This is an optimization exercise on Yosys and OpenROAD, whose aim is small area and a short achievable clock period, not a production implementation.
Where RTL was checked, it was by simulation tests only, not by an equivalence proof against the original.
Not every run is shown, and edits may drop behaviour that the tests do not exercise.
Only the layout flow was run in run 2; the RTL was not checked for function there. The clock port is modelled as an ideal driver; clocking choices that lean on that would not hold on a real chip.

## design/flow/design.v

```verilog
module deserializer(
    input serial_data,
    input clk,rst,
    input deser_en,
    output reg[9:0] parallel_data,
    output reg data_valid
);
reg [3:0] counter;
wire full = (counter == 4'd10);
always @(posedge clk,negedge rst) begin
    if (!rst) begin
        counter<=4'b0;
        data_valid<=1'b0;
    end
    else begin
        data_valid <= deser_en & full;
        if (deser_en)
            counter <= full ? 4'd0 : counter + 1'b1;
    end
end
always @(posedge clk) begin
    if (deser_en & !full)
        parallel_data<={serial_data,parallel_data[9:1]};
end
endmodule
module SERIALIZER(
    input rst,clk,
    input [7:0] data,
    output reg ser_out,
    input data_valid,ss_n
);
reg [7:0] registers;
reg [3:0] counter;
always @(posedge clk,negedge rst)
begin
  if(!rst)
  begin
    counter<=4'b0000;
    registers<=8'b00;
    ser_out<=1'b0;
  end
  else if(data_valid)
  begin
    registers<=data;
    ser_out<=1'b0;
    counter<=4'b0000;
  end
  else if(!ss_n)
  begin
    if (counter!=4'd8) begin
      {registers,ser_out}<={1'b0,registers};
      counter<=counter+1'b1;
    end
    else begin
      counter<=4'd0;
    end
  end
  else
    counter<=4'b0000;
end
endmodule
module Single_Port_Asyn_RAM #(parameter MEM_DEPTH =256,parameter ADDR_SIZE=8)( 
    input [9:0]din,
    input clk,rst,rx_valid,
    output [7:0] dout,
    output reg tx_valid
);
localparam NG = MEM_DEPTH/8;
reg [ADDR_SIZE-1:0] write_address,read_address;
always @(posedge clk,negedge rst) begin
    if (!rst) begin
        tx_valid<=1'b0;
        write_address<='b0;
        read_address<='b0;
    end
    else begin
        tx_valid <= rx_valid & (din[9:8] == 2'b11);
        if (rx_valid & (din[9:8] == 2'b00))
            write_address <= din[7:0];
        if (rx_valid & (din[9:8] == 2'b10))
            read_address <= din[7:0];
    end
end
reg [ADDR_SIZE-1:0] wa_p;
reg [7:0] wd_p;
reg [2:0] phase;
reg [7:0] rbuf;
always @(posedge clk) begin
    phase <= phase + 1'b1;
    if (rx_valid & (din[9:8] == 2'b01)) begin
        wa_p <= write_address;
        wd_p <= din[7:0];
    end
end
wire wslot = (wa_p[2:0] == phase);
wire [8*NG-1:0] heads;
genvar g;
generate
for (g = 0; g < NG; g = g + 1) begin : grp
    reg [63:0] ring;
    wire [7:0] head = (wslot && wa_p[7:3] == g) ? wd_p : ring[63:56];
    assign heads[8*g +: 8] = head;
    always @(posedge clk)
        ring <= {ring[55:0], head};
end
endgenerate
always @(posedge clk) begin
    if (read_address[2:0] == phase)
        rbuf <= heads[8*read_address[7:3] +: 8];
end
assign dout = rbuf;
endmodule
module SPI_Slave(
    input MOSI,
    input clk,rst,ss_n,
    input tx_valid,
    output wire MISO,
    input [7:0]tx_data,
    output wire [9:0]rx_data,
    output wire rx_valid
);
reg start_q, shift_q;
always @(posedge clk,negedge rst) begin
    if (!rst) begin
        start_q <= 1'b0;
        shift_q <= 1'b0;
    end
    else begin
        start_q <= !ss_n & !start_q & !shift_q;
        shift_q <= !ss_n & (start_q | shift_q);
    end
end
deserializer  Deserializer_SPI(
    .serial_data(MOSI),
    .clk(clk),
    .rst(rst),
    .deser_en(shift_q),
    .parallel_data(rx_data),
    .data_valid(rx_valid)
);
SERIALIZER SERIALIZER_SPI(
   .rst(rst),
   .clk(clk),
   .data(tx_data),
   .ser_out(MISO),
   .data_valid(tx_valid),
   .ss_n(ss_n)
);
endmodule
module SPI_TOP(
    input clk,
	input rst,
	input ss_n,
	input MOSI, 
	output MISO
);
	wire [9:0] SLAVE_RAM;
	wire [7:0] RAM_SLAVE;
	wire tx_valid, rx_valid;
	SPI_Slave SPI_SLAVE 
	(
		.MOSI(MOSI),
		.MISO(MISO),
		.ss_n(ss_n),
		.clk(clk),
		.rst(rst),
		.rx_data(SLAVE_RAM),
		.rx_valid(rx_valid),
		.tx_data(RAM_SLAVE),
		.tx_valid(tx_valid)
	);
	Single_Port_Asyn_RAM RAM
	(
		.clk(clk),
		.rst(rst),
		.din(SLAVE_RAM),
		.rx_valid(rx_valid),
		.dout(RAM_SLAVE),
		.tx_valid(tx_valid)
	);
endmodule
```

## design/flow/run.sh

```bash
#!/bin/bash
# synth_recipe.tcl (not shown) runs the flow's synth.tcl, then flattens the netlist and writes it again
# the make line also repeats each setting of config.mk as NAME=value (left out here)
make -C /OpenROAD-flow-scripts/flow DESIGN_CONFIG=/design/flow/config.mk WORK_HOME=/design/flow/orfs CLKGATE_MAP_FILE= SYNTH_SCRIPT=/design/flow/synth_recipe.tcl finish
```

## design/flow/config.mk

```make
export PLATFORM = sky130hd
export DESIGN_NAME = SPI_TOP
export DESIGN_NICKNAME = SPI_TOP
export VERILOG_FILES = /design/flow/design.v
export SDC_FILE = /design/flow/constraint.sdc
export NUM_CORES = 8
export LEC_CHECK = 0
export CAP_MARGIN = 30
export CORE_MARGIN = 2
export CORE_UTILIZATION = 35
export SLEW_MARGIN = 40
```

## design/flow/constraint.sdc

```tcl
create_clock -name core_clock -period 6.0 [get_ports {clk}]
set_input_delay 1.2000 -clock core_clock [delete_from_list [all_inputs] [get_ports {clk}]]
set_output_delay 1.2000 -clock core_clock [all_outputs]
set_load 0.01 [all_outputs]
```

==> impl_results.md, run 1 <==
* Outcome: complete, no violations
* RSZ-0062 raised after global routing: false
* Fraction of final layout cells sized beyond drive strength 1 at 16.7%
* Registers with the most flip-flops: RAM.grp.ring: 2048 flops, SPI_SLAVE.Deserializer_SPI.parallel_data: 10 flops
* Number of inserted diodes at 1
* Dpl ws at 1.88 ns
* Combinational family with the most area after synthesis: compound AO/OA/AOI/OAI gates
* Clock tree buffer count of the final layout at ~260
* Startpoint of the tightest hold check path: RAM.grp[27].ring[46]$_DFF_P_
* Fraction of area in multi-input gates at roughly an eighth
* CP Depth at 8
* Multi-input logic cell count at approximately 1000
* Startpoint type of the worst setup path: register
* CP Data Arrival Time at roughly 4.3 ns
* Share of async-settable or async-resettable flops after synthesis at 1.74%
* Gate count after technology mapping at 3306
* Post-route insts no fill at 5473
* Most common cell after layout, fill and taps aside: dfxtp_1
* Post-route setup slack at approximately 2.2 ns
* Compound-cell area share of the yosys netlist at between 5 and 6%
* Number of enable flip-flop cells after synthesis at 34
* Clock period minus final worst setup slack at 3.78 ns
* Starting density of the core at a little over a third
* Worst path max stage delay at 0.69 ns
* Relative area change from synthesis to final layout at 17.4%
* Number of clock buffers inserted by TritonCTS at 186
* Placed insts at 5126
* Register bit count reported by yosys at approximately 2100
* Full die area at ~0.15 mm^2
* Die Height at 385 um
* Core Rows at 139
* Global placement routability congestion at 0.948
* Top library cells by usage in the layout, fill and taps aside: dfxtp_1, nand2_1, mux2_2
* Final design area excluding fillers at 0.0596 mm^2
* Global routing met2 resource utilization at 19.8%
* Most frequent cells after synthesis: dfxtp_1, nand2_1, mux2_2, clkbuf_1, nor2_1
* Synthesized net count at 3313
* Total number of vias at 24500
* Clock Tree Buf Depth at 3
* Inverter count at 26
* Setup CP Type: register to register
* Die X-Extent at 385 um
* R2R setup slack at 2.22 ns
* Startpoint of the lowest-slack register-to-register path: RAM.wa_p[1]$_DFFE_PP_
* Reg2reg path depth at 8
* Met1 Use GR at approximately a fifth
* Cell chosen for the clock root: clkbuf_16
* Initial antenna violation count at 4
* Master of the slowest instance on the critical path: and4_2
* Wire length of the first global-routing pass at 156 mm
* Fraction of the mapped netlist area in simple logic gates at ~4.1%
* Uppermost metal layer occupied by signal nets: met4
* Destination of the worst hold path: RAM.grp[27].ring[54]$_DFF_P_
* CTS tree: done
* Critical-path maximum fanout at 37
* Worst Hold Margin at a little under 0.3 ns
* Clock network contribution to total cell area at 11.0%
* Via count of the first global-routing pass at 23500
* Crit path max-delay family: simple AND/OR/NAND/NOR gates
* Post-route clock period utilization at 63.0%
* Syn Std Cell Area at about 0.05 mm^2
* Leading cell type by number of instances after synthesis: dfxtp_1
* Resized Gates After CTS at 0
* Yosys top cell by area: dfxtp_1
* Share of the core filled with cells in the final layout at 41.4%
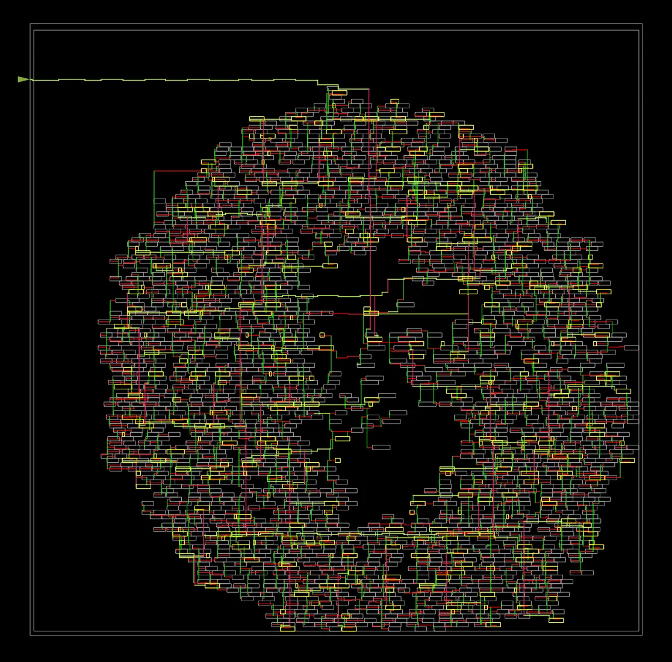
Fig. 1. Clock wiring as the flow saved it (run 1).
largest clock skew in the final design: 0.0560 ns

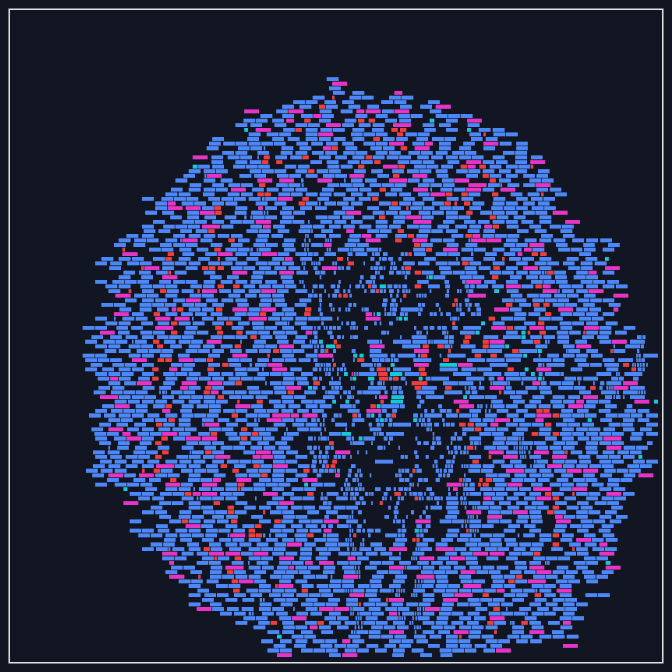
Fig. 2. Sizing map (run 1).
legend:
  cyan:
    size: drive 3 to 4
    cells: 52
    share: 1.5%
  blue:
    size: drive 1 or less
    cells: 2972
    share: 83%
  magenta:
    size: drive 6 and up
    cells: 270
    share: 7.6%
  red:
    size: drive 2
    cells: 275
    share: 7.7%

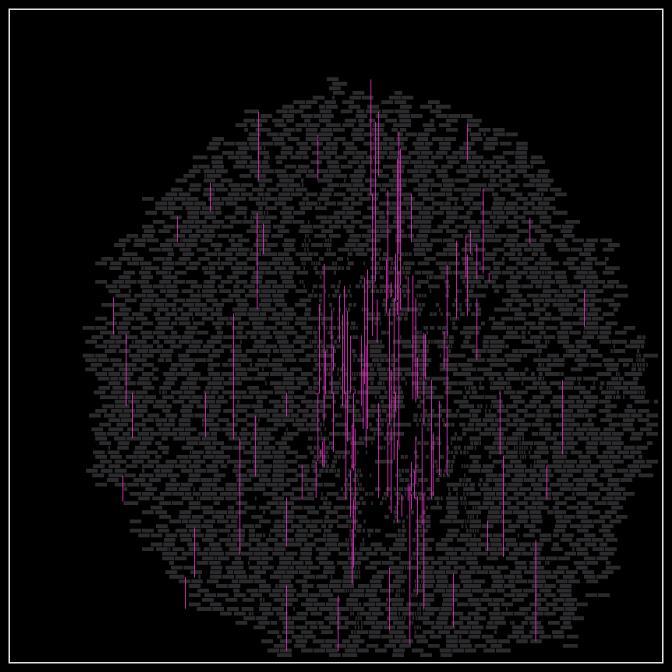
Fig. 3. Signal wires on met4 (run 1).
share of all routed wire: 4.3%
main direction: vertical

==> inputs of run 2 (changes only) <==
--- a/design/flow/design.v
+++ b/design/flow/design.v
@@ -94,18 +94,18 @@
 end
 wire wslot = (wa_p[2:0] == phase);
-wire [8*NG-1:0] heads;
+wire [8*NG-1:0] tails;
 genvar g;
 generate
 for (g = 0; g < NG; g = g + 1) begin : grp
     reg [63:0] ring;
-    wire [7:0] head = (wslot && wa_p[7:3] == g) ? wd_p : ring[63:56];
-    assign heads[8*g +: 8] = head;
+    assign tails[8*g +: 8] = ring[63:56];
     always @(posedge clk)
-        ring <= {ring[55:0], head};
+        ring <= {ring[55:0], (wslot && wa_p[7:3] == g) ? wd_p : ring[63:56]};
 end
 endgenerate
+wire fwd = (wa_p == read_address);
 always @(posedge clk) begin
     if (read_address[2:0] == phase)
-        rbuf <= heads[8*read_address[7:3] +: 8];
+        rbuf <= fwd ? wd_p : tails[8*read_address[7:3] +: 8];
 end
 assign dout = rbuf;
--- a/design/flow/config.mk
+++ b/design/flow/config.mk
@@ -9,3 +9,6 @@
 export CORE_MARGIN = 2
 export CORE_UTILIZATION = 35
+export CTS_CLUSTER_DIAMETER = 80
+export CTS_CLUSTER_SIZE = 24
+export SETUP_SLACK_MARGIN = 3.4
 export SLEW_MARGIN = 40
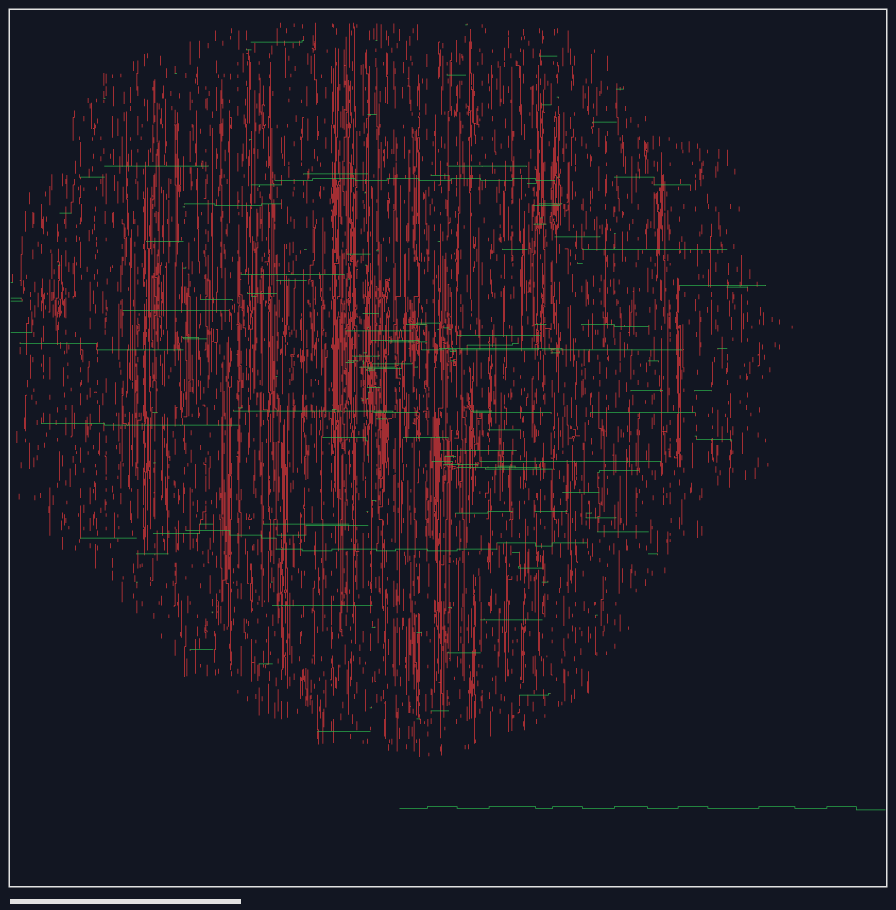
Fig. 4. Signal wires by layer (run 2).
Scale bar: 100 um. Only two layers are drawn.
legend:
  red:
    layer: met2
    wire_length: 31.2 mm
  green:
    layer: met3
    wire_length: 2700 um

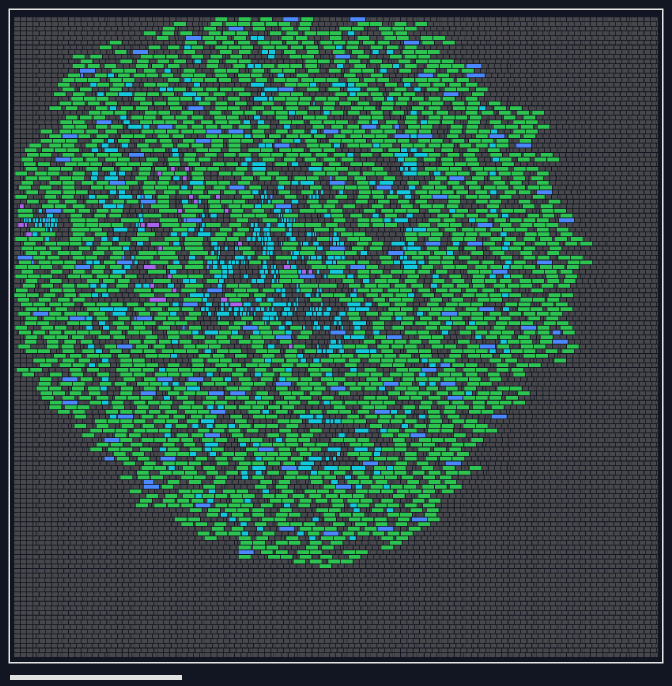
Fig. 5. Cell classes on the final placement (run 2).
Scale bar: 100 um. Fill, decap, tap and diode cells in gray.
legend:
  purple:
    class: other buffers and delay cells
    cells: 28
    share_of_their_area: 0.53%
  cyan:
    class: all other logic
    cells: 574
    share_of_their_area: 12%
  green:
    class: flip-flops
    cells: 2122
    share_of_their_area: 83%
  blue:
    class: clock drivers and dummy loads
    cells: 120
    share_of_their_area: 5.1%

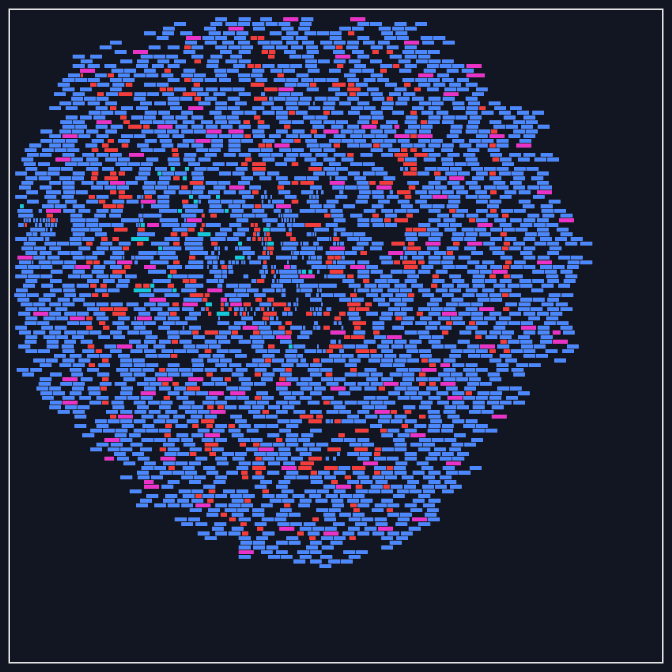
Fig. 6. Sizing map (run 2).
legend:
  blue:
    size: drive 1 or less
    cells: 2326
    share: 82%
  red:
    size: drive 2
    cells: 379
    share: 13%
  magenta:
    size: drive 6 and up
    cells: 112
    share: 3.9%
  cyan:
    size: drive 3 to 4
    cells: 27
    share: 0.95%

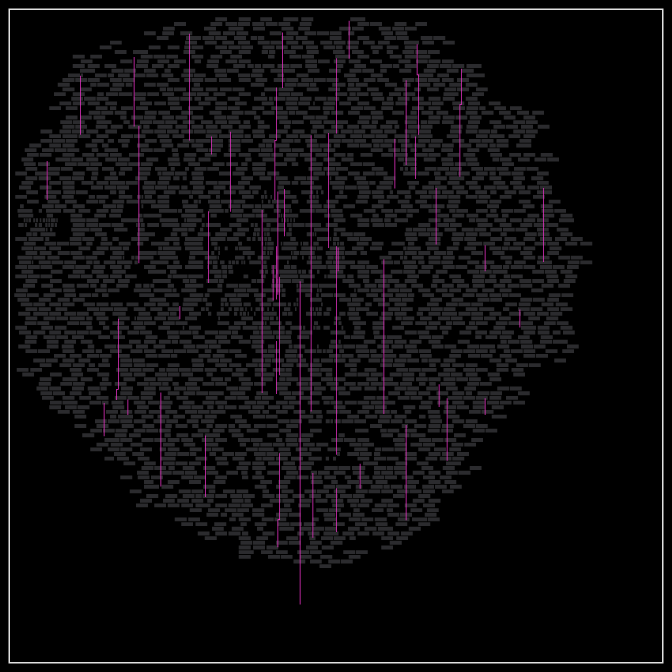
Fig. 7. Signal wires on met4 (run 2).
share of all routed wire: 2.9%
main direction: vertical
longest straight run: 188 um

==> run 2 against run 1 <==
Sequential cell count is the same. Via count shrank 23%. Final cell count shrank 14%. Core utilization shrank 2.5 points. Critical path type unchanged. First-iteration DRC count shrank 52%. Still clean.
==> impl_results.md, run 2 <==
* Fraction of final layout cells sized beyond drive strength 1 at between 10% and 20%
* Number of enable flip-flop cells after synthesis at 34
* Largest clock skew in the final design at ~0.038 ns
* Master of the slowest instance on the critical path: nor2_2
* Met1 Use GR at 16.5%
* Post-route setup slack at ~3.3 ns
* Initial antenna violation count at 4
* Most common cell after layout, fill and taps aside: dfxtp_1
* Worst path max stage delay at 0.83 ns
* Final design area excluding fillers at 0.0543 mm^2
* CTS tree: done
* CP Data Arrival Time at about 3.2 ns
* Global placement routability congestion at between 0.7 and 0.8
* Fraction of area in multi-input gates at roughly 11%
* Number of inserted diodes at 2
* Core Rows at 137
* Startpoint of the lowest-slack register-to-register path: RAM.wa_p[1]$_DFFE_PP_
* Destination of the worst hold path: RAM.grp[11].ring[25]$_DFF_P_
* Crit path max-delay family: simple AND/OR/NAND/NOR gates
* Synthesized net count at 2763
* Die X-Extent at 379 um
* Uppermost metal layer occupied by signal nets: met4
* Die Height at 379 um
* Leading cell type by number of instances after synthesis: dfxtp_1
* RSZ-0062 raised after global routing: true
* Worst Hold Margin at 0.312 ns
* Resized Gates After CTS at 8
* Dpl ws at roughly 2.9 ns
* Outcome: complete, no violations
* Share of async-settable or async-resettable flops after synthesis at under 10%
* Clock network contribution to total cell area at 4.89%
* Fraction of the mapped netlist area in simple logic gates at between 1.5 and 2%
* R2R setup slack at 3.32 ns
* Global routing met2 resource utilization at between 15 and 20%
* Clock period minus final worst setup slack at 2.68 ns
* Post-route insts no fill at 4722
* Placed insts at 4594
* Yosys top cell by area: dfxtp_1
* Starting density of the core at 35.3%
* Syn Std Cell Area at 0.0493 mm^2
* Wire length of the first global-routing pass at 115 mm
* Multi-input logic cell count at 560
* Most frequent cells after synthesis: dfxtp_1, mux2_2, mux4_2, dfrtp_1, edfxtp_1
* Via count of the first global-routing pass at 18100
* Number of clock buffers inserted by TritonCTS at 99
* Setup CP Type: register to register
* Post-route clock period utilization at between 40% and 50%
* Clock tree buffer count of the final layout at 114
==> inputs of run 3 (changes only) <==
--- a/design/flow/design.v
+++ b/design/flow/design.v
@@ -66,46 +66,72 @@
     output reg tx_valid
 );
-localparam NG = MEM_DEPTH/8;
-reg [ADDR_SIZE-1:0] write_address,read_address;
+localparam NG = 24;
+wire hi = din[7] & din[6];
+wire k3 = din[5] & din[4];
+wire [4:0] c_grp  = !hi ? din[7:3] : (!k3 ? {1'b0, din[3:0]} : {2'b10, din[2:0]});
+wire [3:0] c_slot = !hi ? {1'b0, din[2:0]} : (!k3 ? {2'b10, din[5:4]} : {3'b100, din[3]});
+wire cmd_wa = rx_valid & (din[9:8] == 2'b00);
+wire cmd_wr = rx_valid & (din[9:8] == 2'b01);
+wire cmd_ra = rx_valid & (din[9:8] == 2'b10);
+reg [8:0] read_address;
+reg wa_set;    
 always @(posedge clk,negedge rst) begin
     if (!rst) begin
         tx_valid<=1'b0;
-        write_address<='b0;
-        read_address<='b0;
+        read_address<=9'b0;
+        wa_set<=1'b0;
     end
     else begin
         tx_valid <= rx_valid & (din[9:8] == 2'b11);
-        if (rx_valid & (din[9:8] == 2'b00))
-            write_address <= din[7:0];
-        if (rx_valid & (din[9:8] == 2'b10))
-            read_address <= din[7:0];
-    end
-end
-reg [ADDR_SIZE-1:0] wa_p;
+        if (cmd_ra)
+            read_address <= {c_grp, c_slot};
+        if (cmd_wa)
+            wa_set <= 1'b1;
+    end
+end
+reg [8:0] write_address;
 reg [7:0] wd_p;
-reg [2:0] phase;
-reg [7:0] rbuf;
-always @(posedge clk) begin
-    phase <= phase + 1'b1;
-    if (rx_valid & (din[9:8] == 2'b01)) begin
-        wa_p <= write_address;
+reg pend;
+wire [8:0] write_address_n = cmd_wa ? {c_grp, c_slot} : (cmd_wr & !wa_set) ? 9'b0 : write_address;
+wire pend_n = cmd_wa ? 1'b0 : cmd_wr ? 1'b1 : pend;
+always @(posedge clk) begin
+    write_address <= write_address_n;
+    pend <= pend_n;
+    if (cmd_wr)
         wd_p <= din[7:0];
-    end
-end
-wire wslot = (wa_p[2:0] == phase);
+end
+reg [3:0] p11, p10;
+wire [3:0] p11_n = (p11 == 4'd10) ? 4'd0 : p11 + 1'b1;
+wire [3:0] p10_n = (p10 == 4'd9)  ? 4'd0 : p10 + 1'b1;
+always @(posedge clk) begin
+    p11 <= p11_n;
+    p10 <= p10_n;
+end
+wire [8:0] read_address_n = cmd_ra ? {c_grp, c_slot} : read_address;
+reg w11, w10, r_hit, fwd;
+always @(posedge clk) begin
+    w11 <= pend_n & (write_address_n[3:0] == p11_n);
+    w10 <= pend_n & (write_address_n[3:0] == p10_n);
+    r_hit <= read_address_n[3:0] == (read_address_n[8] ? p10_n : p11_n);
+    fwd <= pend_n & (write_address_n == read_address_n);
+end
+wire [4:0] w_grp = write_address[8:4];
 wire [8*NG-1:0] tails;
 genvar g;
 generate
 for (g = 0; g < NG; g = g + 1) begin : grp
-    reg [63:0] ring;
-    assign tails[8*g +: 8] = ring[63:56];
+    localparam L = (g < 16) ? 11 : 10;
+    reg [8*L-1:0] ring;
+    wire we = ((g < 16) ? w11 : w10) && (w_grp == g);
+    assign tails[8*g +: 8] = ring[8*L-1 -: 8];
     always @(posedge clk)
-        ring <= {ring[55:0], (wslot && wa_p[7:3] == g) ? wd_p : ring[63:56]};
+        ring <= {ring[8*L-9:0], we ? wd_p : ring[8*L-1 -: 8]};
 end
 endgenerate
-wire fwd = (wa_p == read_address);
-always @(posedge clk) begin
-    if (read_address[2:0] == phase)
-        rbuf <= fwd ? wd_p : tails[8*read_address[7:3] +: 8];
+wire [4:0] r_grp = read_address[8:4];
+reg [7:0] rbuf;
+always @(posedge clk) begin
+    if (r_hit)
+        rbuf <= fwd ? wd_p : tails[8*r_grp +: 8];
 end
 assign dout = rbuf;
--- a/design/flow/config.mk
+++ b/design/flow/config.mk
@@ -8,7 +8,7 @@
 export CAP_MARGIN = 30
 export CORE_MARGIN = 2
-export CORE_UTILIZATION = 35
+export CORE_UTILIZATION = 50
 export CTS_CLUSTER_DIAMETER = 80
 export CTS_CLUSTER_SIZE = 24
-export SETUP_SLACK_MARGIN = 3.4
+export SETUP_SLACK_MARGIN = 4.0
 export SLEW_MARGIN = 40
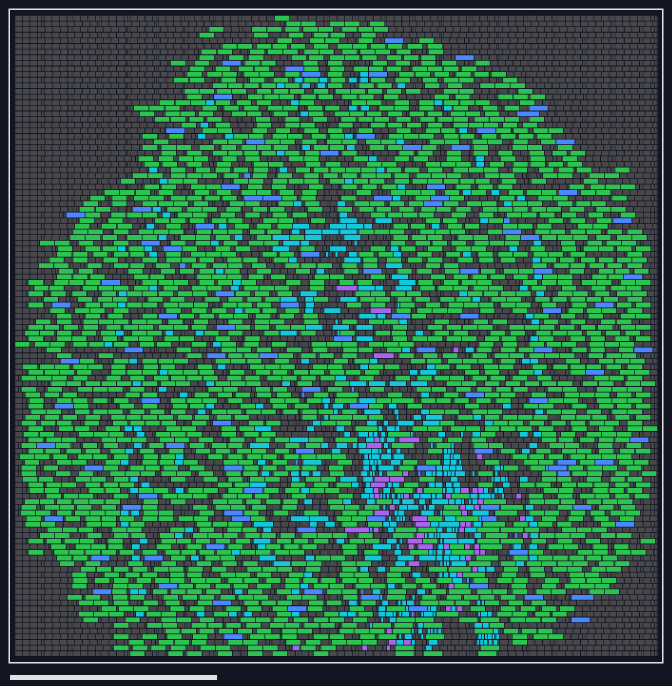
Fig. 8. Cell classes on the final placement (run 3).
Scale bar: 100 um. Fill, decap, tap and diode cells in gray.
legend:
  purple:
    class: other buffers and delay cells
    cells: 58
    share_of_their_area: 1.3%
  green:
    class: flip-flops
    cells: 2127
    share_of_their_area: 83%
  blue:
    class: clock drivers and dummy loads
    cells: 117
    share_of_their_area: 5.1%
  cyan:
    class: all other logic
    cells: 501
    share_of_their_area: 11%

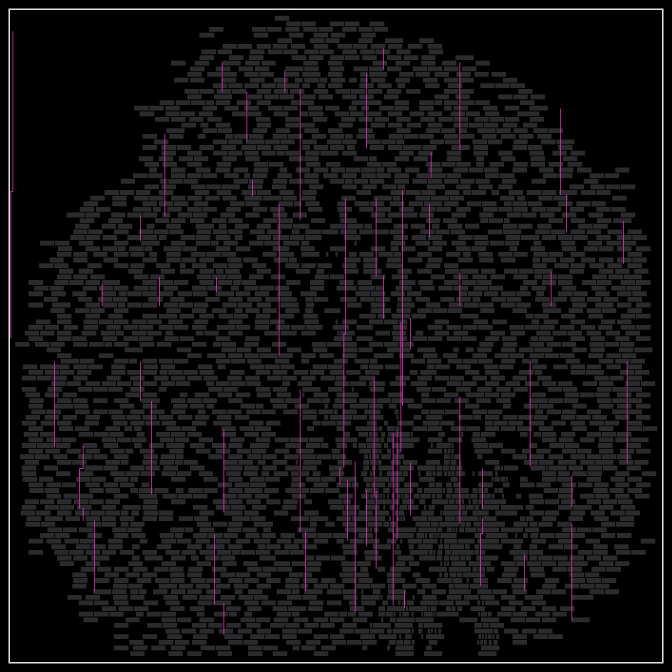
Fig. 9. Signal wires on met4 (run 3).
wire length on this layer: 2080 um
share of all routed wire: 2.7%
nets with wire on the layer: 21
longest straight run: 104 um

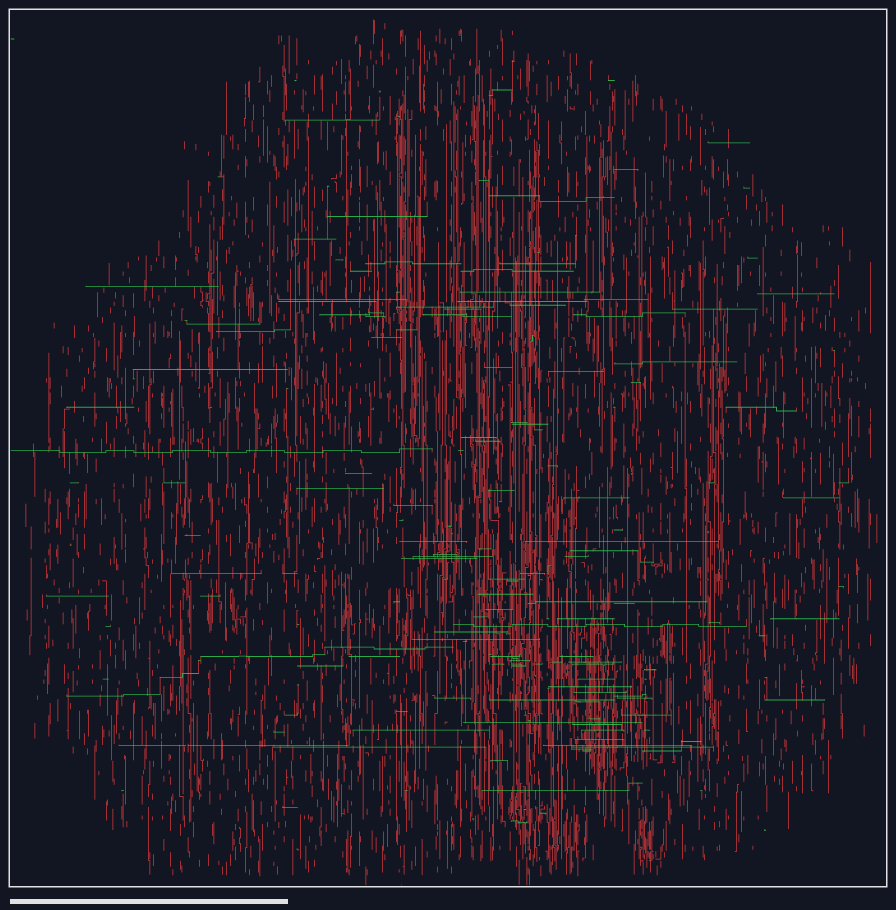
Fig. 10. Signal wires by layer (run 3).
Scale bar: 100 um. Only two layers are drawn.
legend:
  red:
    layer: met2
    wire_length: 30.7 mm
  green:
    layer: met3
    wire_length: 3040 um

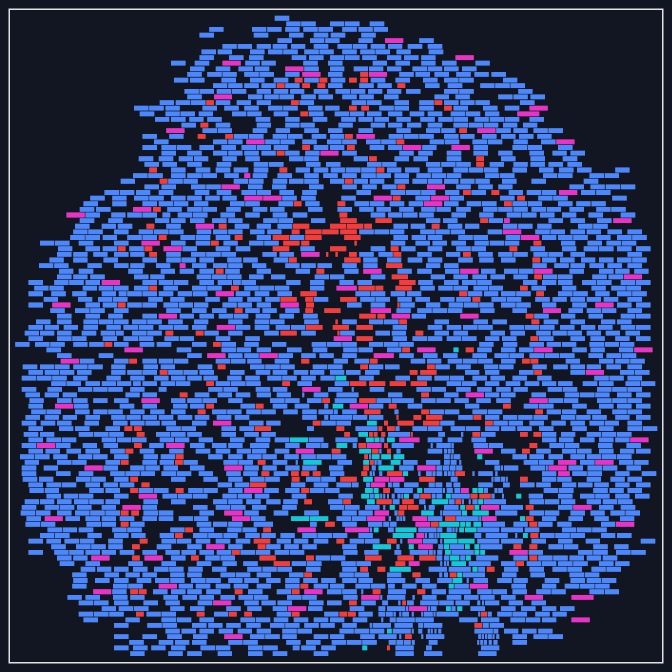
Fig. 11. Sizing map (run 3).
legend:
  cyan:
    size: drive 3 to 4
    cells: 76
    share: 2.7%
  red:
    size: drive 2
    cells: 286
    share: 10%
  blue:
    size: drive 1 or less
    cells: 2317
    share: 83%
  magenta:
    size: drive 6 and up
    cells: 124
    share: 4.4%

==> run 3 against run 2 <==
First-iteration DRC count decreased by 2.0%. Non-clock buffer count increased by 30. Register-to-register slack improved by 0.19 ns. Final cell count shrank 14%. Hold slack worse by 0.0029 ns. Global-route usage grew 4.6 points. Fmax rose by 7.7%. Worst setup slack improved by 0.19 ns. Critical path type unchanged.
==> impl_results.md, run 3 <==
* Top library cells by usage in the layout, fill and taps aside: dfxtp_1, mux2_2, clkbuf_16
* Startpoint of the lowest-slack register-to-register path: RAM.read_address[4]$_DFF_PN0_
* Destination of the worst hold path: RAM.grp[11].ring[13]$_DFF_P_
* Non-Clock Buffer Count at 58
* Core Rows at 114
* Multi-input logic cell count at 468
* Die Height at 315 um
* Inverter count at 33
* RSZ-0062 raised after global routing: true
* Pre-Repair DR Iteration Count at 5
* Cell chosen for the clock root: clkbuf_16
* Most common cell after layout, fill and taps aside: dfxtp_1
* Clock network contribution to total cell area at 4.99%
* Placed insts at between 3000 and 4000
* CP Depth at 7
* Number of inserted diodes at 1
* Number of clock buffers inserted by TritonCTS at 98
* CTS tree: done
* Total number of vias at 18300
* Most frequent cells after synthesis: dfxtp_1, mux2_2, nand2_1, inv_1, dfrtp_1
* Crit path max-delay family: multiplexers
* Share of async-settable or async-resettable flops after synthesis at under 10%
* Final design area excluding fillers at 0.0534 mm^2
* Register bit count reported by yosys at approximately 2100
* Largest net degree at the start of global routing at 32
* Compound-cell area share of the yosys netlist at 0.906%
* Registers with the most flip-flops: RAM.grp.ring: 2048 flops, SPI_SLAVE.Deserializer_SPI.parallel_data: 10 flops
* Share of the core filled with cells in the final layout at 55.4%
* Post-route clock period utilization at between 40% and 50%
* Dpl ws at 3.09 ns
* Library cells used by synthesis at 65
* Met1 Use GR at between 20% and 30%
* Master of the slowest instance on the critical path: mux4_2
* Global placement routability congestion at 0.774
* Clock Tree Buf Depth at 3
* Relative area change from synthesis to final layout at 10.1%
* Setup CP Type: register to register
* Post-route insts no fill at 4080
* Via count of the first global-routing pass at 18200
* Full die area at 0.0995 mm^2
* Yosys top cell by area: dfxtp_1
* CP Data Arrival Time at between 2 and 3 ns
* Largest clock skew in the final design at between 0.03 and 0.04 ns
* Resized Gates After CTS at 63
* Gate count after technology mapping at around 2700
* Outcome: complete, no violations
* Worst Hold Margin at 0.309 ns
* CTS H-Tree Depth at 3
* Combinational family with the most area after synthesis: multiplexers
* Fraction of final layout cells sized beyond drive strength 1 at 17.3%
* Die X-Extent at 315 um
* Post-route setup slack at 3.51 ns
* Worst path max stage delay at around 0.51 ns
* Syn Std Cell Area at 0.0485 mm^2
* DRT met1 WL at around 40 mm
* Clock tree buffer count of the final layout at 110
* Reg2reg path depth at 7
* Initial antenna violation count at 6
* Leading cell type by number of instances after synthesis: dfxtp_1
* R2R setup slack at around 3.5 ns
* Startpoint of the tightest hold check path: RAM.grp[11].ring[5]$_DFF_P_
* Layer with the highest usage: met1
* Wire length of the first global-routing pass at 113 mm
* Fraction of area in multi-input gates at 9.96%
* Synthesized net count at 2681
* Startpoint type of the worst setup path: register
* Number of enable flip-flop cells after synthesis at 26
* Critical-path maximum fanout at 7
* Clock period minus final worst setup slack at 2.49 ns
==> inputs of run 4 (changes only) <==
--- a/design/flow/config.mk
+++ b/design/flow/config.mk
@@ -8,7 +8,7 @@
 export CAP_MARGIN = 30
 export CORE_MARGIN = 2
-export CORE_UTILIZATION = 50
+export CORE_UTILIZATION = 35
 export CTS_CLUSTER_DIAMETER = 80
 export CTS_CLUSTER_SIZE = 24
-export SETUP_SLACK_MARGIN = 4.0
+export SETUP_SLACK_MARGIN = 3.6
 export SLEW_MARGIN = 40
==> run 4 against run 3 <==
Still clean on timing, DRC and antenna. Clock skew down 0.0068 ns. Fmax grew 0.95%. Area after synthesis stayed put. Global-route usage shrank 5.3 points. Register-to-register slack gained 0.02 ns. Synthesized cell count stayed put.
==> impl_results.md, run 4 <==
* GR Overflow Total at 0
* CP Depth at 7
* Sequential cell area fraction in the yosys report at 88.7%
* Worst path max stage delay at 0.51 ns
* Compound-cell area share of the yosys netlist at 0.906%
* Placed insts at 4442
* Most frequent cells after synthesis: dfxtp_1, mux2_2, nand2_1, inv_1, dfrtp_1
* Startpoint of the tightest hold check path: RAM.grp[14].ring[15]$_DFF_P_
* Fraction of the mapped netlist area in simple logic gates at approximately 1.1%
* Final antenna-violating net count at 0
* Post-route insts no fill at 4577
* Yosys top cell by area: dfxtp_1
* Worst relative slew slack at 43.6%
* Fraction of area in registers at 80.2%
* Area share of the largest cell type after synthesis at 85.5%
* Dpl ws at 3.13 ns
* Register bit count reported by yosys at 2127
* Post-route setup slack at 3.53 ns
* Clock Tree Buf Depth at 3
* Most common cell after layout, fill and taps aside: dfxtp_1
* Via count of the first global-routing pass at 17200
* Initial antenna violation count at 8
* Global routing met2 resource utilization at between 10% and 20%
* Setup TNS after final layout at 0 ns
* Number of fillers in the final layout at approximately 12000
* Fraction of final layout cells sized beyond drive strength 1 at 15.1%
* Die Height at 376 um
* Number of remaining DRC errors at 0
* DRT met1 WL at 38.8 mm
* Layer with the highest usage: met1
* Avg Inst Size Synth at 18.1 um^2
* Resized Gates After CTS at 42
* Master of the slowest instance on the critical path: mux4_2
* Crit path max-delay family: multiplexers
* Launching instance or port of the critical path: RAM.read_address[4]$_DFF_PN0_
* Reg2reg path depth at 7
* Share of async-settable or async-resettable flops after synthesis at under 10%
* R2R setup slack at 3.53 ns
* Uppermost metal layer occupied by signal nets: met4
* Largest net degree at the start of global routing at 32
* Final-report max-slew violation count at 0
* Transition time at the pin with the least slew margin at 0.844 ns
* Relative area change from synthesis to final layout at 10.5%
* Kind of end point of the critical path: register
* Largest register FFs at 2048
* Critical-path maximum fanout at 8
* Fraction of met3 tracks used by global routing at 1.84%
* Startpoint type of the worst setup path: register
* Achievable clock frequency at 405 MHz
* Inverter count at 33
* Multi-input logic cell count at roughly 470
* Max-capacitance violation count at 0
* Die X-Extent at between 300 and 400 um
* CTS H-Tree Depth at 3
* Fraction of area in multi-input gates at under 10%
* Top library cells by usage in the layout, fill and taps aside: dfxtp_1, mux2_2, clkbuf_16
* Number of inserted diodes at 3
* Total length of routed wires at 72.3 mm
* Setup CP Type: register to register
* Clock-pin slew on the worst setup and hold paths at 0.10 ns
* Total number of vias at ~18000
* RSZ-0062 raised after global routing: true
* Synthesized net count at 2681
* Startpoint of the lowest-slack register-to-register path: RAM.read_address[4]$_DFF_PN0_
* Placeable core region at 0.137 mm^2
* CP Data Arrival Time at 2.92 ns
* Number of enable flip-flop cells after synthesis at 26
* Combinational family with the most area after synthesis: multiplexers
* Hold bufs inserted after CTS at 0
* Ports placed on the boundary at 5
* Clock network contribution to total cell area at under 10%
* Share of the core filled with cells in the final layout at slightly below 40%
* Setup fix buffers added after clock tree synthesis at 7
* Registers with the most flip-flops: RAM.grp.ring: 2048 flops, SPI_SLAVE.Deserializer_SPI.parallel_data: 10 flops
* Global placement routability congestion at between 0.7 and 0.8
* Clock period minus final worst setup slack at 2.47 ns
* Worst setup path endpoint: RAM.rbuf[7]$_DFFE_PP_
* Non-Clock Buffer Count at 31
* Library cells used by synthesis at 65
* Final setup violation count at 0
* Destination of the worst hold path: RAM.grp[14].ring[23]$_DFF_P_
* Max-area cell class: flip-flops and latches
* Full die area at 0.142 mm^2
* Core Rows at 136
* Post-route clock period utilization at 41.1%
* Met1 Use GR at 15.7%
* Leading cell type by number of instances after synthesis: dfxtp_1
* Worst Hold Margin at 0.314 ns
* Final design area excluding fillers at 0.0536 mm^2
* Gate count after technology mapping at 2675
* Proportion of synthesized area in mux cells at 7.98%
* Largest clock skew in the final design at 0.0284 ns
* CTS tree: done
* Number of buffers inserted by port buffering at 4
* Wire length of the first global-routing pass at 108 mm
* Starting density of the core at a little over a third
* Outcome: complete, no violations
* Pre-Repair DR Iteration Count at 5
* Syn Std Cell Area at between 0.04 and 0.05 mm^2
* Cell chosen for the clock root: clkbuf_16
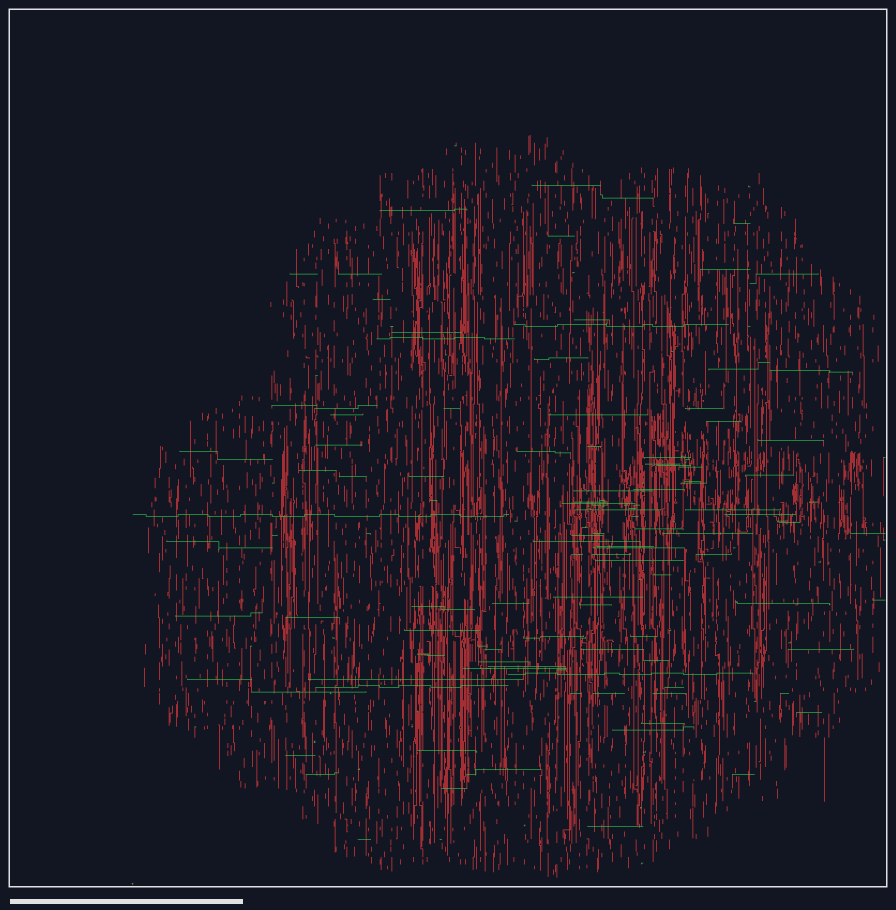
Fig. 12. Signal wires by layer (run 4).
Scale bar: 100 um. Only two layers are drawn.
legend:
  red:
    layer: met2
    wire_length: 29.3 mm
  green:
    layer: met3
    wire_length: 2740 um

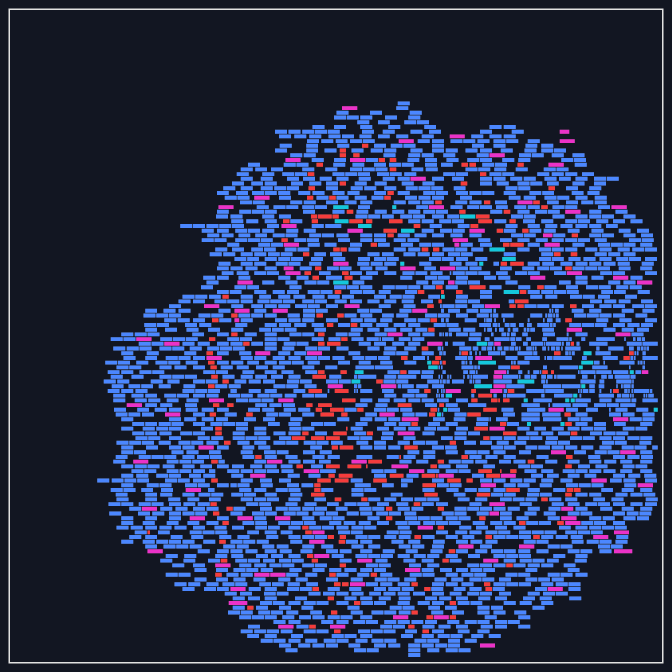
Fig. 13. Sizing map (run 4).
legend:
  magenta:
    size: drive 6 and up
    cells: 121
    share: 4.4%
  blue:
    size: drive 1 or less
    cells: 2359
    share: 85%
  red:
    size: drive 2
    cells: 264
    share: 9.5%
  cyan:
    size: drive 3 to 4
    cells: 36
    share: 1.3%

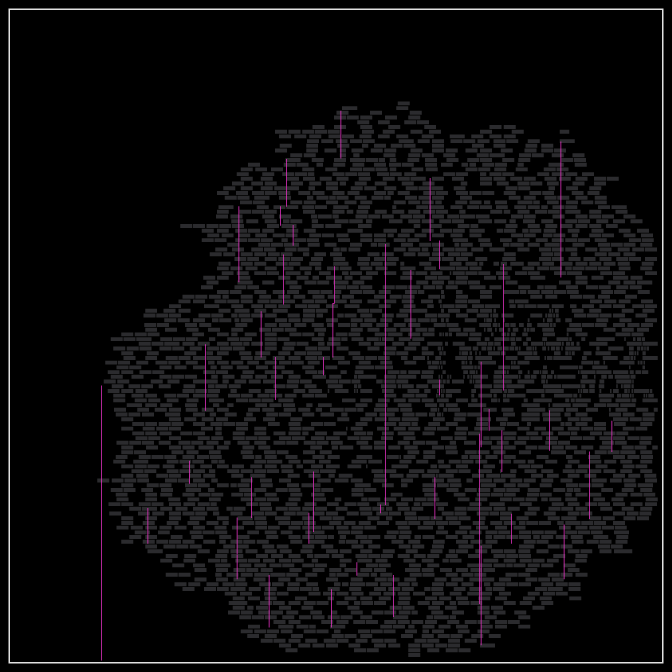
Fig. 14. Signal wires on met4 (run 4).
share of all routed wire: 2.1%
main direction: vertical
longest straight run: 158 um
wire length on this layer: 1480 um
nets with wire on the layer: 14

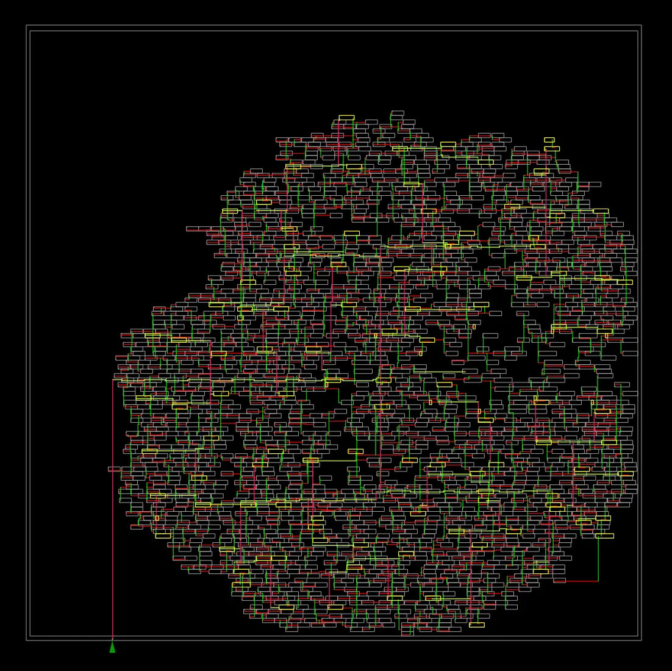
Fig. 15. Clock wiring as the flow saved it (run 4).
number of clock buffers inserted by TritonCTS: 100
flip-flop and latch count: 2127
clock tree buffer count of the final layout: 111

==> inputs of run 5 (changes only) <==
--- a/design/flow/design.v
+++ b/design/flow/design.v
@@ -4,8 +4,10 @@
     input deser_en,
     output reg[9:0] parallel_data,
-    output reg data_valid
+    output reg data_valid,
+    output wire issue        
 );
 reg [3:0] counter;
 wire full = (counter == 4'd10);
+assign issue = deser_en & full;
 always @(posedge clk,negedge rst) begin
     if (!rst) begin
@@ -14,5 +16,5 @@
     end
     else begin
-        data_valid <= deser_en & full;
+        data_valid <= issue;
         if (deser_en)
             counter <= full ? 4'd0 : counter + 1'b1;
@@ -63,4 +65,5 @@
     input [9:0]din,
     input clk,rst,rx_valid,
+    input rx_issue,
     output [7:0] dout,
     output reg tx_valid
@@ -73,5 +76,5 @@
 wire cmd_wa = rx_valid & (din[9:8] == 2'b00);
 wire cmd_wr = rx_valid & (din[9:8] == 2'b01);
-wire cmd_ra = rx_valid & (din[9:8] == 2'b10);
+wire iss_ra = rx_issue & (din[9:8] == 2'b10);
 reg [8:0] read_address;
 reg wa_set;    
@@ -84,5 +87,5 @@
     else begin
         tx_valid <= rx_valid & (din[9:8] == 2'b11);
-        if (cmd_ra)
+        if (iss_ra)
             read_address <= {c_grp, c_slot};
         if (cmd_wa)
@@ -93,8 +96,9 @@
 reg [7:0] wd_p;
 reg pend;
-wire [8:0] write_address_n = cmd_wa ? {c_grp, c_slot} : (cmd_wr & !wa_set) ? 9'b0 : write_address;
+wire wa_zero = cmd_wr & !wa_set;
 wire pend_n = cmd_wa ? 1'b0 : cmd_wr ? 1'b1 : pend;
 always @(posedge clk) begin
-    write_address <= write_address_n;
+    if (cmd_wa | wa_zero)
+        write_address <= cmd_wa ? {c_grp, c_slot} : 9'b0;
     pend <= pend_n;
     if (cmd_wr)
@@ -108,13 +112,16 @@
     p10 <= p10_n;
 end
-wire [8:0] read_address_n = cmd_ra ? {c_grp, c_slot} : read_address;
-reg w11, w10, r_hit, fwd;
-always @(posedge clk) begin
-    w11 <= pend_n & (write_address_n[3:0] == p11_n);
-    w10 <= pend_n & (write_address_n[3:0] == p10_n);
-    r_hit <= read_address_n[3:0] == (read_address_n[8] ? p10_n : p11_n);
-    fwd <= pend_n & (write_address_n == read_address_n);
-end
-wire [4:0] w_grp = write_address[8:4];
+wire [3:0] w_slot_n = wa_zero ? 4'd0 : write_address[3:0];
+wire [1:0] w_hi_n = wa_zero ? 2'd0 : write_address[8:7];
+reg [2:0] wsel;
+reg r_hit, fwd;
+always @(posedge clk) begin
+    wsel[0] <= pend_n & (w_hi_n == 2'd0) & (w_slot_n == p11_n);
+    wsel[1] <= pend_n & (w_hi_n == 2'd1) & (w_slot_n == p11_n);
+    wsel[2] <= pend_n & (w_hi_n == 2'd2) & (w_slot_n == p10_n);
+    r_hit <= read_address[3:0] == (read_address[8] ? p10_n : p11_n);
+    fwd <= pend_n & (wa_zero ? (read_address == 9'd0) : (write_address == read_address));
+end
+wire [2:0] w_lo = write_address[6:4];
 wire [8*NG-1:0] tails;
 genvar g;
@@ -123,5 +130,5 @@
     localparam L = (g < 16) ? 11 : 10;
     reg [8*L-1:0] ring;
-    wire we = ((g < 16) ? w11 : w10) && (w_grp == g);
+    wire we = wsel[g / 8] && (w_lo == g % 8);
     assign tails[8*g +: 8] = ring[8*L-1 -: 8];
     always @(posedge clk)
@@ -144,5 +151,6 @@
     input [7:0]tx_data,
     output wire [9:0]rx_data,
-    output wire rx_valid
+    output wire rx_valid,
+    output wire rx_issue
 );
 reg start_q, shift_q;
@@ -163,5 +171,6 @@
     .deser_en(shift_q),
     .parallel_data(rx_data),
-    .data_valid(rx_valid)
+    .data_valid(rx_valid),
+    .issue(rx_issue)
 );
 SERIALIZER SERIALIZER_SPI(
@@ -183,5 +192,5 @@
 	wire [9:0] SLAVE_RAM;
 	wire [7:0] RAM_SLAVE;
-	wire tx_valid, rx_valid;
+	wire tx_valid, rx_valid, rx_issue;
 	SPI_Slave SPI_SLAVE 
 	(
@@ -193,4 +202,5 @@
 		.rx_data(SLAVE_RAM),
 		.rx_valid(rx_valid),
+		.rx_issue(rx_issue),
 		.tx_data(RAM_SLAVE),
 		.tx_valid(tx_valid)
@@ -202,4 +212,5 @@
 		.din(SLAVE_RAM),
 		.rx_valid(rx_valid),
+		.rx_issue(rx_issue),
 		.dout(RAM_SLAVE),
 		.tx_valid(tx_valid)
--- a/design/flow/config.mk
+++ b/design/flow/config.mk
@@ -8,7 +8,7 @@
 export CAP_MARGIN = 30
 export CORE_MARGIN = 2
-export CORE_UTILIZATION = 35
+export CORE_UTILIZATION = 60
 export CTS_CLUSTER_DIAMETER = 80
-export CTS_CLUSTER_SIZE = 24
+export CTS_CLUSTER_SIZE = 32
 export SETUP_SLACK_MARGIN = 3.6
 export SLEW_MARGIN = 40
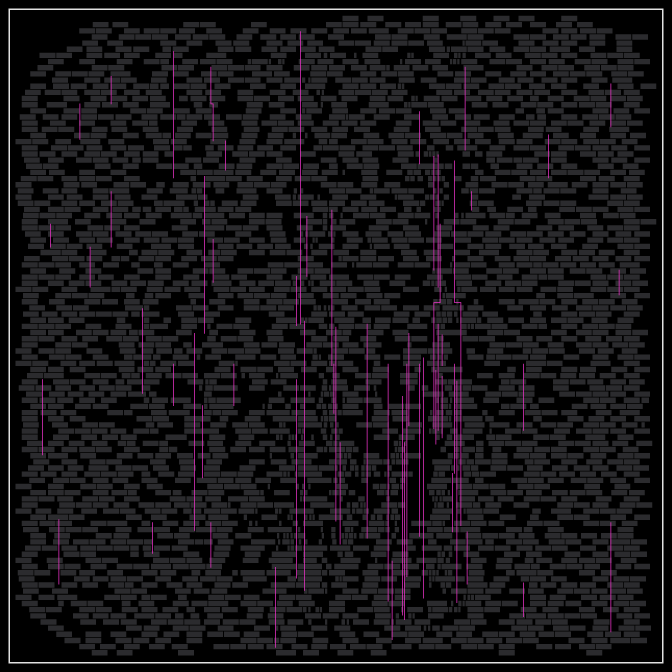
Fig. 16. Signal wires on met4 (run 5).
wire length on this layer: 2820 um
main direction: vertical
longest straight run: 129 um
share of all routed wire: 3.8%
nets with wire on the layer: 33

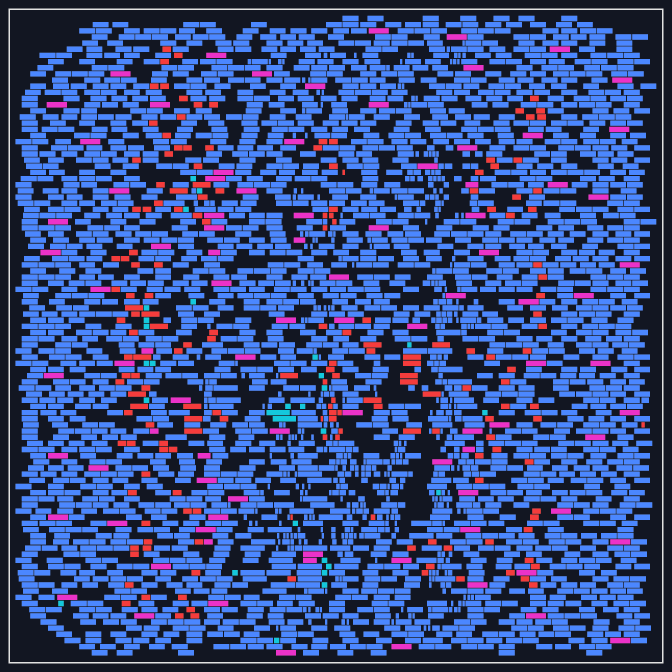
Fig. 17. Sizing map (run 5).
legend:
  red:
    size: drive 2
    cells: 178
    share: 6.1%
  magenta:
    size: drive 6 and up
    cells: 89
    share: 3.1%
  cyan:
    size: drive 3 to 4
    cells: 29
    share: 1.0%
  blue:
    size: drive 1 or less
    cells: 2604
    share: 90%

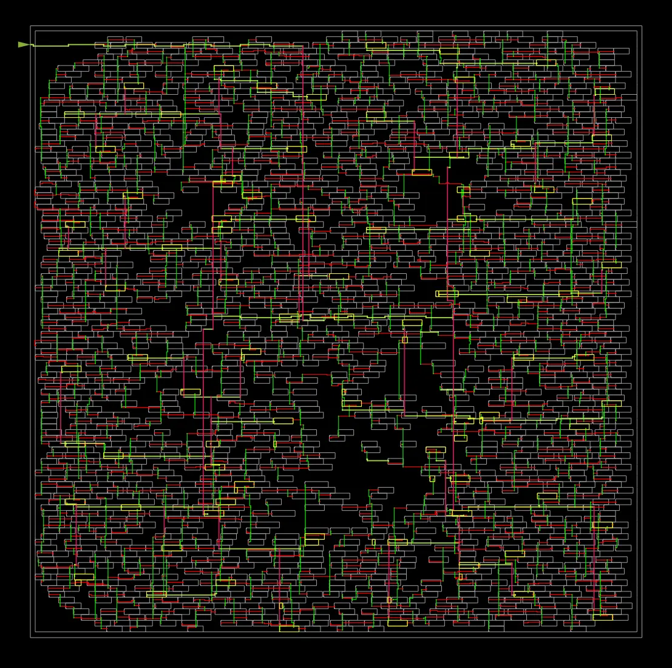
Fig. 18. Clock wiring as the flow saved it (run 5).
clock network latency to the later pin of the worst-skew pair: 0.66 ns
Clock Sink Count: 2128
flip-flop and latch count: 2128

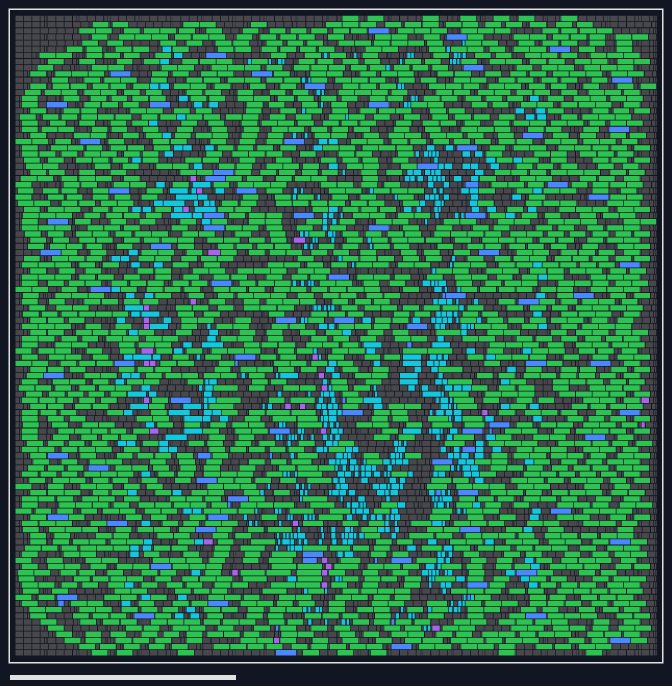
Fig. 19. Cell classes on the final placement (run 5).
Scale bar: 100 um. Fill, decap, tap and diode cells in gray.
legend:
  purple:
    class: other buffers and delay cells
    cells: 32
    share_of_their_area: 0.54%
  green:
    class: flip-flops
    cells: 2128
    share_of_their_area: 85%
  blue:
    class: clock drivers and dummy loads
    cells: 97
    share_of_their_area: 4.2%
  cyan:
    class: all other logic
    cells: 643
    share_of_their_area: 10%

==> run 5 against run 4 <==
Final cell count down 13%. Synthesized cell count grew 5.8%. First-iteration DRC count increased by 6.6%. Global-route usage increased by 8.2 points. Critical endpoint is now MISO. Sequential share of layout area up 2.8 points. Worst setup slack gained 0.0037 ns.
==> impl_results.md, run 5 <==
* Clock network contribution to total cell area at just over 4%
* Layer with the highest usage: met2
* Startpoint type of the worst setup path: register
* Total number of vias at 18900
* Setup fix buffers added after clock tree synthesis at 4
* Outcome: complete, no violations
* Proportion of synthesized area in mux cells at 5.32%
* Via count of the first global-routing pass at about 18000
* Clock tree buffer count of the final layout at 90
* Share of the core filled with cells in the final layout at 64.7%
* Number of inserted diodes at 1
* Met1 Use GR at 26.8%
* Worst Hold Margin at 0.320 ns
* Post-route insts no fill at a little under 4000
* Dpl ws at around 3.2 ns
* Number of enable flip-flop cells after synthesis at 35
* Most common cell after layout, fill and taps aside: dfxtp_1
* Number of fillers in the final layout at 5784
* Library cells used by synthesis at 57
* Kind of end point of the critical path: primary output
* Multi-input logic cell count at 621
* Final setup violation count at 0
* Non-Clock Buffer Count at 32
* Gate count after technology mapping at between 2000 and 3000
* Startpoint of the lowest-slack register-to-register path: RAM.read_address[4]$_DFFE_PN0P_
* Starting density of the core at 60.4%
* Largest net degree at the start of global routing at 46
* Worst setup path endpoint: MISO
* Global placement routability congestion at ~0.9
* Syn Std Cell Area at about 0.048 mm^2
* Cell chosen for the clock root: clkbuf_16
* Fraction of the mapped netlist area in simple logic gates at between 2 and 2.5%
* CP Depth at 1
* CP Data Arrival Time at approximately 1.3 ns
* Inverter count at 22
* Post-route setup slack at 3.54 ns
* Master of the slowest instance on the critical path: dfrtp_1
* CTS H-Tree Depth at 3
* Uppermost metal layer occupied by signal nets: met4
* Relative area change from synthesis to final layout at 7.25%
* Sequential cell area fraction in the yosys report at about 90%
* Yosys top cell by area: dfxtp_1
* Achievable clock frequency at 406 MHz
* Transition time at the pin with the least slew margin at 0.864 ns
* Registers with the most flip-flops: RAM.grp.ring: 2048 flops, SPI_SLAVE.Deserializer_SPI.parallel_data: 10 flops
* Leading cell type by number of instances after synthesis: dfxtp_1
* Clock period minus final worst setup slack at 2.46 ns
* Fraction of met3 tracks used by global routing at 2.67%
* Post-route clock period utilization at roughly two fifths
* Initial antenna violation count at 2
* Combinational family with the most area after synthesis: multiplexers
* DRT met1 WL at around 37 mm
* Die Height at between 200 and 300 um
* Clock-pin slew on the worst setup and hold paths at 0.12 ns
* Critical-path maximum fanout at 2
* Setup TNS after final layout at 0 ns
* Most frequent cells after synthesis: dfxtp_1, mux2_2, nand2_1, o21ai_0, mux2i_1
* Compound-cell area share of the yosys netlist at 2.14%
* Avg Inst Size Synth at 17.1 um^2
* Launching instance or port of the critical path: SPI_SLAVE.SERIALIZER_SPI.ser_out$_DFFE_PN0P_
* Hold bufs inserted after CTS at 0
* Fraction of final layout cells sized beyond drive strength 1 at 10.2%
* Pre-Repair DR Iteration Count at 5
* Ports placed on the boundary at 5
* Number of clock buffers inserted by TritonCTS at 76
* GR Overflow Total at 0
* Startpoint of the tightest hold check path: RAM.grp[15].ring[63]$_DFF_P_
* Placeable core region at approximately 0.080 mm^2
* Wire length of the first global-routing pass at 113 mm
* Clock Tree Buf Depth at 3
* Resized Gates After CTS at 7
* Number of remaining DRC errors at 0
* Max-area cell class: flip-flops and latches
* Fraction of area in registers at 83.1%
* Total length of routed wires at approximately 75 mm
==> inputs of run 6 (changes only) <==
--- a/design/flow/config.mk
+++ b/design/flow/config.mk
@@ -8,7 +8,7 @@
 export CAP_MARGIN = 30
 export CORE_MARGIN = 2
-export CORE_UTILIZATION = 60
+export CORE_UTILIZATION = 50
 export CTS_CLUSTER_DIAMETER = 80
-export CTS_CLUSTER_SIZE = 32
+export CTS_CLUSTER_SIZE = 24
 export SETUP_SLACK_MARGIN = 3.6
 export SLEW_MARGIN = 40
==> run 6 against run 5 <==
Still clean. Final cell count is 5.9% higher. Core utilization decreased by 9.9 points. Sequential cell count did not move. Hold slack lost 0.015 ns. First-iteration DRC count rose by 5.9%. Register-to-register slack barely moved. Area after synthesis did not move. Global-route usage decreased by 2.5 points. Design area rose by 1.7%. Critical path type unchanged.
==> impl_results.md, run 6 <==
* Registers with the most flip-flops: RAM.grp.ring: 2048 flops, SPI_SLAVE.Deserializer_SPI.parallel_data: 10 flops
* Clock Sink Count at about 2100
* Layer with the highest usage: met1
* Clock network contribution to total cell area at 5.26%
* Largest register FFs at 2048
* Most common cell after layout, fill and taps aside: dfxtp_1
* Max-capacitance violation count at 0
* Leading cell type by number of instances after synthesis: dfxtp_1
* Number of fillers in the final layout at 7557
* Number of enable flip-flop cells after synthesis at 35
* Setup TNS after final layout at 0 ns
* Syn Std Cell Area at a little under 0.05 mm^2
* Via count of the first global-routing pass at 19000
* Clock Tree Buf Depth at 3
* Clock-pin slew on the worst setup and hold paths at 0.09 ns
* Global routing met2 resource utilization at a little under a quarter
* Multi-input logic cell count at 621
* Post-route clock period utilization at between 40% and 50%
* Total length of routed wires at around 80 mm
* Share of the core filled with cells in the final layout at 54.8%
* Library cells used by synthesis at 57
* Most frequent cells after synthesis: dfxtp_1, mux2_2, nand2_1, o21ai_0, mux2i_1
* Outcome: complete, no violations
* Core Rows at between 100 and 150
* Global placement routability congestion at 0.847
* Fraction of area in registers at 81.7%
* Kind of end point of the critical path: primary output
* Starting density of the core at between 50 and 60%
* Max-area cell class: flip-flops and latches
* Fraction of the mapped netlist area in simple logic gates at 2.30%
* Number of remaining DRC errors at 0
* Post-route insts no fill at roughly 4200
* CTS H-Tree Depth at 3
* Inverter count at 22
* Gate count after technology mapping at 2829
* Avg Inst Size Synth at 17.1 um^2
* Crit path max-delay family: flip-flops
* Reg2reg path depth at 6
* Register bit count reported by yosys at ~2100
* Initial antenna violation count at 2
* Proportion of synthesized area in mux cells at under 10%
* Die X-Extent at 315 um
* Number of clock buffers inserted by TritonCTS at 100
* R2R setup slack at 3.68 ns
* GR Overflow Total at 0
* Area share of the largest cell type after synthesis at a little under nine tenths
* Setup fix buffers added after clock tree synthesis at 6
* Hold bufs inserted after CTS at 0
* Combinational family with the most area after synthesis: multiplexers
* Die Height at between 300 and 400 um
* Compound-cell area share of the yosys netlist at under 10%
* Worst relative slew slack at 42.5%
* Final antenna-violating net count at 0
* Uppermost metal layer occupied by signal nets: met4
* Resized Gates After CTS at 5
* Post-route setup slack at between 3 and 4 ns
* Transition time at the pin with the least slew margin at ~0.86 ns
* Fraction of area in multi-input gates at 9.42%
* Cell chosen for the clock root: clkbuf_16
* Total number of vias at between 15000 and 20000
* Dpl ws at 3.09 ns
* Startpoint type of the worst setup path: register
* Achievable clock frequency at 416 MHz
* Full die area at around 0.1 mm^2
* RSZ-0062 raised after global routing: true
* Destination of the worst hold path: RAM.grp[18].ring[68]$_DFF_P_
* Sequential cell area fraction in the yosys report at 89.1%
* Number of buffers inserted by port buffering at 4
* Largest net degree at the start of global routing at 32
* Master of the slowest instance on the critical path: dfrtp_1
* Relative area change from synthesis to final layout at 9.09%
* Number of inserted diodes at 1
* Non-Clock Buffer Count at 22
* CTS tree: done
* Met1 Use GR at a little under a quarter
* Final setup violation count at 0
* CP Data Arrival Time at 1.20 ns
* Wire length of the first global-routing pass at 118 mm
* Yosys top cell by area: dfxtp_1
* Placed insts at approximately 4100
* Final-report max-slew violation count at 0
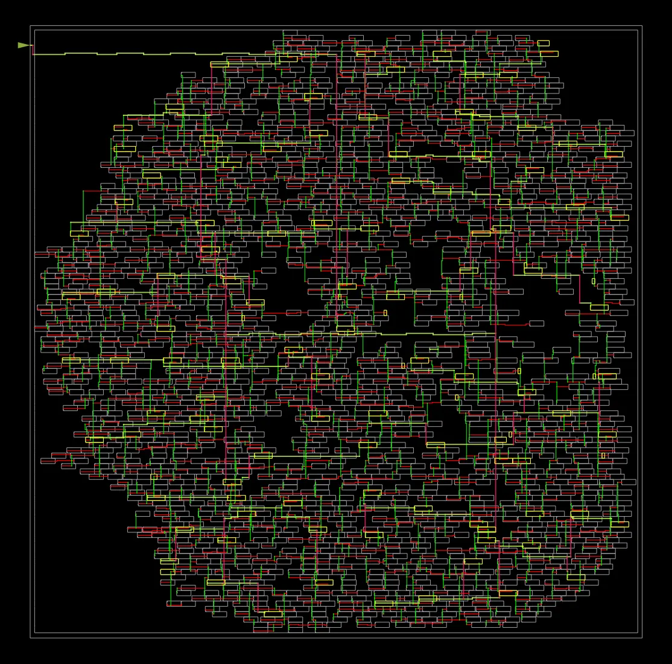
Fig. 20. Clock wiring as the flow saved it (run 6).
clock tree buffer count of the final layout: 117
clock network latency to the later pin of the worst-skew pair: 0.69 ns
largest clock skew in the final design: 0.0353 ns

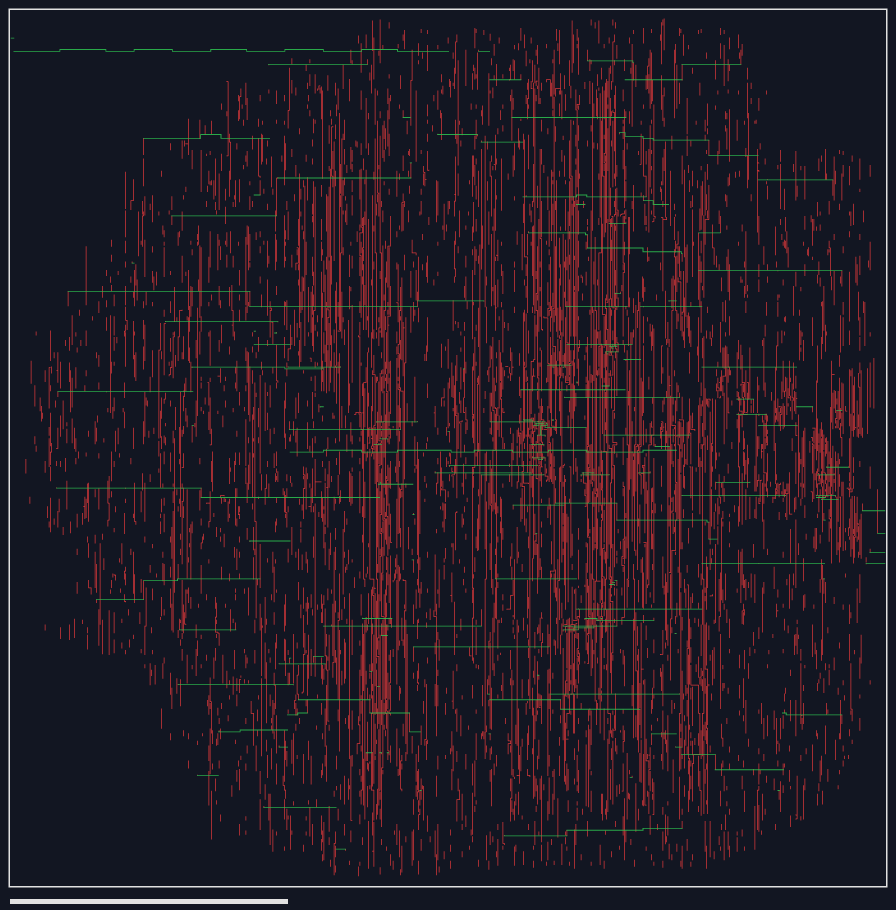
Fig. 21. Signal wires by layer (run 6).
Scale bar: 100 um. Only two layers are drawn.
legend:
  green:
    layer: met3
    wire_length: 2850 um
  red:
    layer: met2
    wire_length: 33.2 mm

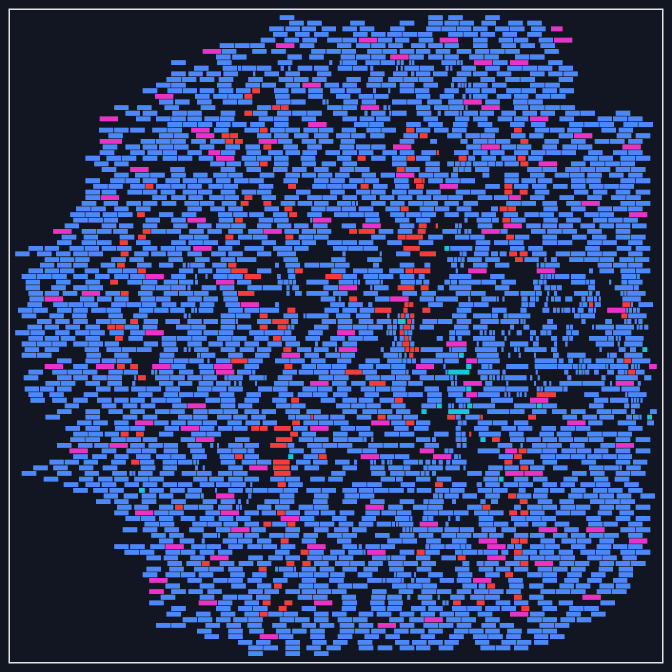
Fig. 22. Sizing map (run 6).
legend:
  blue:
    size: drive 1 or less
    cells: 2604
    share: 89%
  magenta:
    size: drive 6 and up
    cells: 116
    share: 4.0%
  red:
    size: drive 2
    cells: 180
    share: 6.2%
  cyan:
    size: drive 3 to 4
    cells: 17
    share: 0.58%

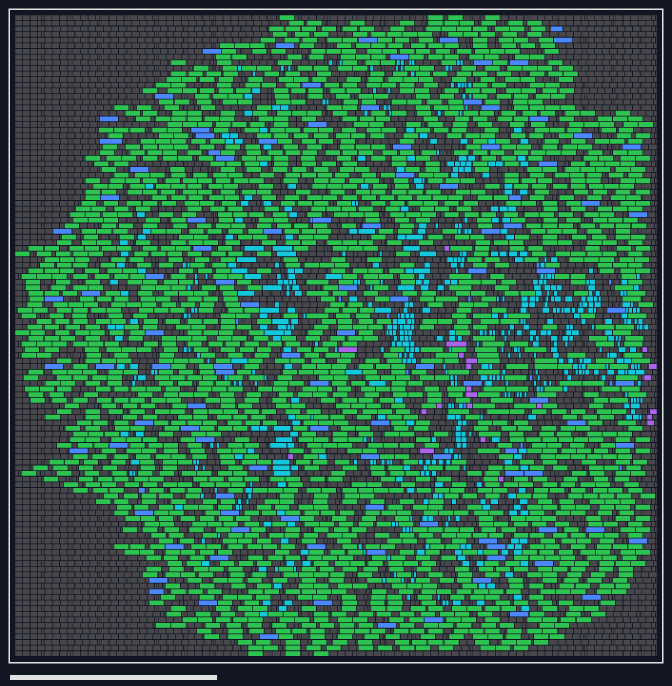
Fig. 23. Cell classes on the final placement (run 6).
Scale bar: 100 um. Fill, decap, tap and diode cells in gray.
legend:
  cyan:
    class: all other logic
    cells: 643
    share_of_their_area: 9.9%
  blue:
    class: clock drivers and dummy loads
    cells: 124
    share_of_their_area: 5.4%
  purple:
    class: other buffers and delay cells
    cells: 22
    share_of_their_area: 0.47%
  green:
    class: flip-flops
    cells: 2128
    share_of_their_area: 84%

==> inputs of run 7 (changes only) <==
--- a/design/flow/design.v
+++ b/design/flow/design.v
@@ -125,4 +125,5 @@
 wire [2:0] w_lo = write_address[6:4];
 wire [8*NG-1:0] tails;
+wire [7:0] wdn = ~wd_p;
 genvar g;
 generate
@@ -132,6 +133,8 @@
     wire we = wsel[g / 8] && (w_lo == g % 8);
     assign tails[8*g +: 8] = ring[8*L-1 -: 8];
+    wire [7:0] head;
+    ring_head hd [7:0] (.wdn(wdn), .wen(!we), .t(ring[8*L-1 -: 8]), .h(head));
     always @(posedge clk)
-        ring <= {ring[8*L-9:0], we ? wd_p : ring[8*L-1 -: 8]};
+        ring <= {ring[8*L-9:0], head};
 end
 endgenerate
@@ -143,4 +146,7 @@
 end
 assign dout = rbuf;
+endmodule
+module ring_head(input wdn, input wen, input t, output h);
+assign h = ~((wdn | wen) & ~(t & wen));
 endmodule
 module SPI_Slave(
--- a/design/flow/config.mk
+++ b/design/flow/config.mk
@@ -10,5 +10,7 @@
 export CORE_UTILIZATION = 50
 export CTS_CLUSTER_DIAMETER = 80
-export CTS_CLUSTER_SIZE = 24
+export CTS_CLUSTER_SIZE = 32
 export SETUP_SLACK_MARGIN = 3.6
 export SLEW_MARGIN = 40
+export SYNTH_HIERARCHICAL = 1
+export SYNTH_MINIMUM_KEEP_SIZE = 0
==> run 7 against run 6 <==
Still clean on timing, DRC and antenna. Hold slack improved by 0.0011 ns. Die area fell by 0.48%. Via count rose by 2.3%. Critical path depth did not move.
==> impl_results.md, run 7 <==
* Placed insts at 4192
* Placeable core region at 0.0952 mm^2
* Compound-cell area share of the yosys netlist at 3.77%
* Fraction of area in multi-input gates at under 10%
* Relative area change from synthesis to final layout at 7.77%
* Number of enable flip-flop cells after synthesis at 35
* Clock Tree Buf Depth at 3
* Leading cell type by number of instances after synthesis: dfxtp_1
* Gate count after technology mapping at 2951
* Startpoint of the tightest hold check path: RAM.grp[22].ring[5]$_DFF_P_
* Registers with the most flip-flops: RAM.grp.ring: 2048 flops, SPI_SLAVE.Deserializer_SPI.parallel_data: 10 flops
* Uppermost metal layer occupied by signal nets: met4
* Setup TNS after final layout at 0 ns
* Core Rows at about 110
* Master of the slowest instance on the critical path: dfrtp_1
* Max-area cell class: flip-flops and latches
* Crit path max-delay family: flip-flops
* Largest register FFs at 2048
* Syn Std Cell Area at 0.0482 mm^2
* Critical-path maximum fanout at 2
* Setup CP Type: register to primary output
* Transition time at the pin with the least slew margin at 0.800 ns
* Max-capacitance violation count at 0
* Outcome: complete, no violations
* Global routing met2 resource utilization at 21.9%
* Clock period minus final worst setup slack at between 2 and 2.5 ns
* Final design area excluding fillers at 0.0519 mm^2
* Fraction of area in registers at slightly above 80%
* Die X-Extent at between 300 and 400 um
* Kind of end point of the critical path: primary output
* Clock network latency to the later pin of the worst-skew pair at 0.69 ns
* Cell chosen for the clock root: clkbuf_16
* Achievable clock frequency at 405 MHz
* CP Data Arrival Time at 1.27 ns
* Startpoint type of the worst setup path: register
* Proportion of synthesized area in mux cells at ~2.4%
* Layer with the highest usage: met1
* Fraction of met3 tracks used by global routing at 2.40%
* Multi-input logic cell count at between 700 and 800
* CTS H-Tree Depth at 3
* Clock-pin slew on the worst setup and hold paths at 0.11 ns
* Global placement routability congestion at 0.822
* Inverter count at 20
* Setup fix buffers added after clock tree synthesis at 3
* Total number of vias at 19400
* Sequential cell area fraction in the yosys report at 89.5%
* Ports placed on the boundary at 5
* Number of fillers in the final layout at 7580
* Pre-Repair DR Iteration Count at 5
* Library cells used by synthesis at 63
* Flip-flop and latch count at 2128
* GR Overflow Total at 0
* Worst relative slew slack at between 40% and 50%
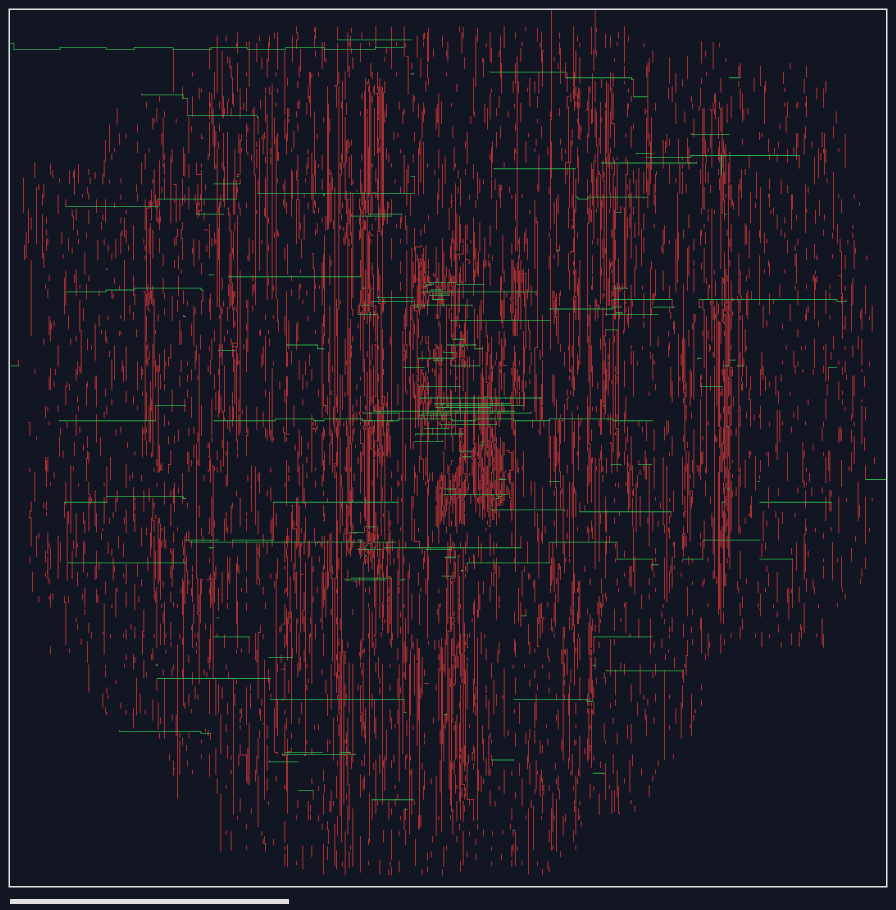
Fig. 24. Signal wires by layer (run 7).
Scale bar: 100 um. Only two layers are drawn.
legend:
  red:
    layer: met2
    wire_length: 30.1 mm
  green:
    layer: met3
    wire_length: 2560 um

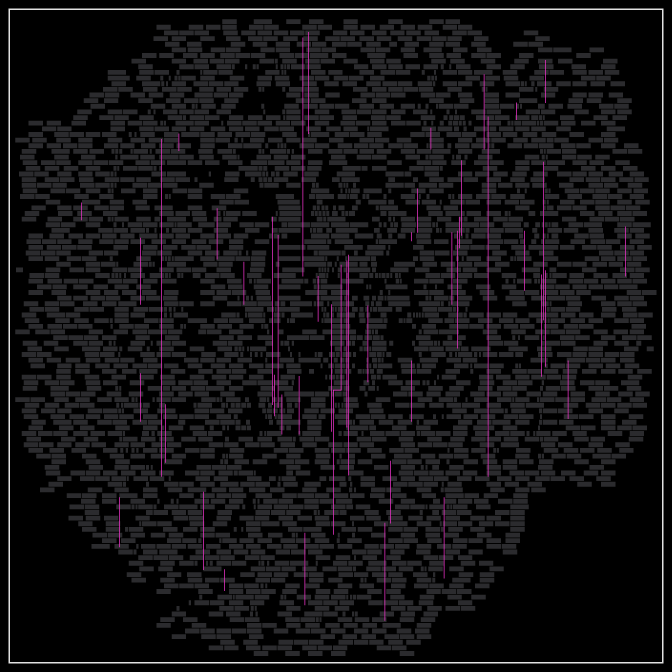
Fig. 25. Signal wires on met4 (run 7).
share of all routed wire: 2.9%
nets with wire on the layer: 24

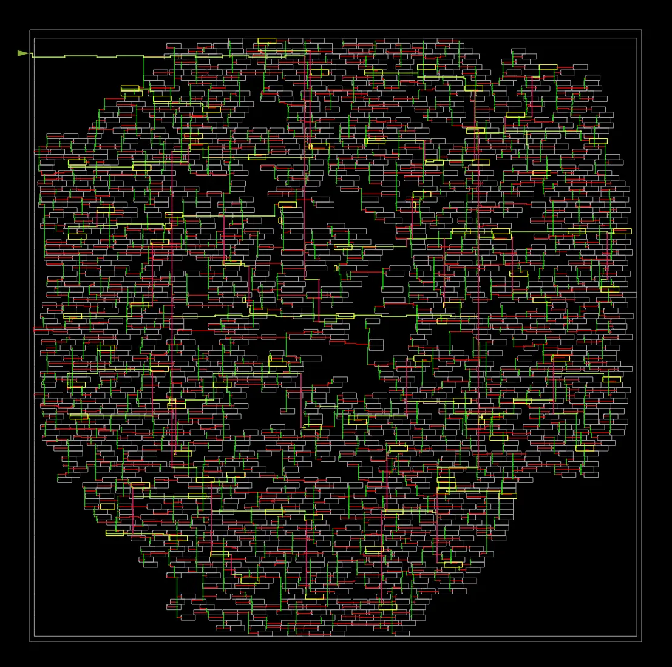
Fig. 26. Clock wiring as the flow saved it (run 7).
clock tree buffer count of the final layout: 88

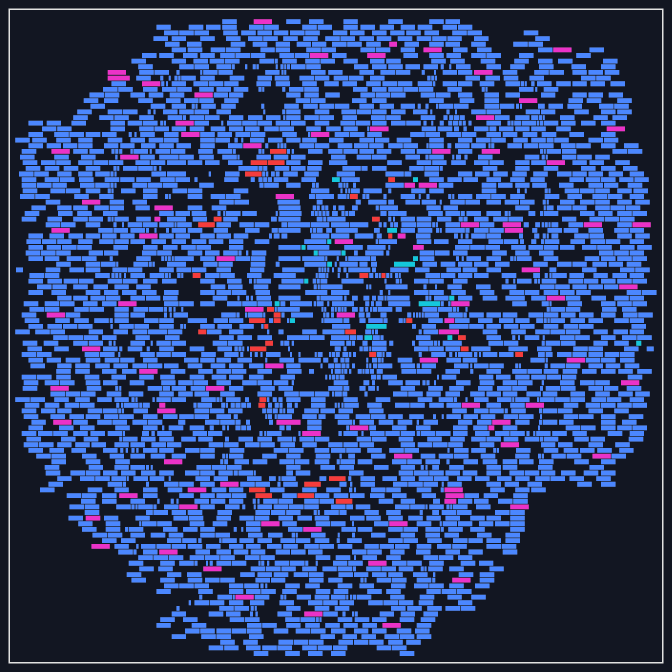
Fig. 27. Sizing map (run 7).
legend:
  red:
    size: drive 2
    cells: 35
    share: 1.2%
  blue:
    size: drive 1 or less
    cells: 2880
    share: 95%
  cyan:
    size: drive 3 to 4
    cells: 19
    share: 0.63%
  magenta:
    size: drive 6 and up
    cells: 93
    share: 3.1%

==> inputs of run 8 (changes only) <==
--- a/design/flow/config.mk
+++ b/design/flow/config.mk
@@ -10,5 +10,5 @@
 export CORE_UTILIZATION = 50
 export CTS_CLUSTER_DIAMETER = 80
-export CTS_CLUSTER_SIZE = 32
+export CTS_CLUSTER_SIZE = 24
 export SETUP_SLACK_MARGIN = 3.6
 export SLEW_MARGIN = 40
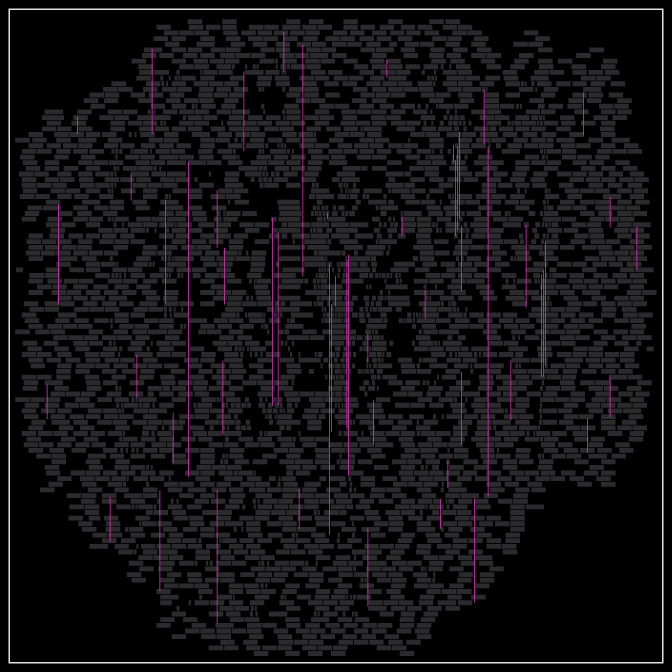
Fig. 28. Signal wires on met4 (run 8).
longest straight run: 169 um
nets with wire on the layer: 22
wire length on this layer: 2230 um
share of all routed wire: 3.1%

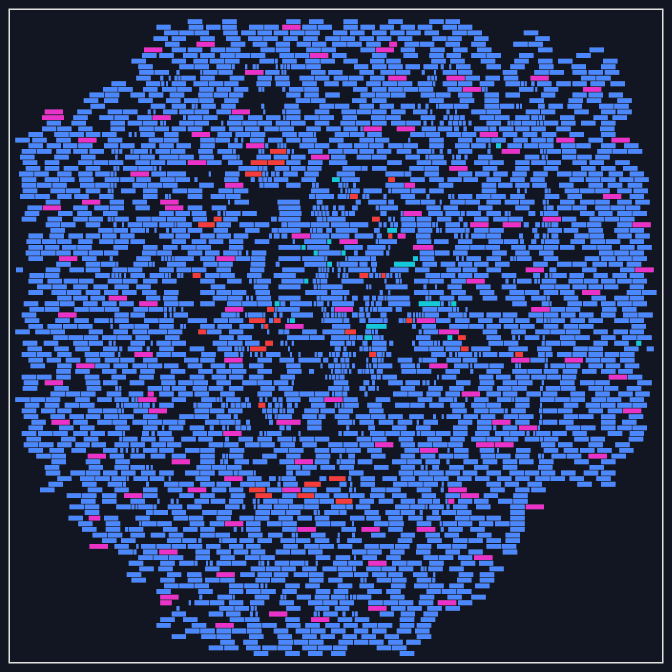
Fig. 29. Sizing map (run 8).
legend:
  blue:
    size: drive 1 or less
    cells: 2884
    share: 95%
  cyan:
    size: drive 3 to 4
    cells: 19
    share: 0.62%
  magenta:
    size: drive 6 and up
    cells: 112
    share: 3.7%
  red:
    size: drive 2
    cells: 33
    share: 1.1%

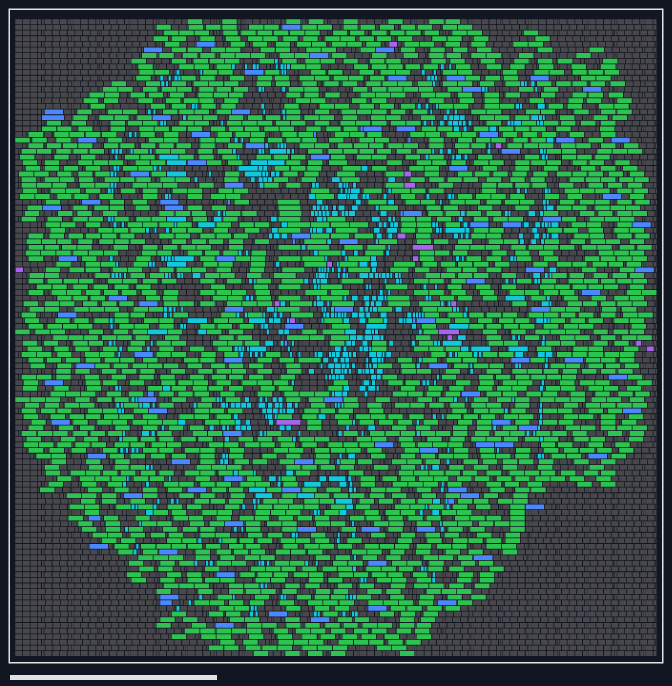
Fig. 30. Cell classes on the final placement (run 8).
Scale bar: 100 um. Fill, decap, tap and diode cells in gray.
legend:
  green:
    class: flip-flops
    cells: 2128
    share_of_their_area: 85%
  blue:
    class: clock drivers and dummy loads
    cells: 115
    share_of_their_area: 5.2%
  purple:
    class: other buffers and delay cells
    cells: 17
    share_of_their_area: 0.42%
  cyan:
    class: all other logic
    cells: 788
    share_of_their_area: 9.5%

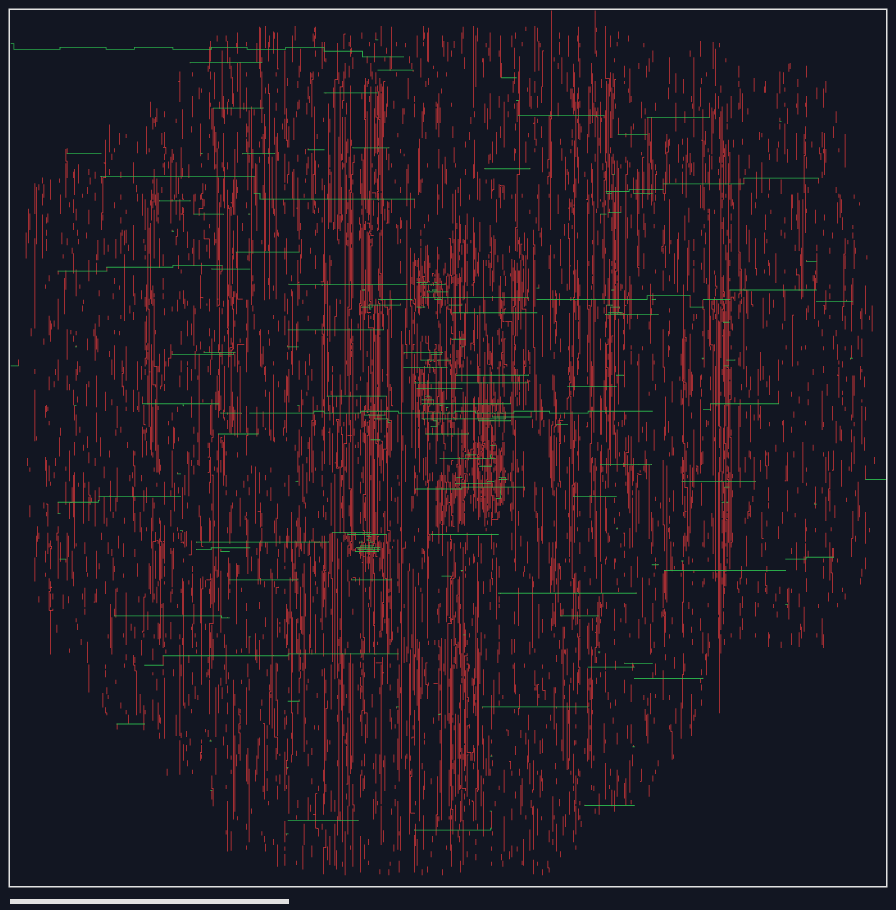
Fig. 31. Signal wires by layer (run 8).
Scale bar: 100 um. Only two layers are drawn.
legend:
  red:
    layer: met2
    wire_length: 30.4 mm
  green:
    layer: met3
    wire_length: 2470 um

==> run 8 against run 7 <==
Final cell count increased by 0.51%. Clock-buffer cell count rose by 22. Still clean. Hold slack gained 0.012 ns. Area after synthesis did not move. Critical path type unchanged. Core utilization is 0.54 points higher. First-iteration DRC count increased by 2.1%.
==> impl_results.md, run 8 <==
* Fraction of area in multi-input gates at 9.09%
* Critical-path maximum fanout at 2
* Met1 Use GR at about 22%
* RSZ-0062 raised after global routing: true
* Fraction of met3 tracks used by global routing at 2.36%
* Post-route setup slack at 3.54 ns
* DRT met1 WL at 37.3 mm
* Initial antenna violation count at 0
* Hold bufs inserted after CTS at 0
* Yosys top cell by area: dfxtp_1
* Registers with the most flip-flops: RAM.grp.ring: 2048 flops, SPI_SLAVE.Deserializer_SPI.parallel_data: 10 flops
* Non-Clock Buffer Count at 17
* Clock Sink Count at 2128
* Clock-pin slew on the worst setup and hold paths at approximately 0.090 ns
* Proportion of synthesized area in mux cells at 2.36%
* Cell chosen for the clock root: clkbuf_16
* Clock period minus final worst setup slack at about 2.5 ns
* Worst setup path endpoint: MISO
* Reg2reg path depth at 4
* Placeable core region at roughly 0.095 mm^2
* Die X-Extent at 314 um
* Combinational family with the most area after synthesis: compound AO/OA/AOI/OAI gates
* Area share of the largest cell type after synthesis at 85.7%
* Setup CP Type: register to primary output
* Kind of end point of the critical path: primary output
* Most frequent cells after synthesis: dfxtp_1, nand2_1, o21ai_1, mux2i_1, edfxtp_1
* Share of async-settable or async-resettable flops after synthesis at between 1 and 1.5%
* Starting density of the core at 50.6%
* Core Rows at 113
* Wire length of the first global-routing pass at 112 mm
* Compound-cell area share of the yosys netlist at roughly 3.8%
* Largest clock skew in the final design at 0.0368 ns
* Startpoint type of the worst setup path: register
* Worst Hold Margin at ~0.32 ns
* Final antenna-violating net count at 0
* Max-area cell class: flip-flops and latches
* Outcome: complete, no violations
* Worst path max stage delay at 0.44 ns
* Fraction of area in registers at 82.3%
* Resized Gates After CTS at 16
* Fraction of the mapped netlist area in simple logic gates at 3.31%
* Transition time at the pin with the least slew margin at 0.804 ns
* Clock tree buffer count of the final layout at 110
* Leading cell type by number of instances after synthesis: dfxtp_1
* Sequential cell area fraction in the yosys report at around 90%
* Setup TNS after final layout at 0 ns
* Synthesized net count at between 2000 and 3000
* Most common cell after layout, fill and taps aside: dfxtp_1
* Achievable clock frequency at 406 MHz
* Clock network latency to the later pin of the worst-skew pair at 0.69 ns
* Share of the core filled with cells in the final layout at 55.1%
* Library cells used by synthesis at 63
* Post-route clock period utilization at 41.1%
* Gate count after technology mapping at 2951
* Syn Std Cell Area at 0.0482 mm^2
* CP Depth at 1
* Number of fillers in the final layout at 7547
* Die Height at about 310 um
* Register bit count reported by yosys at 2128
* Pre-Repair DR Iteration Count at 6
* Largest net degree at the start of global routing at 34
* Clock network contribution to total cell area at 5.04%
* CTS H-Tree Depth at 3
* Number of clock buffers inserted by TritonCTS at slightly below 100
* CP Data Arrival Time at between 1 and 1.5 ns
* Fraction of final layout cells sized beyond drive strength 1 at 5.38%
* Max-capacitance violation count at 0
* Setup fix buffers added after clock tree synthesis at 3
* Ports placed on the boundary at 5
* Final-report max-slew violation count at 0
* CTS tree: done
* Number of remaining DRC errors at 0
Fig. 32: run 8, clock wiring as the flow saved it
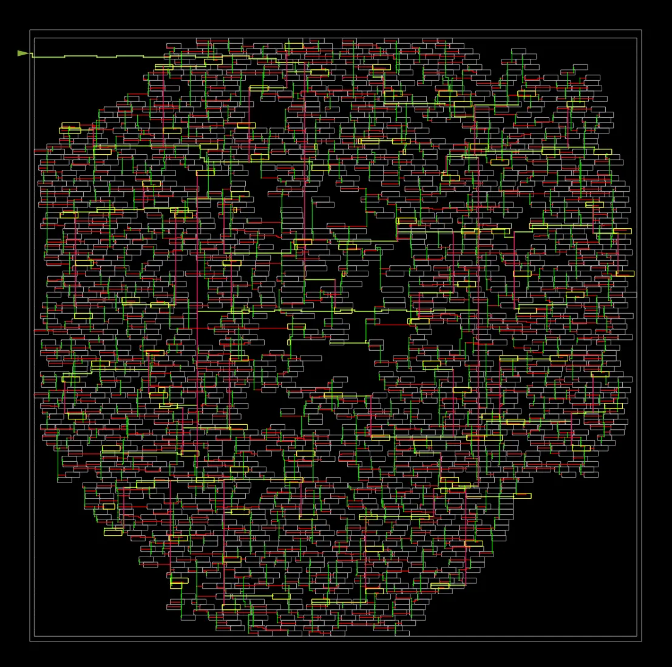

==> inputs of run 9 (changes only) <==
==> design/flow/flow/run.sh (new file) <==
#!/bin/bash
# Layout flow: the standard ORFS flow (standard.sh), with three changes:
# - the flip-flop driving MISO's output buffer is moved next to that buffer
#   before detailed placement (flow/miso.tcl), so it does not drive a long wire;
# - clock tree synthesis with larger sink clusters and no dummy loads;
# each tool's output goes to a log file of its own here.
set -euo pipefail
export PRE_DETAIL_PLACE_TCL="$PWD/flow/miso.tcl"
export CTS_ARGS="-sink_clustering_enable -repair_clock_nets -sink_clustering_size 32 -sink_clustering_max_diameter 80 -dont_use_dummy_load"
bash standard.sh synth > log_synth.txt 2>&1
bash standard.sh floorplan > log_floorplan.txt 2>&1
bash standard.sh place > log_place.txt 2>&1
bash standard.sh cts > log_cts.txt 2>&1
bash standard.sh route > log_route.txt 2>&1
bash standard.sh finish > log_finish.txt 2>&1
==> design/flow/flow/miso.tcl (new file) <==
# Place the flip-flop that drives the MISO port's buffer next to that buffer,
# which the flow has placed at the port; detailed placement then legalizes it.
set block [ord::get_db_block]
set bt [$block findBTerm MISO]
set onet [$bt getNet]
set buf ""
foreach it [$onet getITerms] { if {[$it isOutputSignal]} { set buf [$it getInst] } }
if {$buf ne ""} {
  set ff ""
  foreach it [$buf getITerms] {
    if {[$it isInputSignal]} {
      foreach it2 [[$it getNet] getITerms] { if {[$it2 isOutputSignal]} { set ff [$it2 getInst] } }
    }
  }
  if {$ff ne ""} {
    set loc [$buf getLocation]
    set fw [[$ff getMaster] getWidth]
    set x [expr {[lindex $loc 0] - $fw}]
    if {$x < 0} { set x [expr {[lindex $loc 0] + [[$buf getMaster] getWidth]}] }
    puts "miso.tcl: moving [$ff getName] from [$ff getLocation] to $x [lindex $loc 1] (buffer [$buf getName] at $loc)"
    $ff setLocation $x [lindex $loc 1]
    $ff setPlacementStatus PLACED
  }
}
==> design/flow/standard.sh (new file) <==
#!/bin/bash
# synth_recipe.tcl (not shown) runs the flow's synth.tcl, then flattens the netlist and writes it again
# the make line also repeats each setting of config.mk as NAME=value (left out here)
make -C /OpenROAD-flow-scripts/flow DESIGN_CONFIG=/design/flow/config.mk WORK_HOME=/design/flow/orfs CLKGATE_MAP_FILE= SYNTH_SCRIPT=/design/flow/synth_recipe.tcl "${@:-finish}"
--- a/design/flow/config.mk
+++ b/design/flow/config.mk
@@ -9,6 +9,4 @@
 export CORE_MARGIN = 2
 export CORE_UTILIZATION = 50
-export CTS_CLUSTER_DIAMETER = 80
-export CTS_CLUSTER_SIZE = 24
 export SETUP_SLACK_MARGIN = 3.6
 export SLEW_MARGIN = 40
removed: design/flow/run.sh
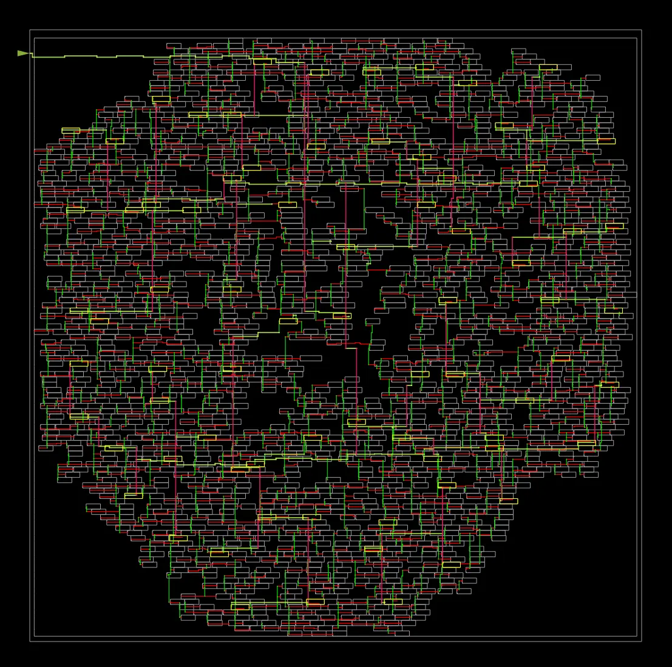
Fig. 33. Clock wiring as the flow saved it (run 9).
clock tree buffer count of the final layout: 76
number of clock buffers inserted by TritonCTS: 76
clock network latency to the later pin of the worst-skew pair: 0.66 ns

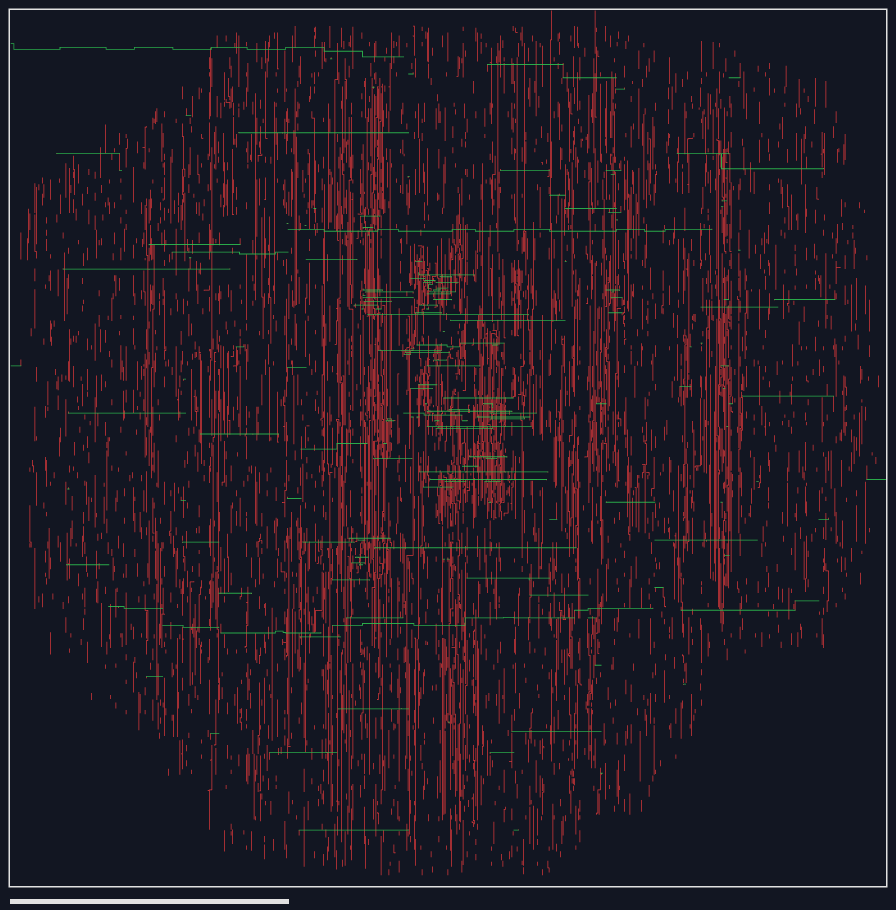
Fig. 34. Signal wires by layer (run 9).
Scale bar: 100 um. Only two layers are drawn.
legend:
  red:
    layer: met2
    wire_length: 30.1 mm
  green:
    layer: met3
    wire_length: 2400 um

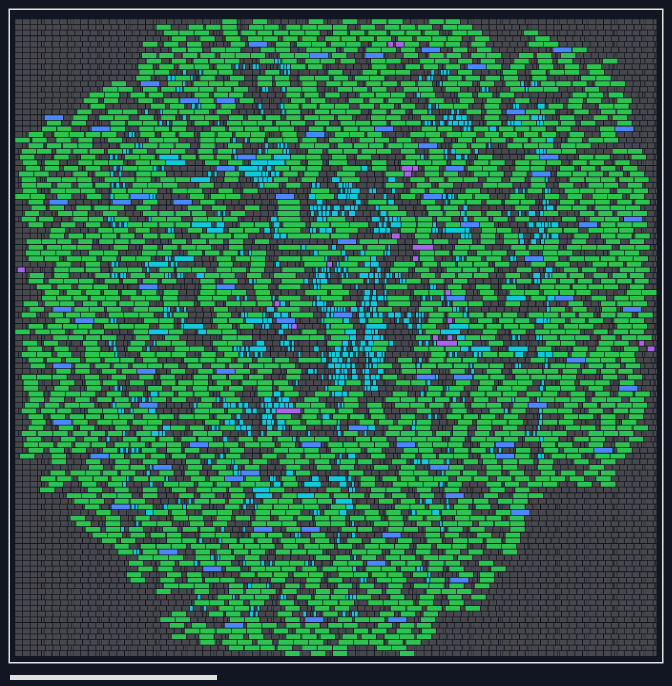
Fig. 35. Cell classes on the final placement (run 9).
Scale bar: 100 um. Fill, decap, tap and diode cells in gray.
legend:
  purple:
    class: other buffers and delay cells
    cells: 20
    share_of_their_area: 0.47%
  blue:
    class: cells driving clock nets
    cells: 76
    share_of_their_area: 3.8%
  cyan:
    class: all other logic
    cells: 788
    share_of_their_area: 9.7%
  green:
    class: flip-flops
    cells: 2128
    share_of_their_area: 86%

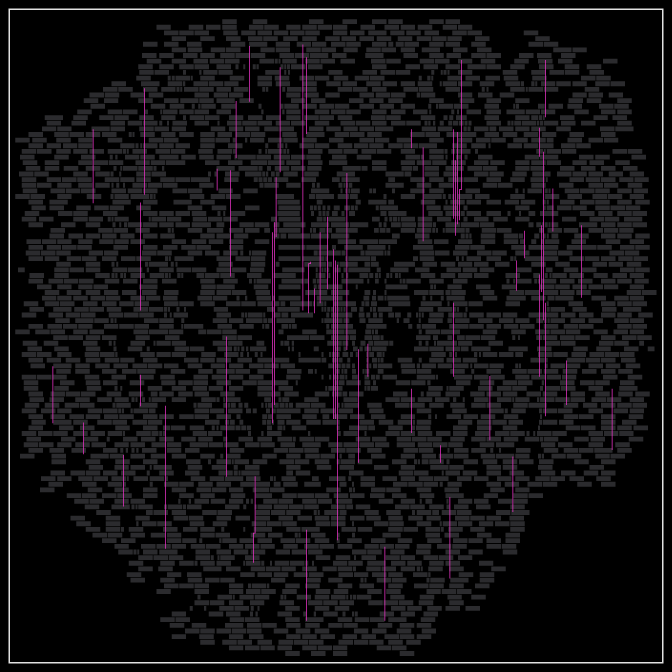
Fig. 36. Signal wires on met4 (run 9).
main direction: vertical
share of all routed wire: 3.3%
wire length on this layer: 2370 um
nets with wire on the layer: 26

==> run 9 against run 8 <==
Sequential cell count unchanged. Fmax grew 3.7%. Critical path type unchanged. Largest cell class unchanged. Final cell count down 0.86%. Still clean on timing, DRC and antenna. Critical path depth unchanged.
==> impl_results.md, run 9 <==
* Transition time at the pin with the least slew margin at between 0.8 and 0.9 ns
* Destination of the worst hold path: RAM.grp[21].ring[64]$_DFF_P_
* CP Data Arrival Time at 1.18 ns
* Master of the slowest instance on the critical path: dfrtp_1
* Final design area excluding fillers at 0.0517 mm^2
* Share of the core filled with cells in the final layout at 54.3%
* Sequential cell area fraction in the yosys report at 89.5%
* Top library cells by usage in the layout, fill and taps aside: dfxtp_1, nand2_1, o21ai_1
* Initial antenna violation count at 0
* Flip-flop and latch count at around 2100
* RSZ-0062 raised after global routing: true
* CP Depth at 1
* Setup fix buffers added after clock tree synthesis at 4
* CTS H-Tree Depth at 3
* Cell chosen for the clock root: clkbuf_16
* Placed insts at roughly 4200
* Register bit count reported by yosys at 2128
* Kind of end point of the critical path: primary output
* Max-area cell class: flip-flops and latches
* Largest register FFs at 2048
* Worst Hold Margin at 0.306 ns
* Multi-input logic cell count at 768
* Fraction of the mapped netlist area in simple logic gates at under 10%
* Setup CP Type: register to primary output
* Clock Sink Count at 2128
* Clock network contribution to total cell area at 3.68%
* Non-Clock Buffer Count at 20
* Final-report max-slew violation count at 0
* Post-route setup slack at 3.62 ns
* Setup TNS after final layout at 0 ns
* Outcome: complete, no violations
* Library cells used by synthesis at 63
* Most frequent cells after synthesis: dfxtp_1, nand2_1, o21ai_1, mux2i_1, edfxtp_1
* Via count of the first global-routing pass at ~19000
* Startpoint of the lowest-slack register-to-register path: RAM.write_address[4]$_SDFFCE_PN0P_
* Reg2reg path depth at 4
* Number of enable flip-flop cells after synthesis at 35
* Clock-pin slew on the worst setup and hold paths at approximately 0.11 ns
* Number of fillers in the final layout at 7595
* Total number of vias at 19300
* Launching instance or port of the critical path: SPI_SLAVE.SERIALIZER_SPI.ser_out$_DFFE_PN0P_
* Post-route clock period utilization at around two fifths
* Total length of routed wires at 71.8 mm
* Global placement routability congestion at just over 0.8
* Post-route insts no fill at 4277
* Proportion of synthesized area in mux cells at ~2.4%
* Critical-path maximum fanout at 2
* Area share of the largest cell type after synthesis at 85.7%
* Final antenna-violating net count at 0
* Inverter count at 20
* Fraction of area in registers at 83.4%
* CTS tree: done
* Met1 Use GR at 21.8%
* Die X-Extent at 314 um
* Worst setup path endpoint: MISO
* GR Overflow Total at 0
* Startpoint of the tightest hold check path: RAM.grp[21].ring[56]$_DFF_P_
* Crit path max-delay family: flip-flops
* Fraction of final layout cells sized beyond drive strength 1 at about 4.7%
* Registers with the most flip-flops: RAM.grp.ring: 2048 flops, SPI_SLAVE.Deserializer_SPI.parallel_data: 10 flops
* Compound-cell area share of the yosys netlist at 3.77%
* Number of buffers inserted by port buffering at 4
* Syn Std Cell Area at 0.0482 mm^2
* Synthesized net count at 2957
* Leading cell type by number of instances after synthesis: dfxtp_1
* Core Rows at 113
* Worst path max stage delay at 0.40 ns
* Full die area at 0.0988 mm^2
* Ports placed on the boundary at 5
* Starting density of the core at 50.6%
* Dpl ws at roughly 3.0 ns
* Global routing met2 resource utilization at 22.0%
* Placeable core region at 0.0952 mm^2
* Combinational family with the most area after synthesis: compound AO/OA/AOI/OAI gates
* Number of remaining DRC errors at 0
* Fraction of area in multi-input gates at 9.25%
* Share of async-settable or async-resettable flops after synthesis at 1.46%
* Max-capacitance violation count at 0
* R2R setup slack at between 3 and 4 ns
* Hold bufs inserted after CTS at 0
* DRT met1 WL at between 30 and 40 mm
* Number of inserted diodes at 0
* Startpoint type of the worst setup path: register
* Uppermost metal layer occupied by signal nets: met4
* Final setup violation count at 0
==> inputs of run 10 (changes only) <==
--- a/design/flow/config.mk
+++ b/design/flow/config.mk
@@ -9,5 +9,5 @@
 export CORE_MARGIN = 2
 export CORE_UTILIZATION = 50
-export SETUP_SLACK_MARGIN = 3.6
+export SETUP_SLACK_MARGIN = 4.0
 export SLEW_MARGIN = 40
 export SYNTH_HIERARCHICAL = 1
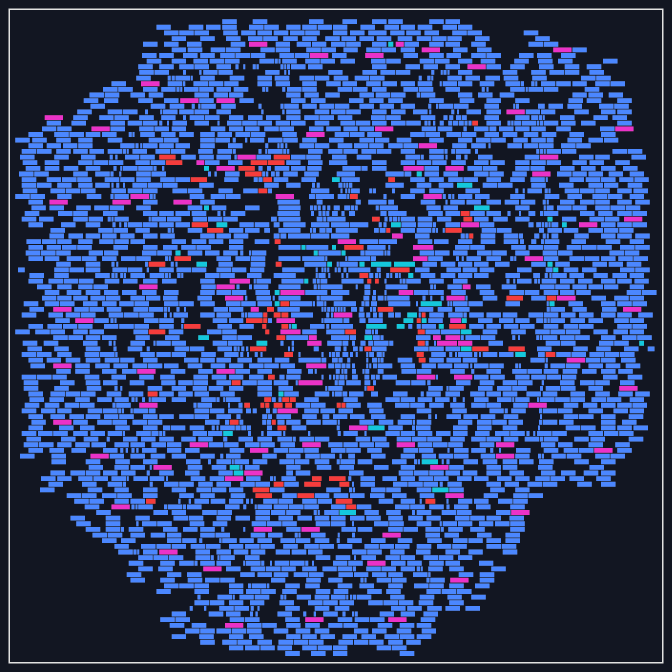
Fig. 37. Sizing map (run 10).
legend:
  cyan:
    size: drive 3 to 4
    cells: 52
    share: 1.7%
  blue:
    size: drive 1 or less
    cells: 2799
    share: 92%
  magenta:
    size: drive 6 and up
    cells: 100
    share: 3.3%
  red:
    size: drive 2
    cells: 89
    share: 2.9%

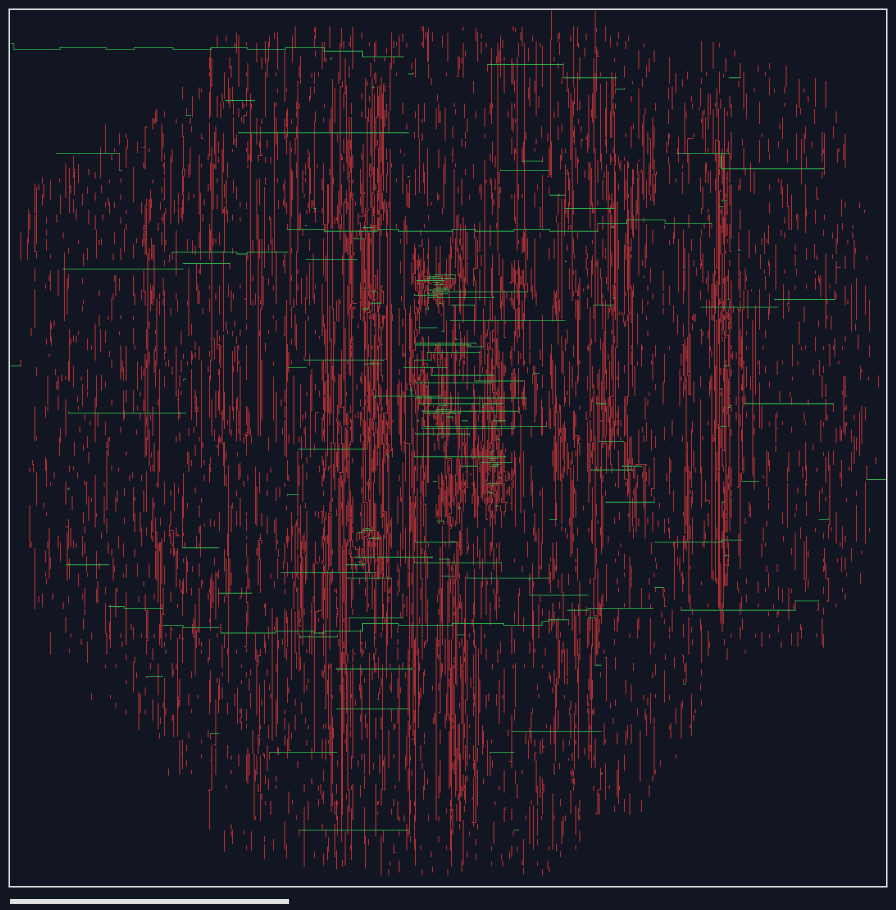
Fig. 38. Signal wires by layer (run 10).
Scale bar: 100 um. Only two layers are drawn.
legend:
  green:
    layer: met3
    wire_length: 2390 um
  red:
    layer: met2
    wire_length: 31.5 mm

==> run 10 against run 9 <==
Design area up 1.4%. Critical path depth unchanged. Synthesized cell count unchanged. Register-to-register slack better by 0.15 ns. Worst setup slack worse by 0.0017 ns.
==> impl_results.md, run 10 <==
* Outcome: complete, no violations
* Sequential cell area fraction in the yosys report at between 80% and 90%
* Die Height at 314 um
* Number of fillers in the final layout at roughly 7500
* Wire length of the first global-routing pass at 113 mm
* Destination of the worst hold path: RAM.grp[18].ring[27]$_DFF_P_
* Transition time at the pin with the least slew margin at 0.722 ns
* Worst path max stage delay at 0.40 ns
* Clock network contribution to total cell area at 3.63%
* Worst Hold Margin at approximately 0.31 ns
* Starting density of the core at between 50% and 60%
* Clock tree buffer count of the final layout at between 70 and 80
* Startpoint type of the worst setup path: register
* Final design area excluding fillers at ~0.052 mm^2
* Clock period minus final worst setup slack at approximately 2.4 ns
* Max-area cell class: flip-flops and latches
* Most frequent cells after synthesis: dfxtp_1, nand2_1, o21ai_1, mux2i_1, edfxtp_1
* Setup TNS after final layout at 0 ns
* Leading cell type by number of instances after synthesis: dfxtp_1
* CTS H-Tree Depth at 3
* GR Overflow Total at 0
* Relative area change from synthesis to final layout at 8.92%
* Startpoint of the lowest-slack register-to-register path: RAM.read_address[4]$_DFFE_PN0P_
* Ports placed on the boundary at 5
* CP Depth at 1
* Largest net degree at the start of global routing at 33
* Achievable clock frequency at 420 MHz
* Met1 Use GR at 22.2%
* Core Rows at 113
* Gate count after technology mapping at just under 3000
* Share of async-settable or async-resettable flops after synthesis at 1.46%
* Top library cells by usage in the layout, fill and taps aside: dfxtp_1, nand2_1, o21ai_1
* Synthesized net count at between 2000 and 3000
* Uppermost metal layer occupied by signal nets: met4
* Fraction of area in registers at 82.2%
* R2R setup slack at 3.83 ns
* Final-report max-slew violation count at 0
* CTS tree: done
* Most common cell after layout, fill and taps aside: dfxtp_1
* Pre-Repair DR Iteration Count at 5
* Worst setup path endpoint: MISO
* Total number of vias at 19400
* Number of buffers inserted by port buffering at 4
* Placed insts at 4192
* Crit path max-delay family: flip-flops
* Global routing met2 resource utilization at approximately 23%
* Number of enable flip-flop cells after synthesis at 35
* Fraction of final layout cells sized beyond drive strength 1 at 7.93%
* Master of the slowest instance on the critical path: dfrtp_1
* Library cells used by synthesis at 63
* Final antenna-violating net count at 0
* Critical-path maximum fanout at 2
* Layer with the highest usage: met2
* Post-route clock period utilization at 39.6%
* Fraction of area in multi-input gates at 9.65%
* Yosys top cell by area: dfxtp_1
* Share of the core filled with cells in the final layout at 55.1%
* Hold bufs inserted after CTS at 0
* Fraction of the mapped netlist area in simple logic gates at 3.31%
* Inverter count at 20
* CP Data Arrival Time at roughly 1.2 ns
* Reg2reg path depth at 7
* Setup CP Type: register to primary output
* Flip-flop and latch count at 2128
* Area share of the largest cell type after synthesis at 85.7%
* Non-Clock Buffer Count at 48
* Initial antenna violation count at 0
* Worst relative slew slack at 51.8%
* RSZ-0062 raised after global routing: true
* Combinational family with the most area after synthesis: compound AO/OA/AOI/OAI gates
* Clock-pin slew on the worst setup and hold paths at roughly 0.10 ns
* Launching instance or port of the critical path: SPI_SLAVE.SERIALIZER_SPI.ser_out$_DFFE_PN0P_
* Avg Inst Size Synth at about 16 um^2
* Full die area at 0.0988 mm^2
* Largest register FFs at 2048
* Number of remaining DRC errors at 0
* Cell chosen for the clock root: clkbuf_16
* Registers with the most flip-flops: RAM.grp.ring: 2048 flops, SPI_SLAVE.Deserializer_SPI.parallel_data: 10 flops
* Syn Std Cell Area at 0.0482 mm^2
* Proportion of synthesized area in mux cells at 2.36%
* Kind of end point of the critical path: primary output
* Main area contributors after synthesis: dfxtp_1, edfxtp_1, o21ai_1, nand2_1, dfrtp_1
* Register bit count reported by yosys at 2128
* Compound-cell area share of the yosys netlist at 3.77%
* Clock Sink Count at 2128
* Setup fix buffers added after clock tree synthesis at 16
* Post-route setup slack at 3.62 ns
* Number of clock buffers inserted by TritonCTS at 76
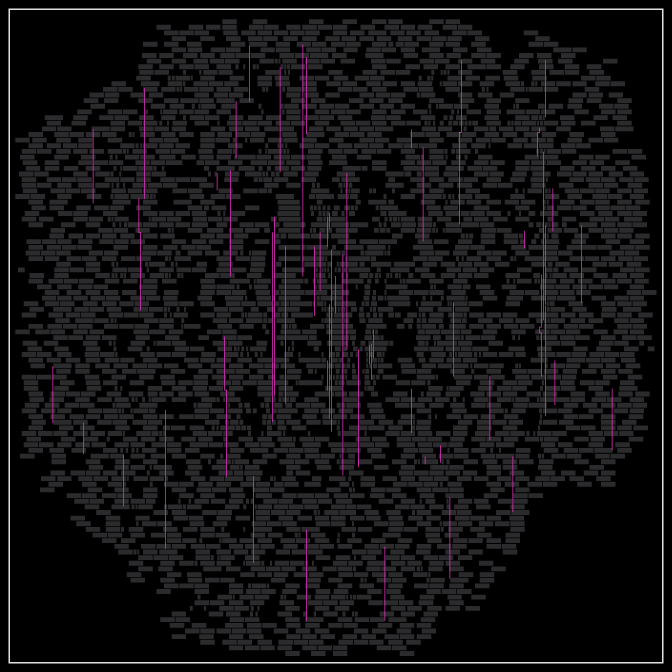
Fig. 39. Signal wires on met4 (run 10).
nets with wire on the layer: 25
share of all routed wire: 3.0%
longest straight run: 112 um
main direction: vertical
wire length on this layer: 2250 um

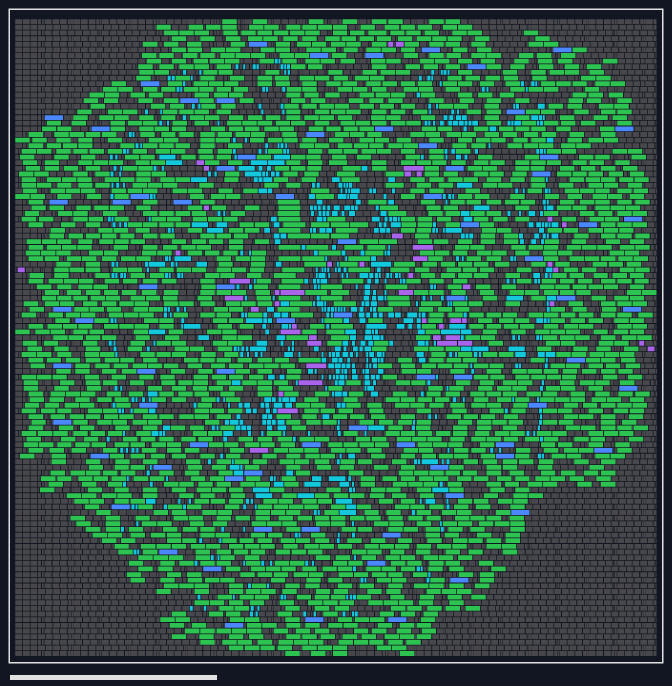
Fig. 40. Cell classes on the final placement (run 10).
Scale bar: 100 um. Fill, decap, tap and diode cells in gray.
legend:
  cyan:
    class: all other logic
    cells: 788
    share_of_their_area: 10%
  blue:
    class: cells driving clock nets
    cells: 76
    share_of_their_area: 3.7%
  purple:
    class: other buffers and delay cells
    cells: 48
    share_of_their_area: 1.4%
  green:
    class: flip-flops
    cells: 2128
    share_of_their_area: 85%


## Gallery

Cell classes on the final placement.
Scale bar: 100 um. Fill, decap, tap and diode cells in gray.
image #1
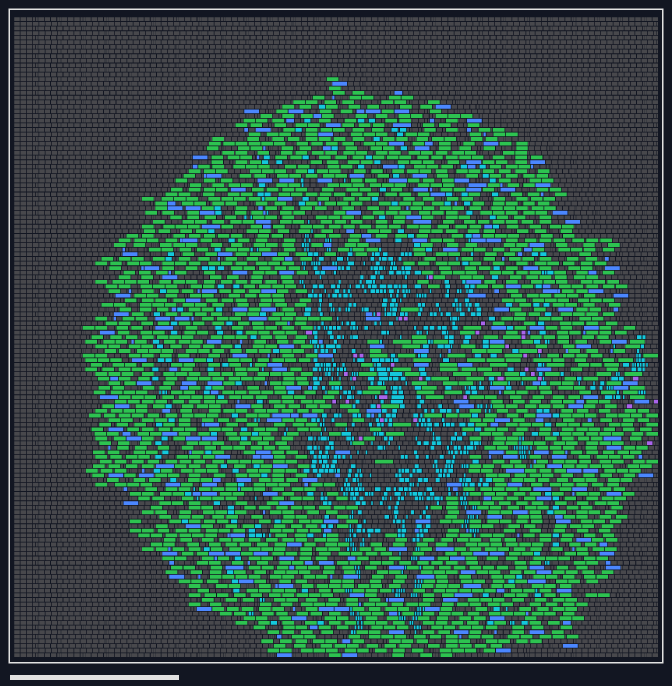
image #2
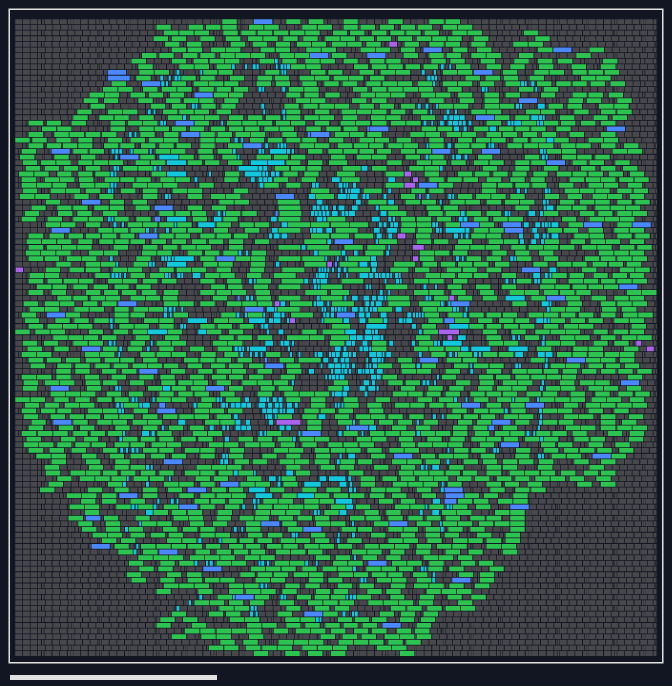
Of these, highest utilization: image #2
Image #2 is run 7.
Image #1 is run 1.


## Gallery

Clock wiring as the flow saved it.
panel A
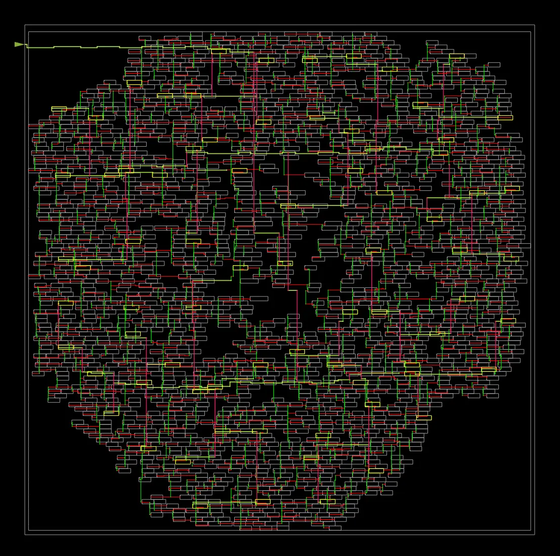
panel B
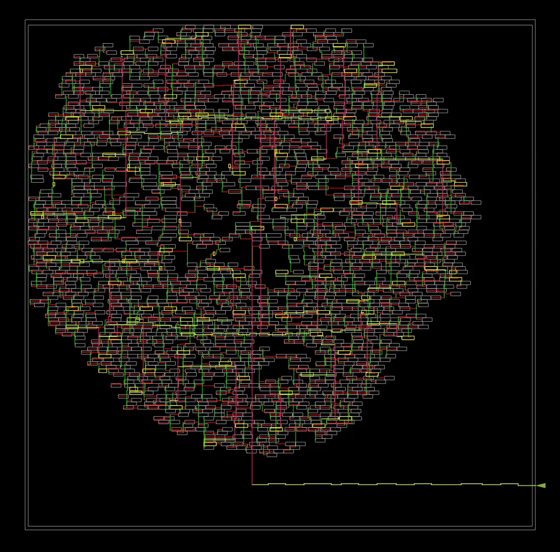
panel C
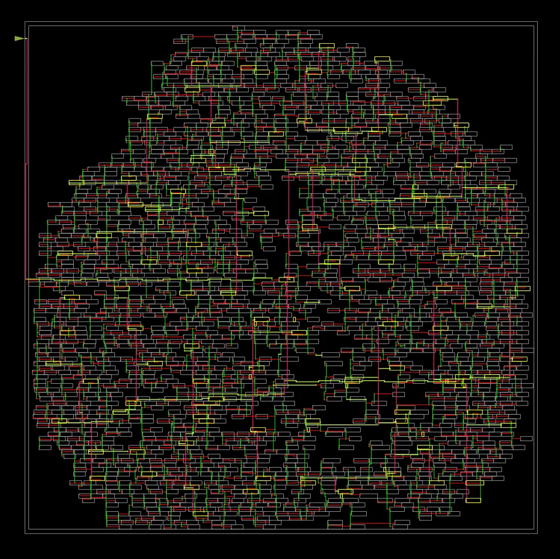
- panel A = run 10
- panel B = run 2
- panel C = run 3

-- what the ideal ports hide --
Ports are ideal in the flow. The routed layouts listed here were re-timed in OpenROAD. Step 1 sets driving cells, clkbuf_16 on the clock port and buf_2 on the other inputs (assumed; they add their load-dependent delay and slew). Step 2, shift: input delay + t, output delay - t, t = (earliest + latest rising clock arrival at the registers) / 2. This alone moves slack from input paths to output paths. Three values: ideal, step 1, step 2; two values: the first two.
run | shift t [ns] | slack for setup (ns) | clock arrival spread, ns | worst register clock-pin slew, ns | worst slew at a driven data input, ns
run 1 | 0.846 | 2.219 / 2.219 / 2.219 | 0.059 / 0.060 | 0.07 / 0.07 | 0.04
run 2 | 0.752 | 3.317 / 3.317 / 3.192 | 0.038 / 0.039 | 0.10 / 0.10 | 0.03
run 3 | 0.744 | 3.509 / 3.503 / 3.390 | 0.037 / 0.037 | 0.10 / 0.10 | 0.04
run 4 | 0.758 | 3.533 / 3.522 / 3.312 | 0.033 / 0.033 | 0.10 / 0.10 | 0.04
run 5 | 0.720 | 3.537 / 3.470 / 3.069 | 0.026 / 0.025 | 0.12 / 0.12 | 0.04
run 6 | 0.740 | 3.596 / 3.528 / 3.362 | 0.043 / 0.044 | 0.10 / 0.10 | 0.03
run 7 | 0.734 | 3.529 / 3.460 / 3.370 | 0.045 / 0.044 | 0.12 / 0.12 | 0.07
run 8 | 0.736 | 3.537 / 3.469 / 3.358 | 0.039 / 0.039 | 0.10 / 0.10 | 0.07
run 9 | 0.714 | 3.624 / 3.555 / 3.345 | 0.043 / 0.043 | 0.12 / 0.12 | 0.07
run 10 | 0.716 | 3.622 / 3.554 / 3.356 | 0.043 / 0.043 | 0.12 / 0.12 | 0.07
After both steps setup and hold are still met in every run listed. The setup slack of run 5, which loses most, moves by -0.067 ns with the drivers and by -0.468 ns with both steps.
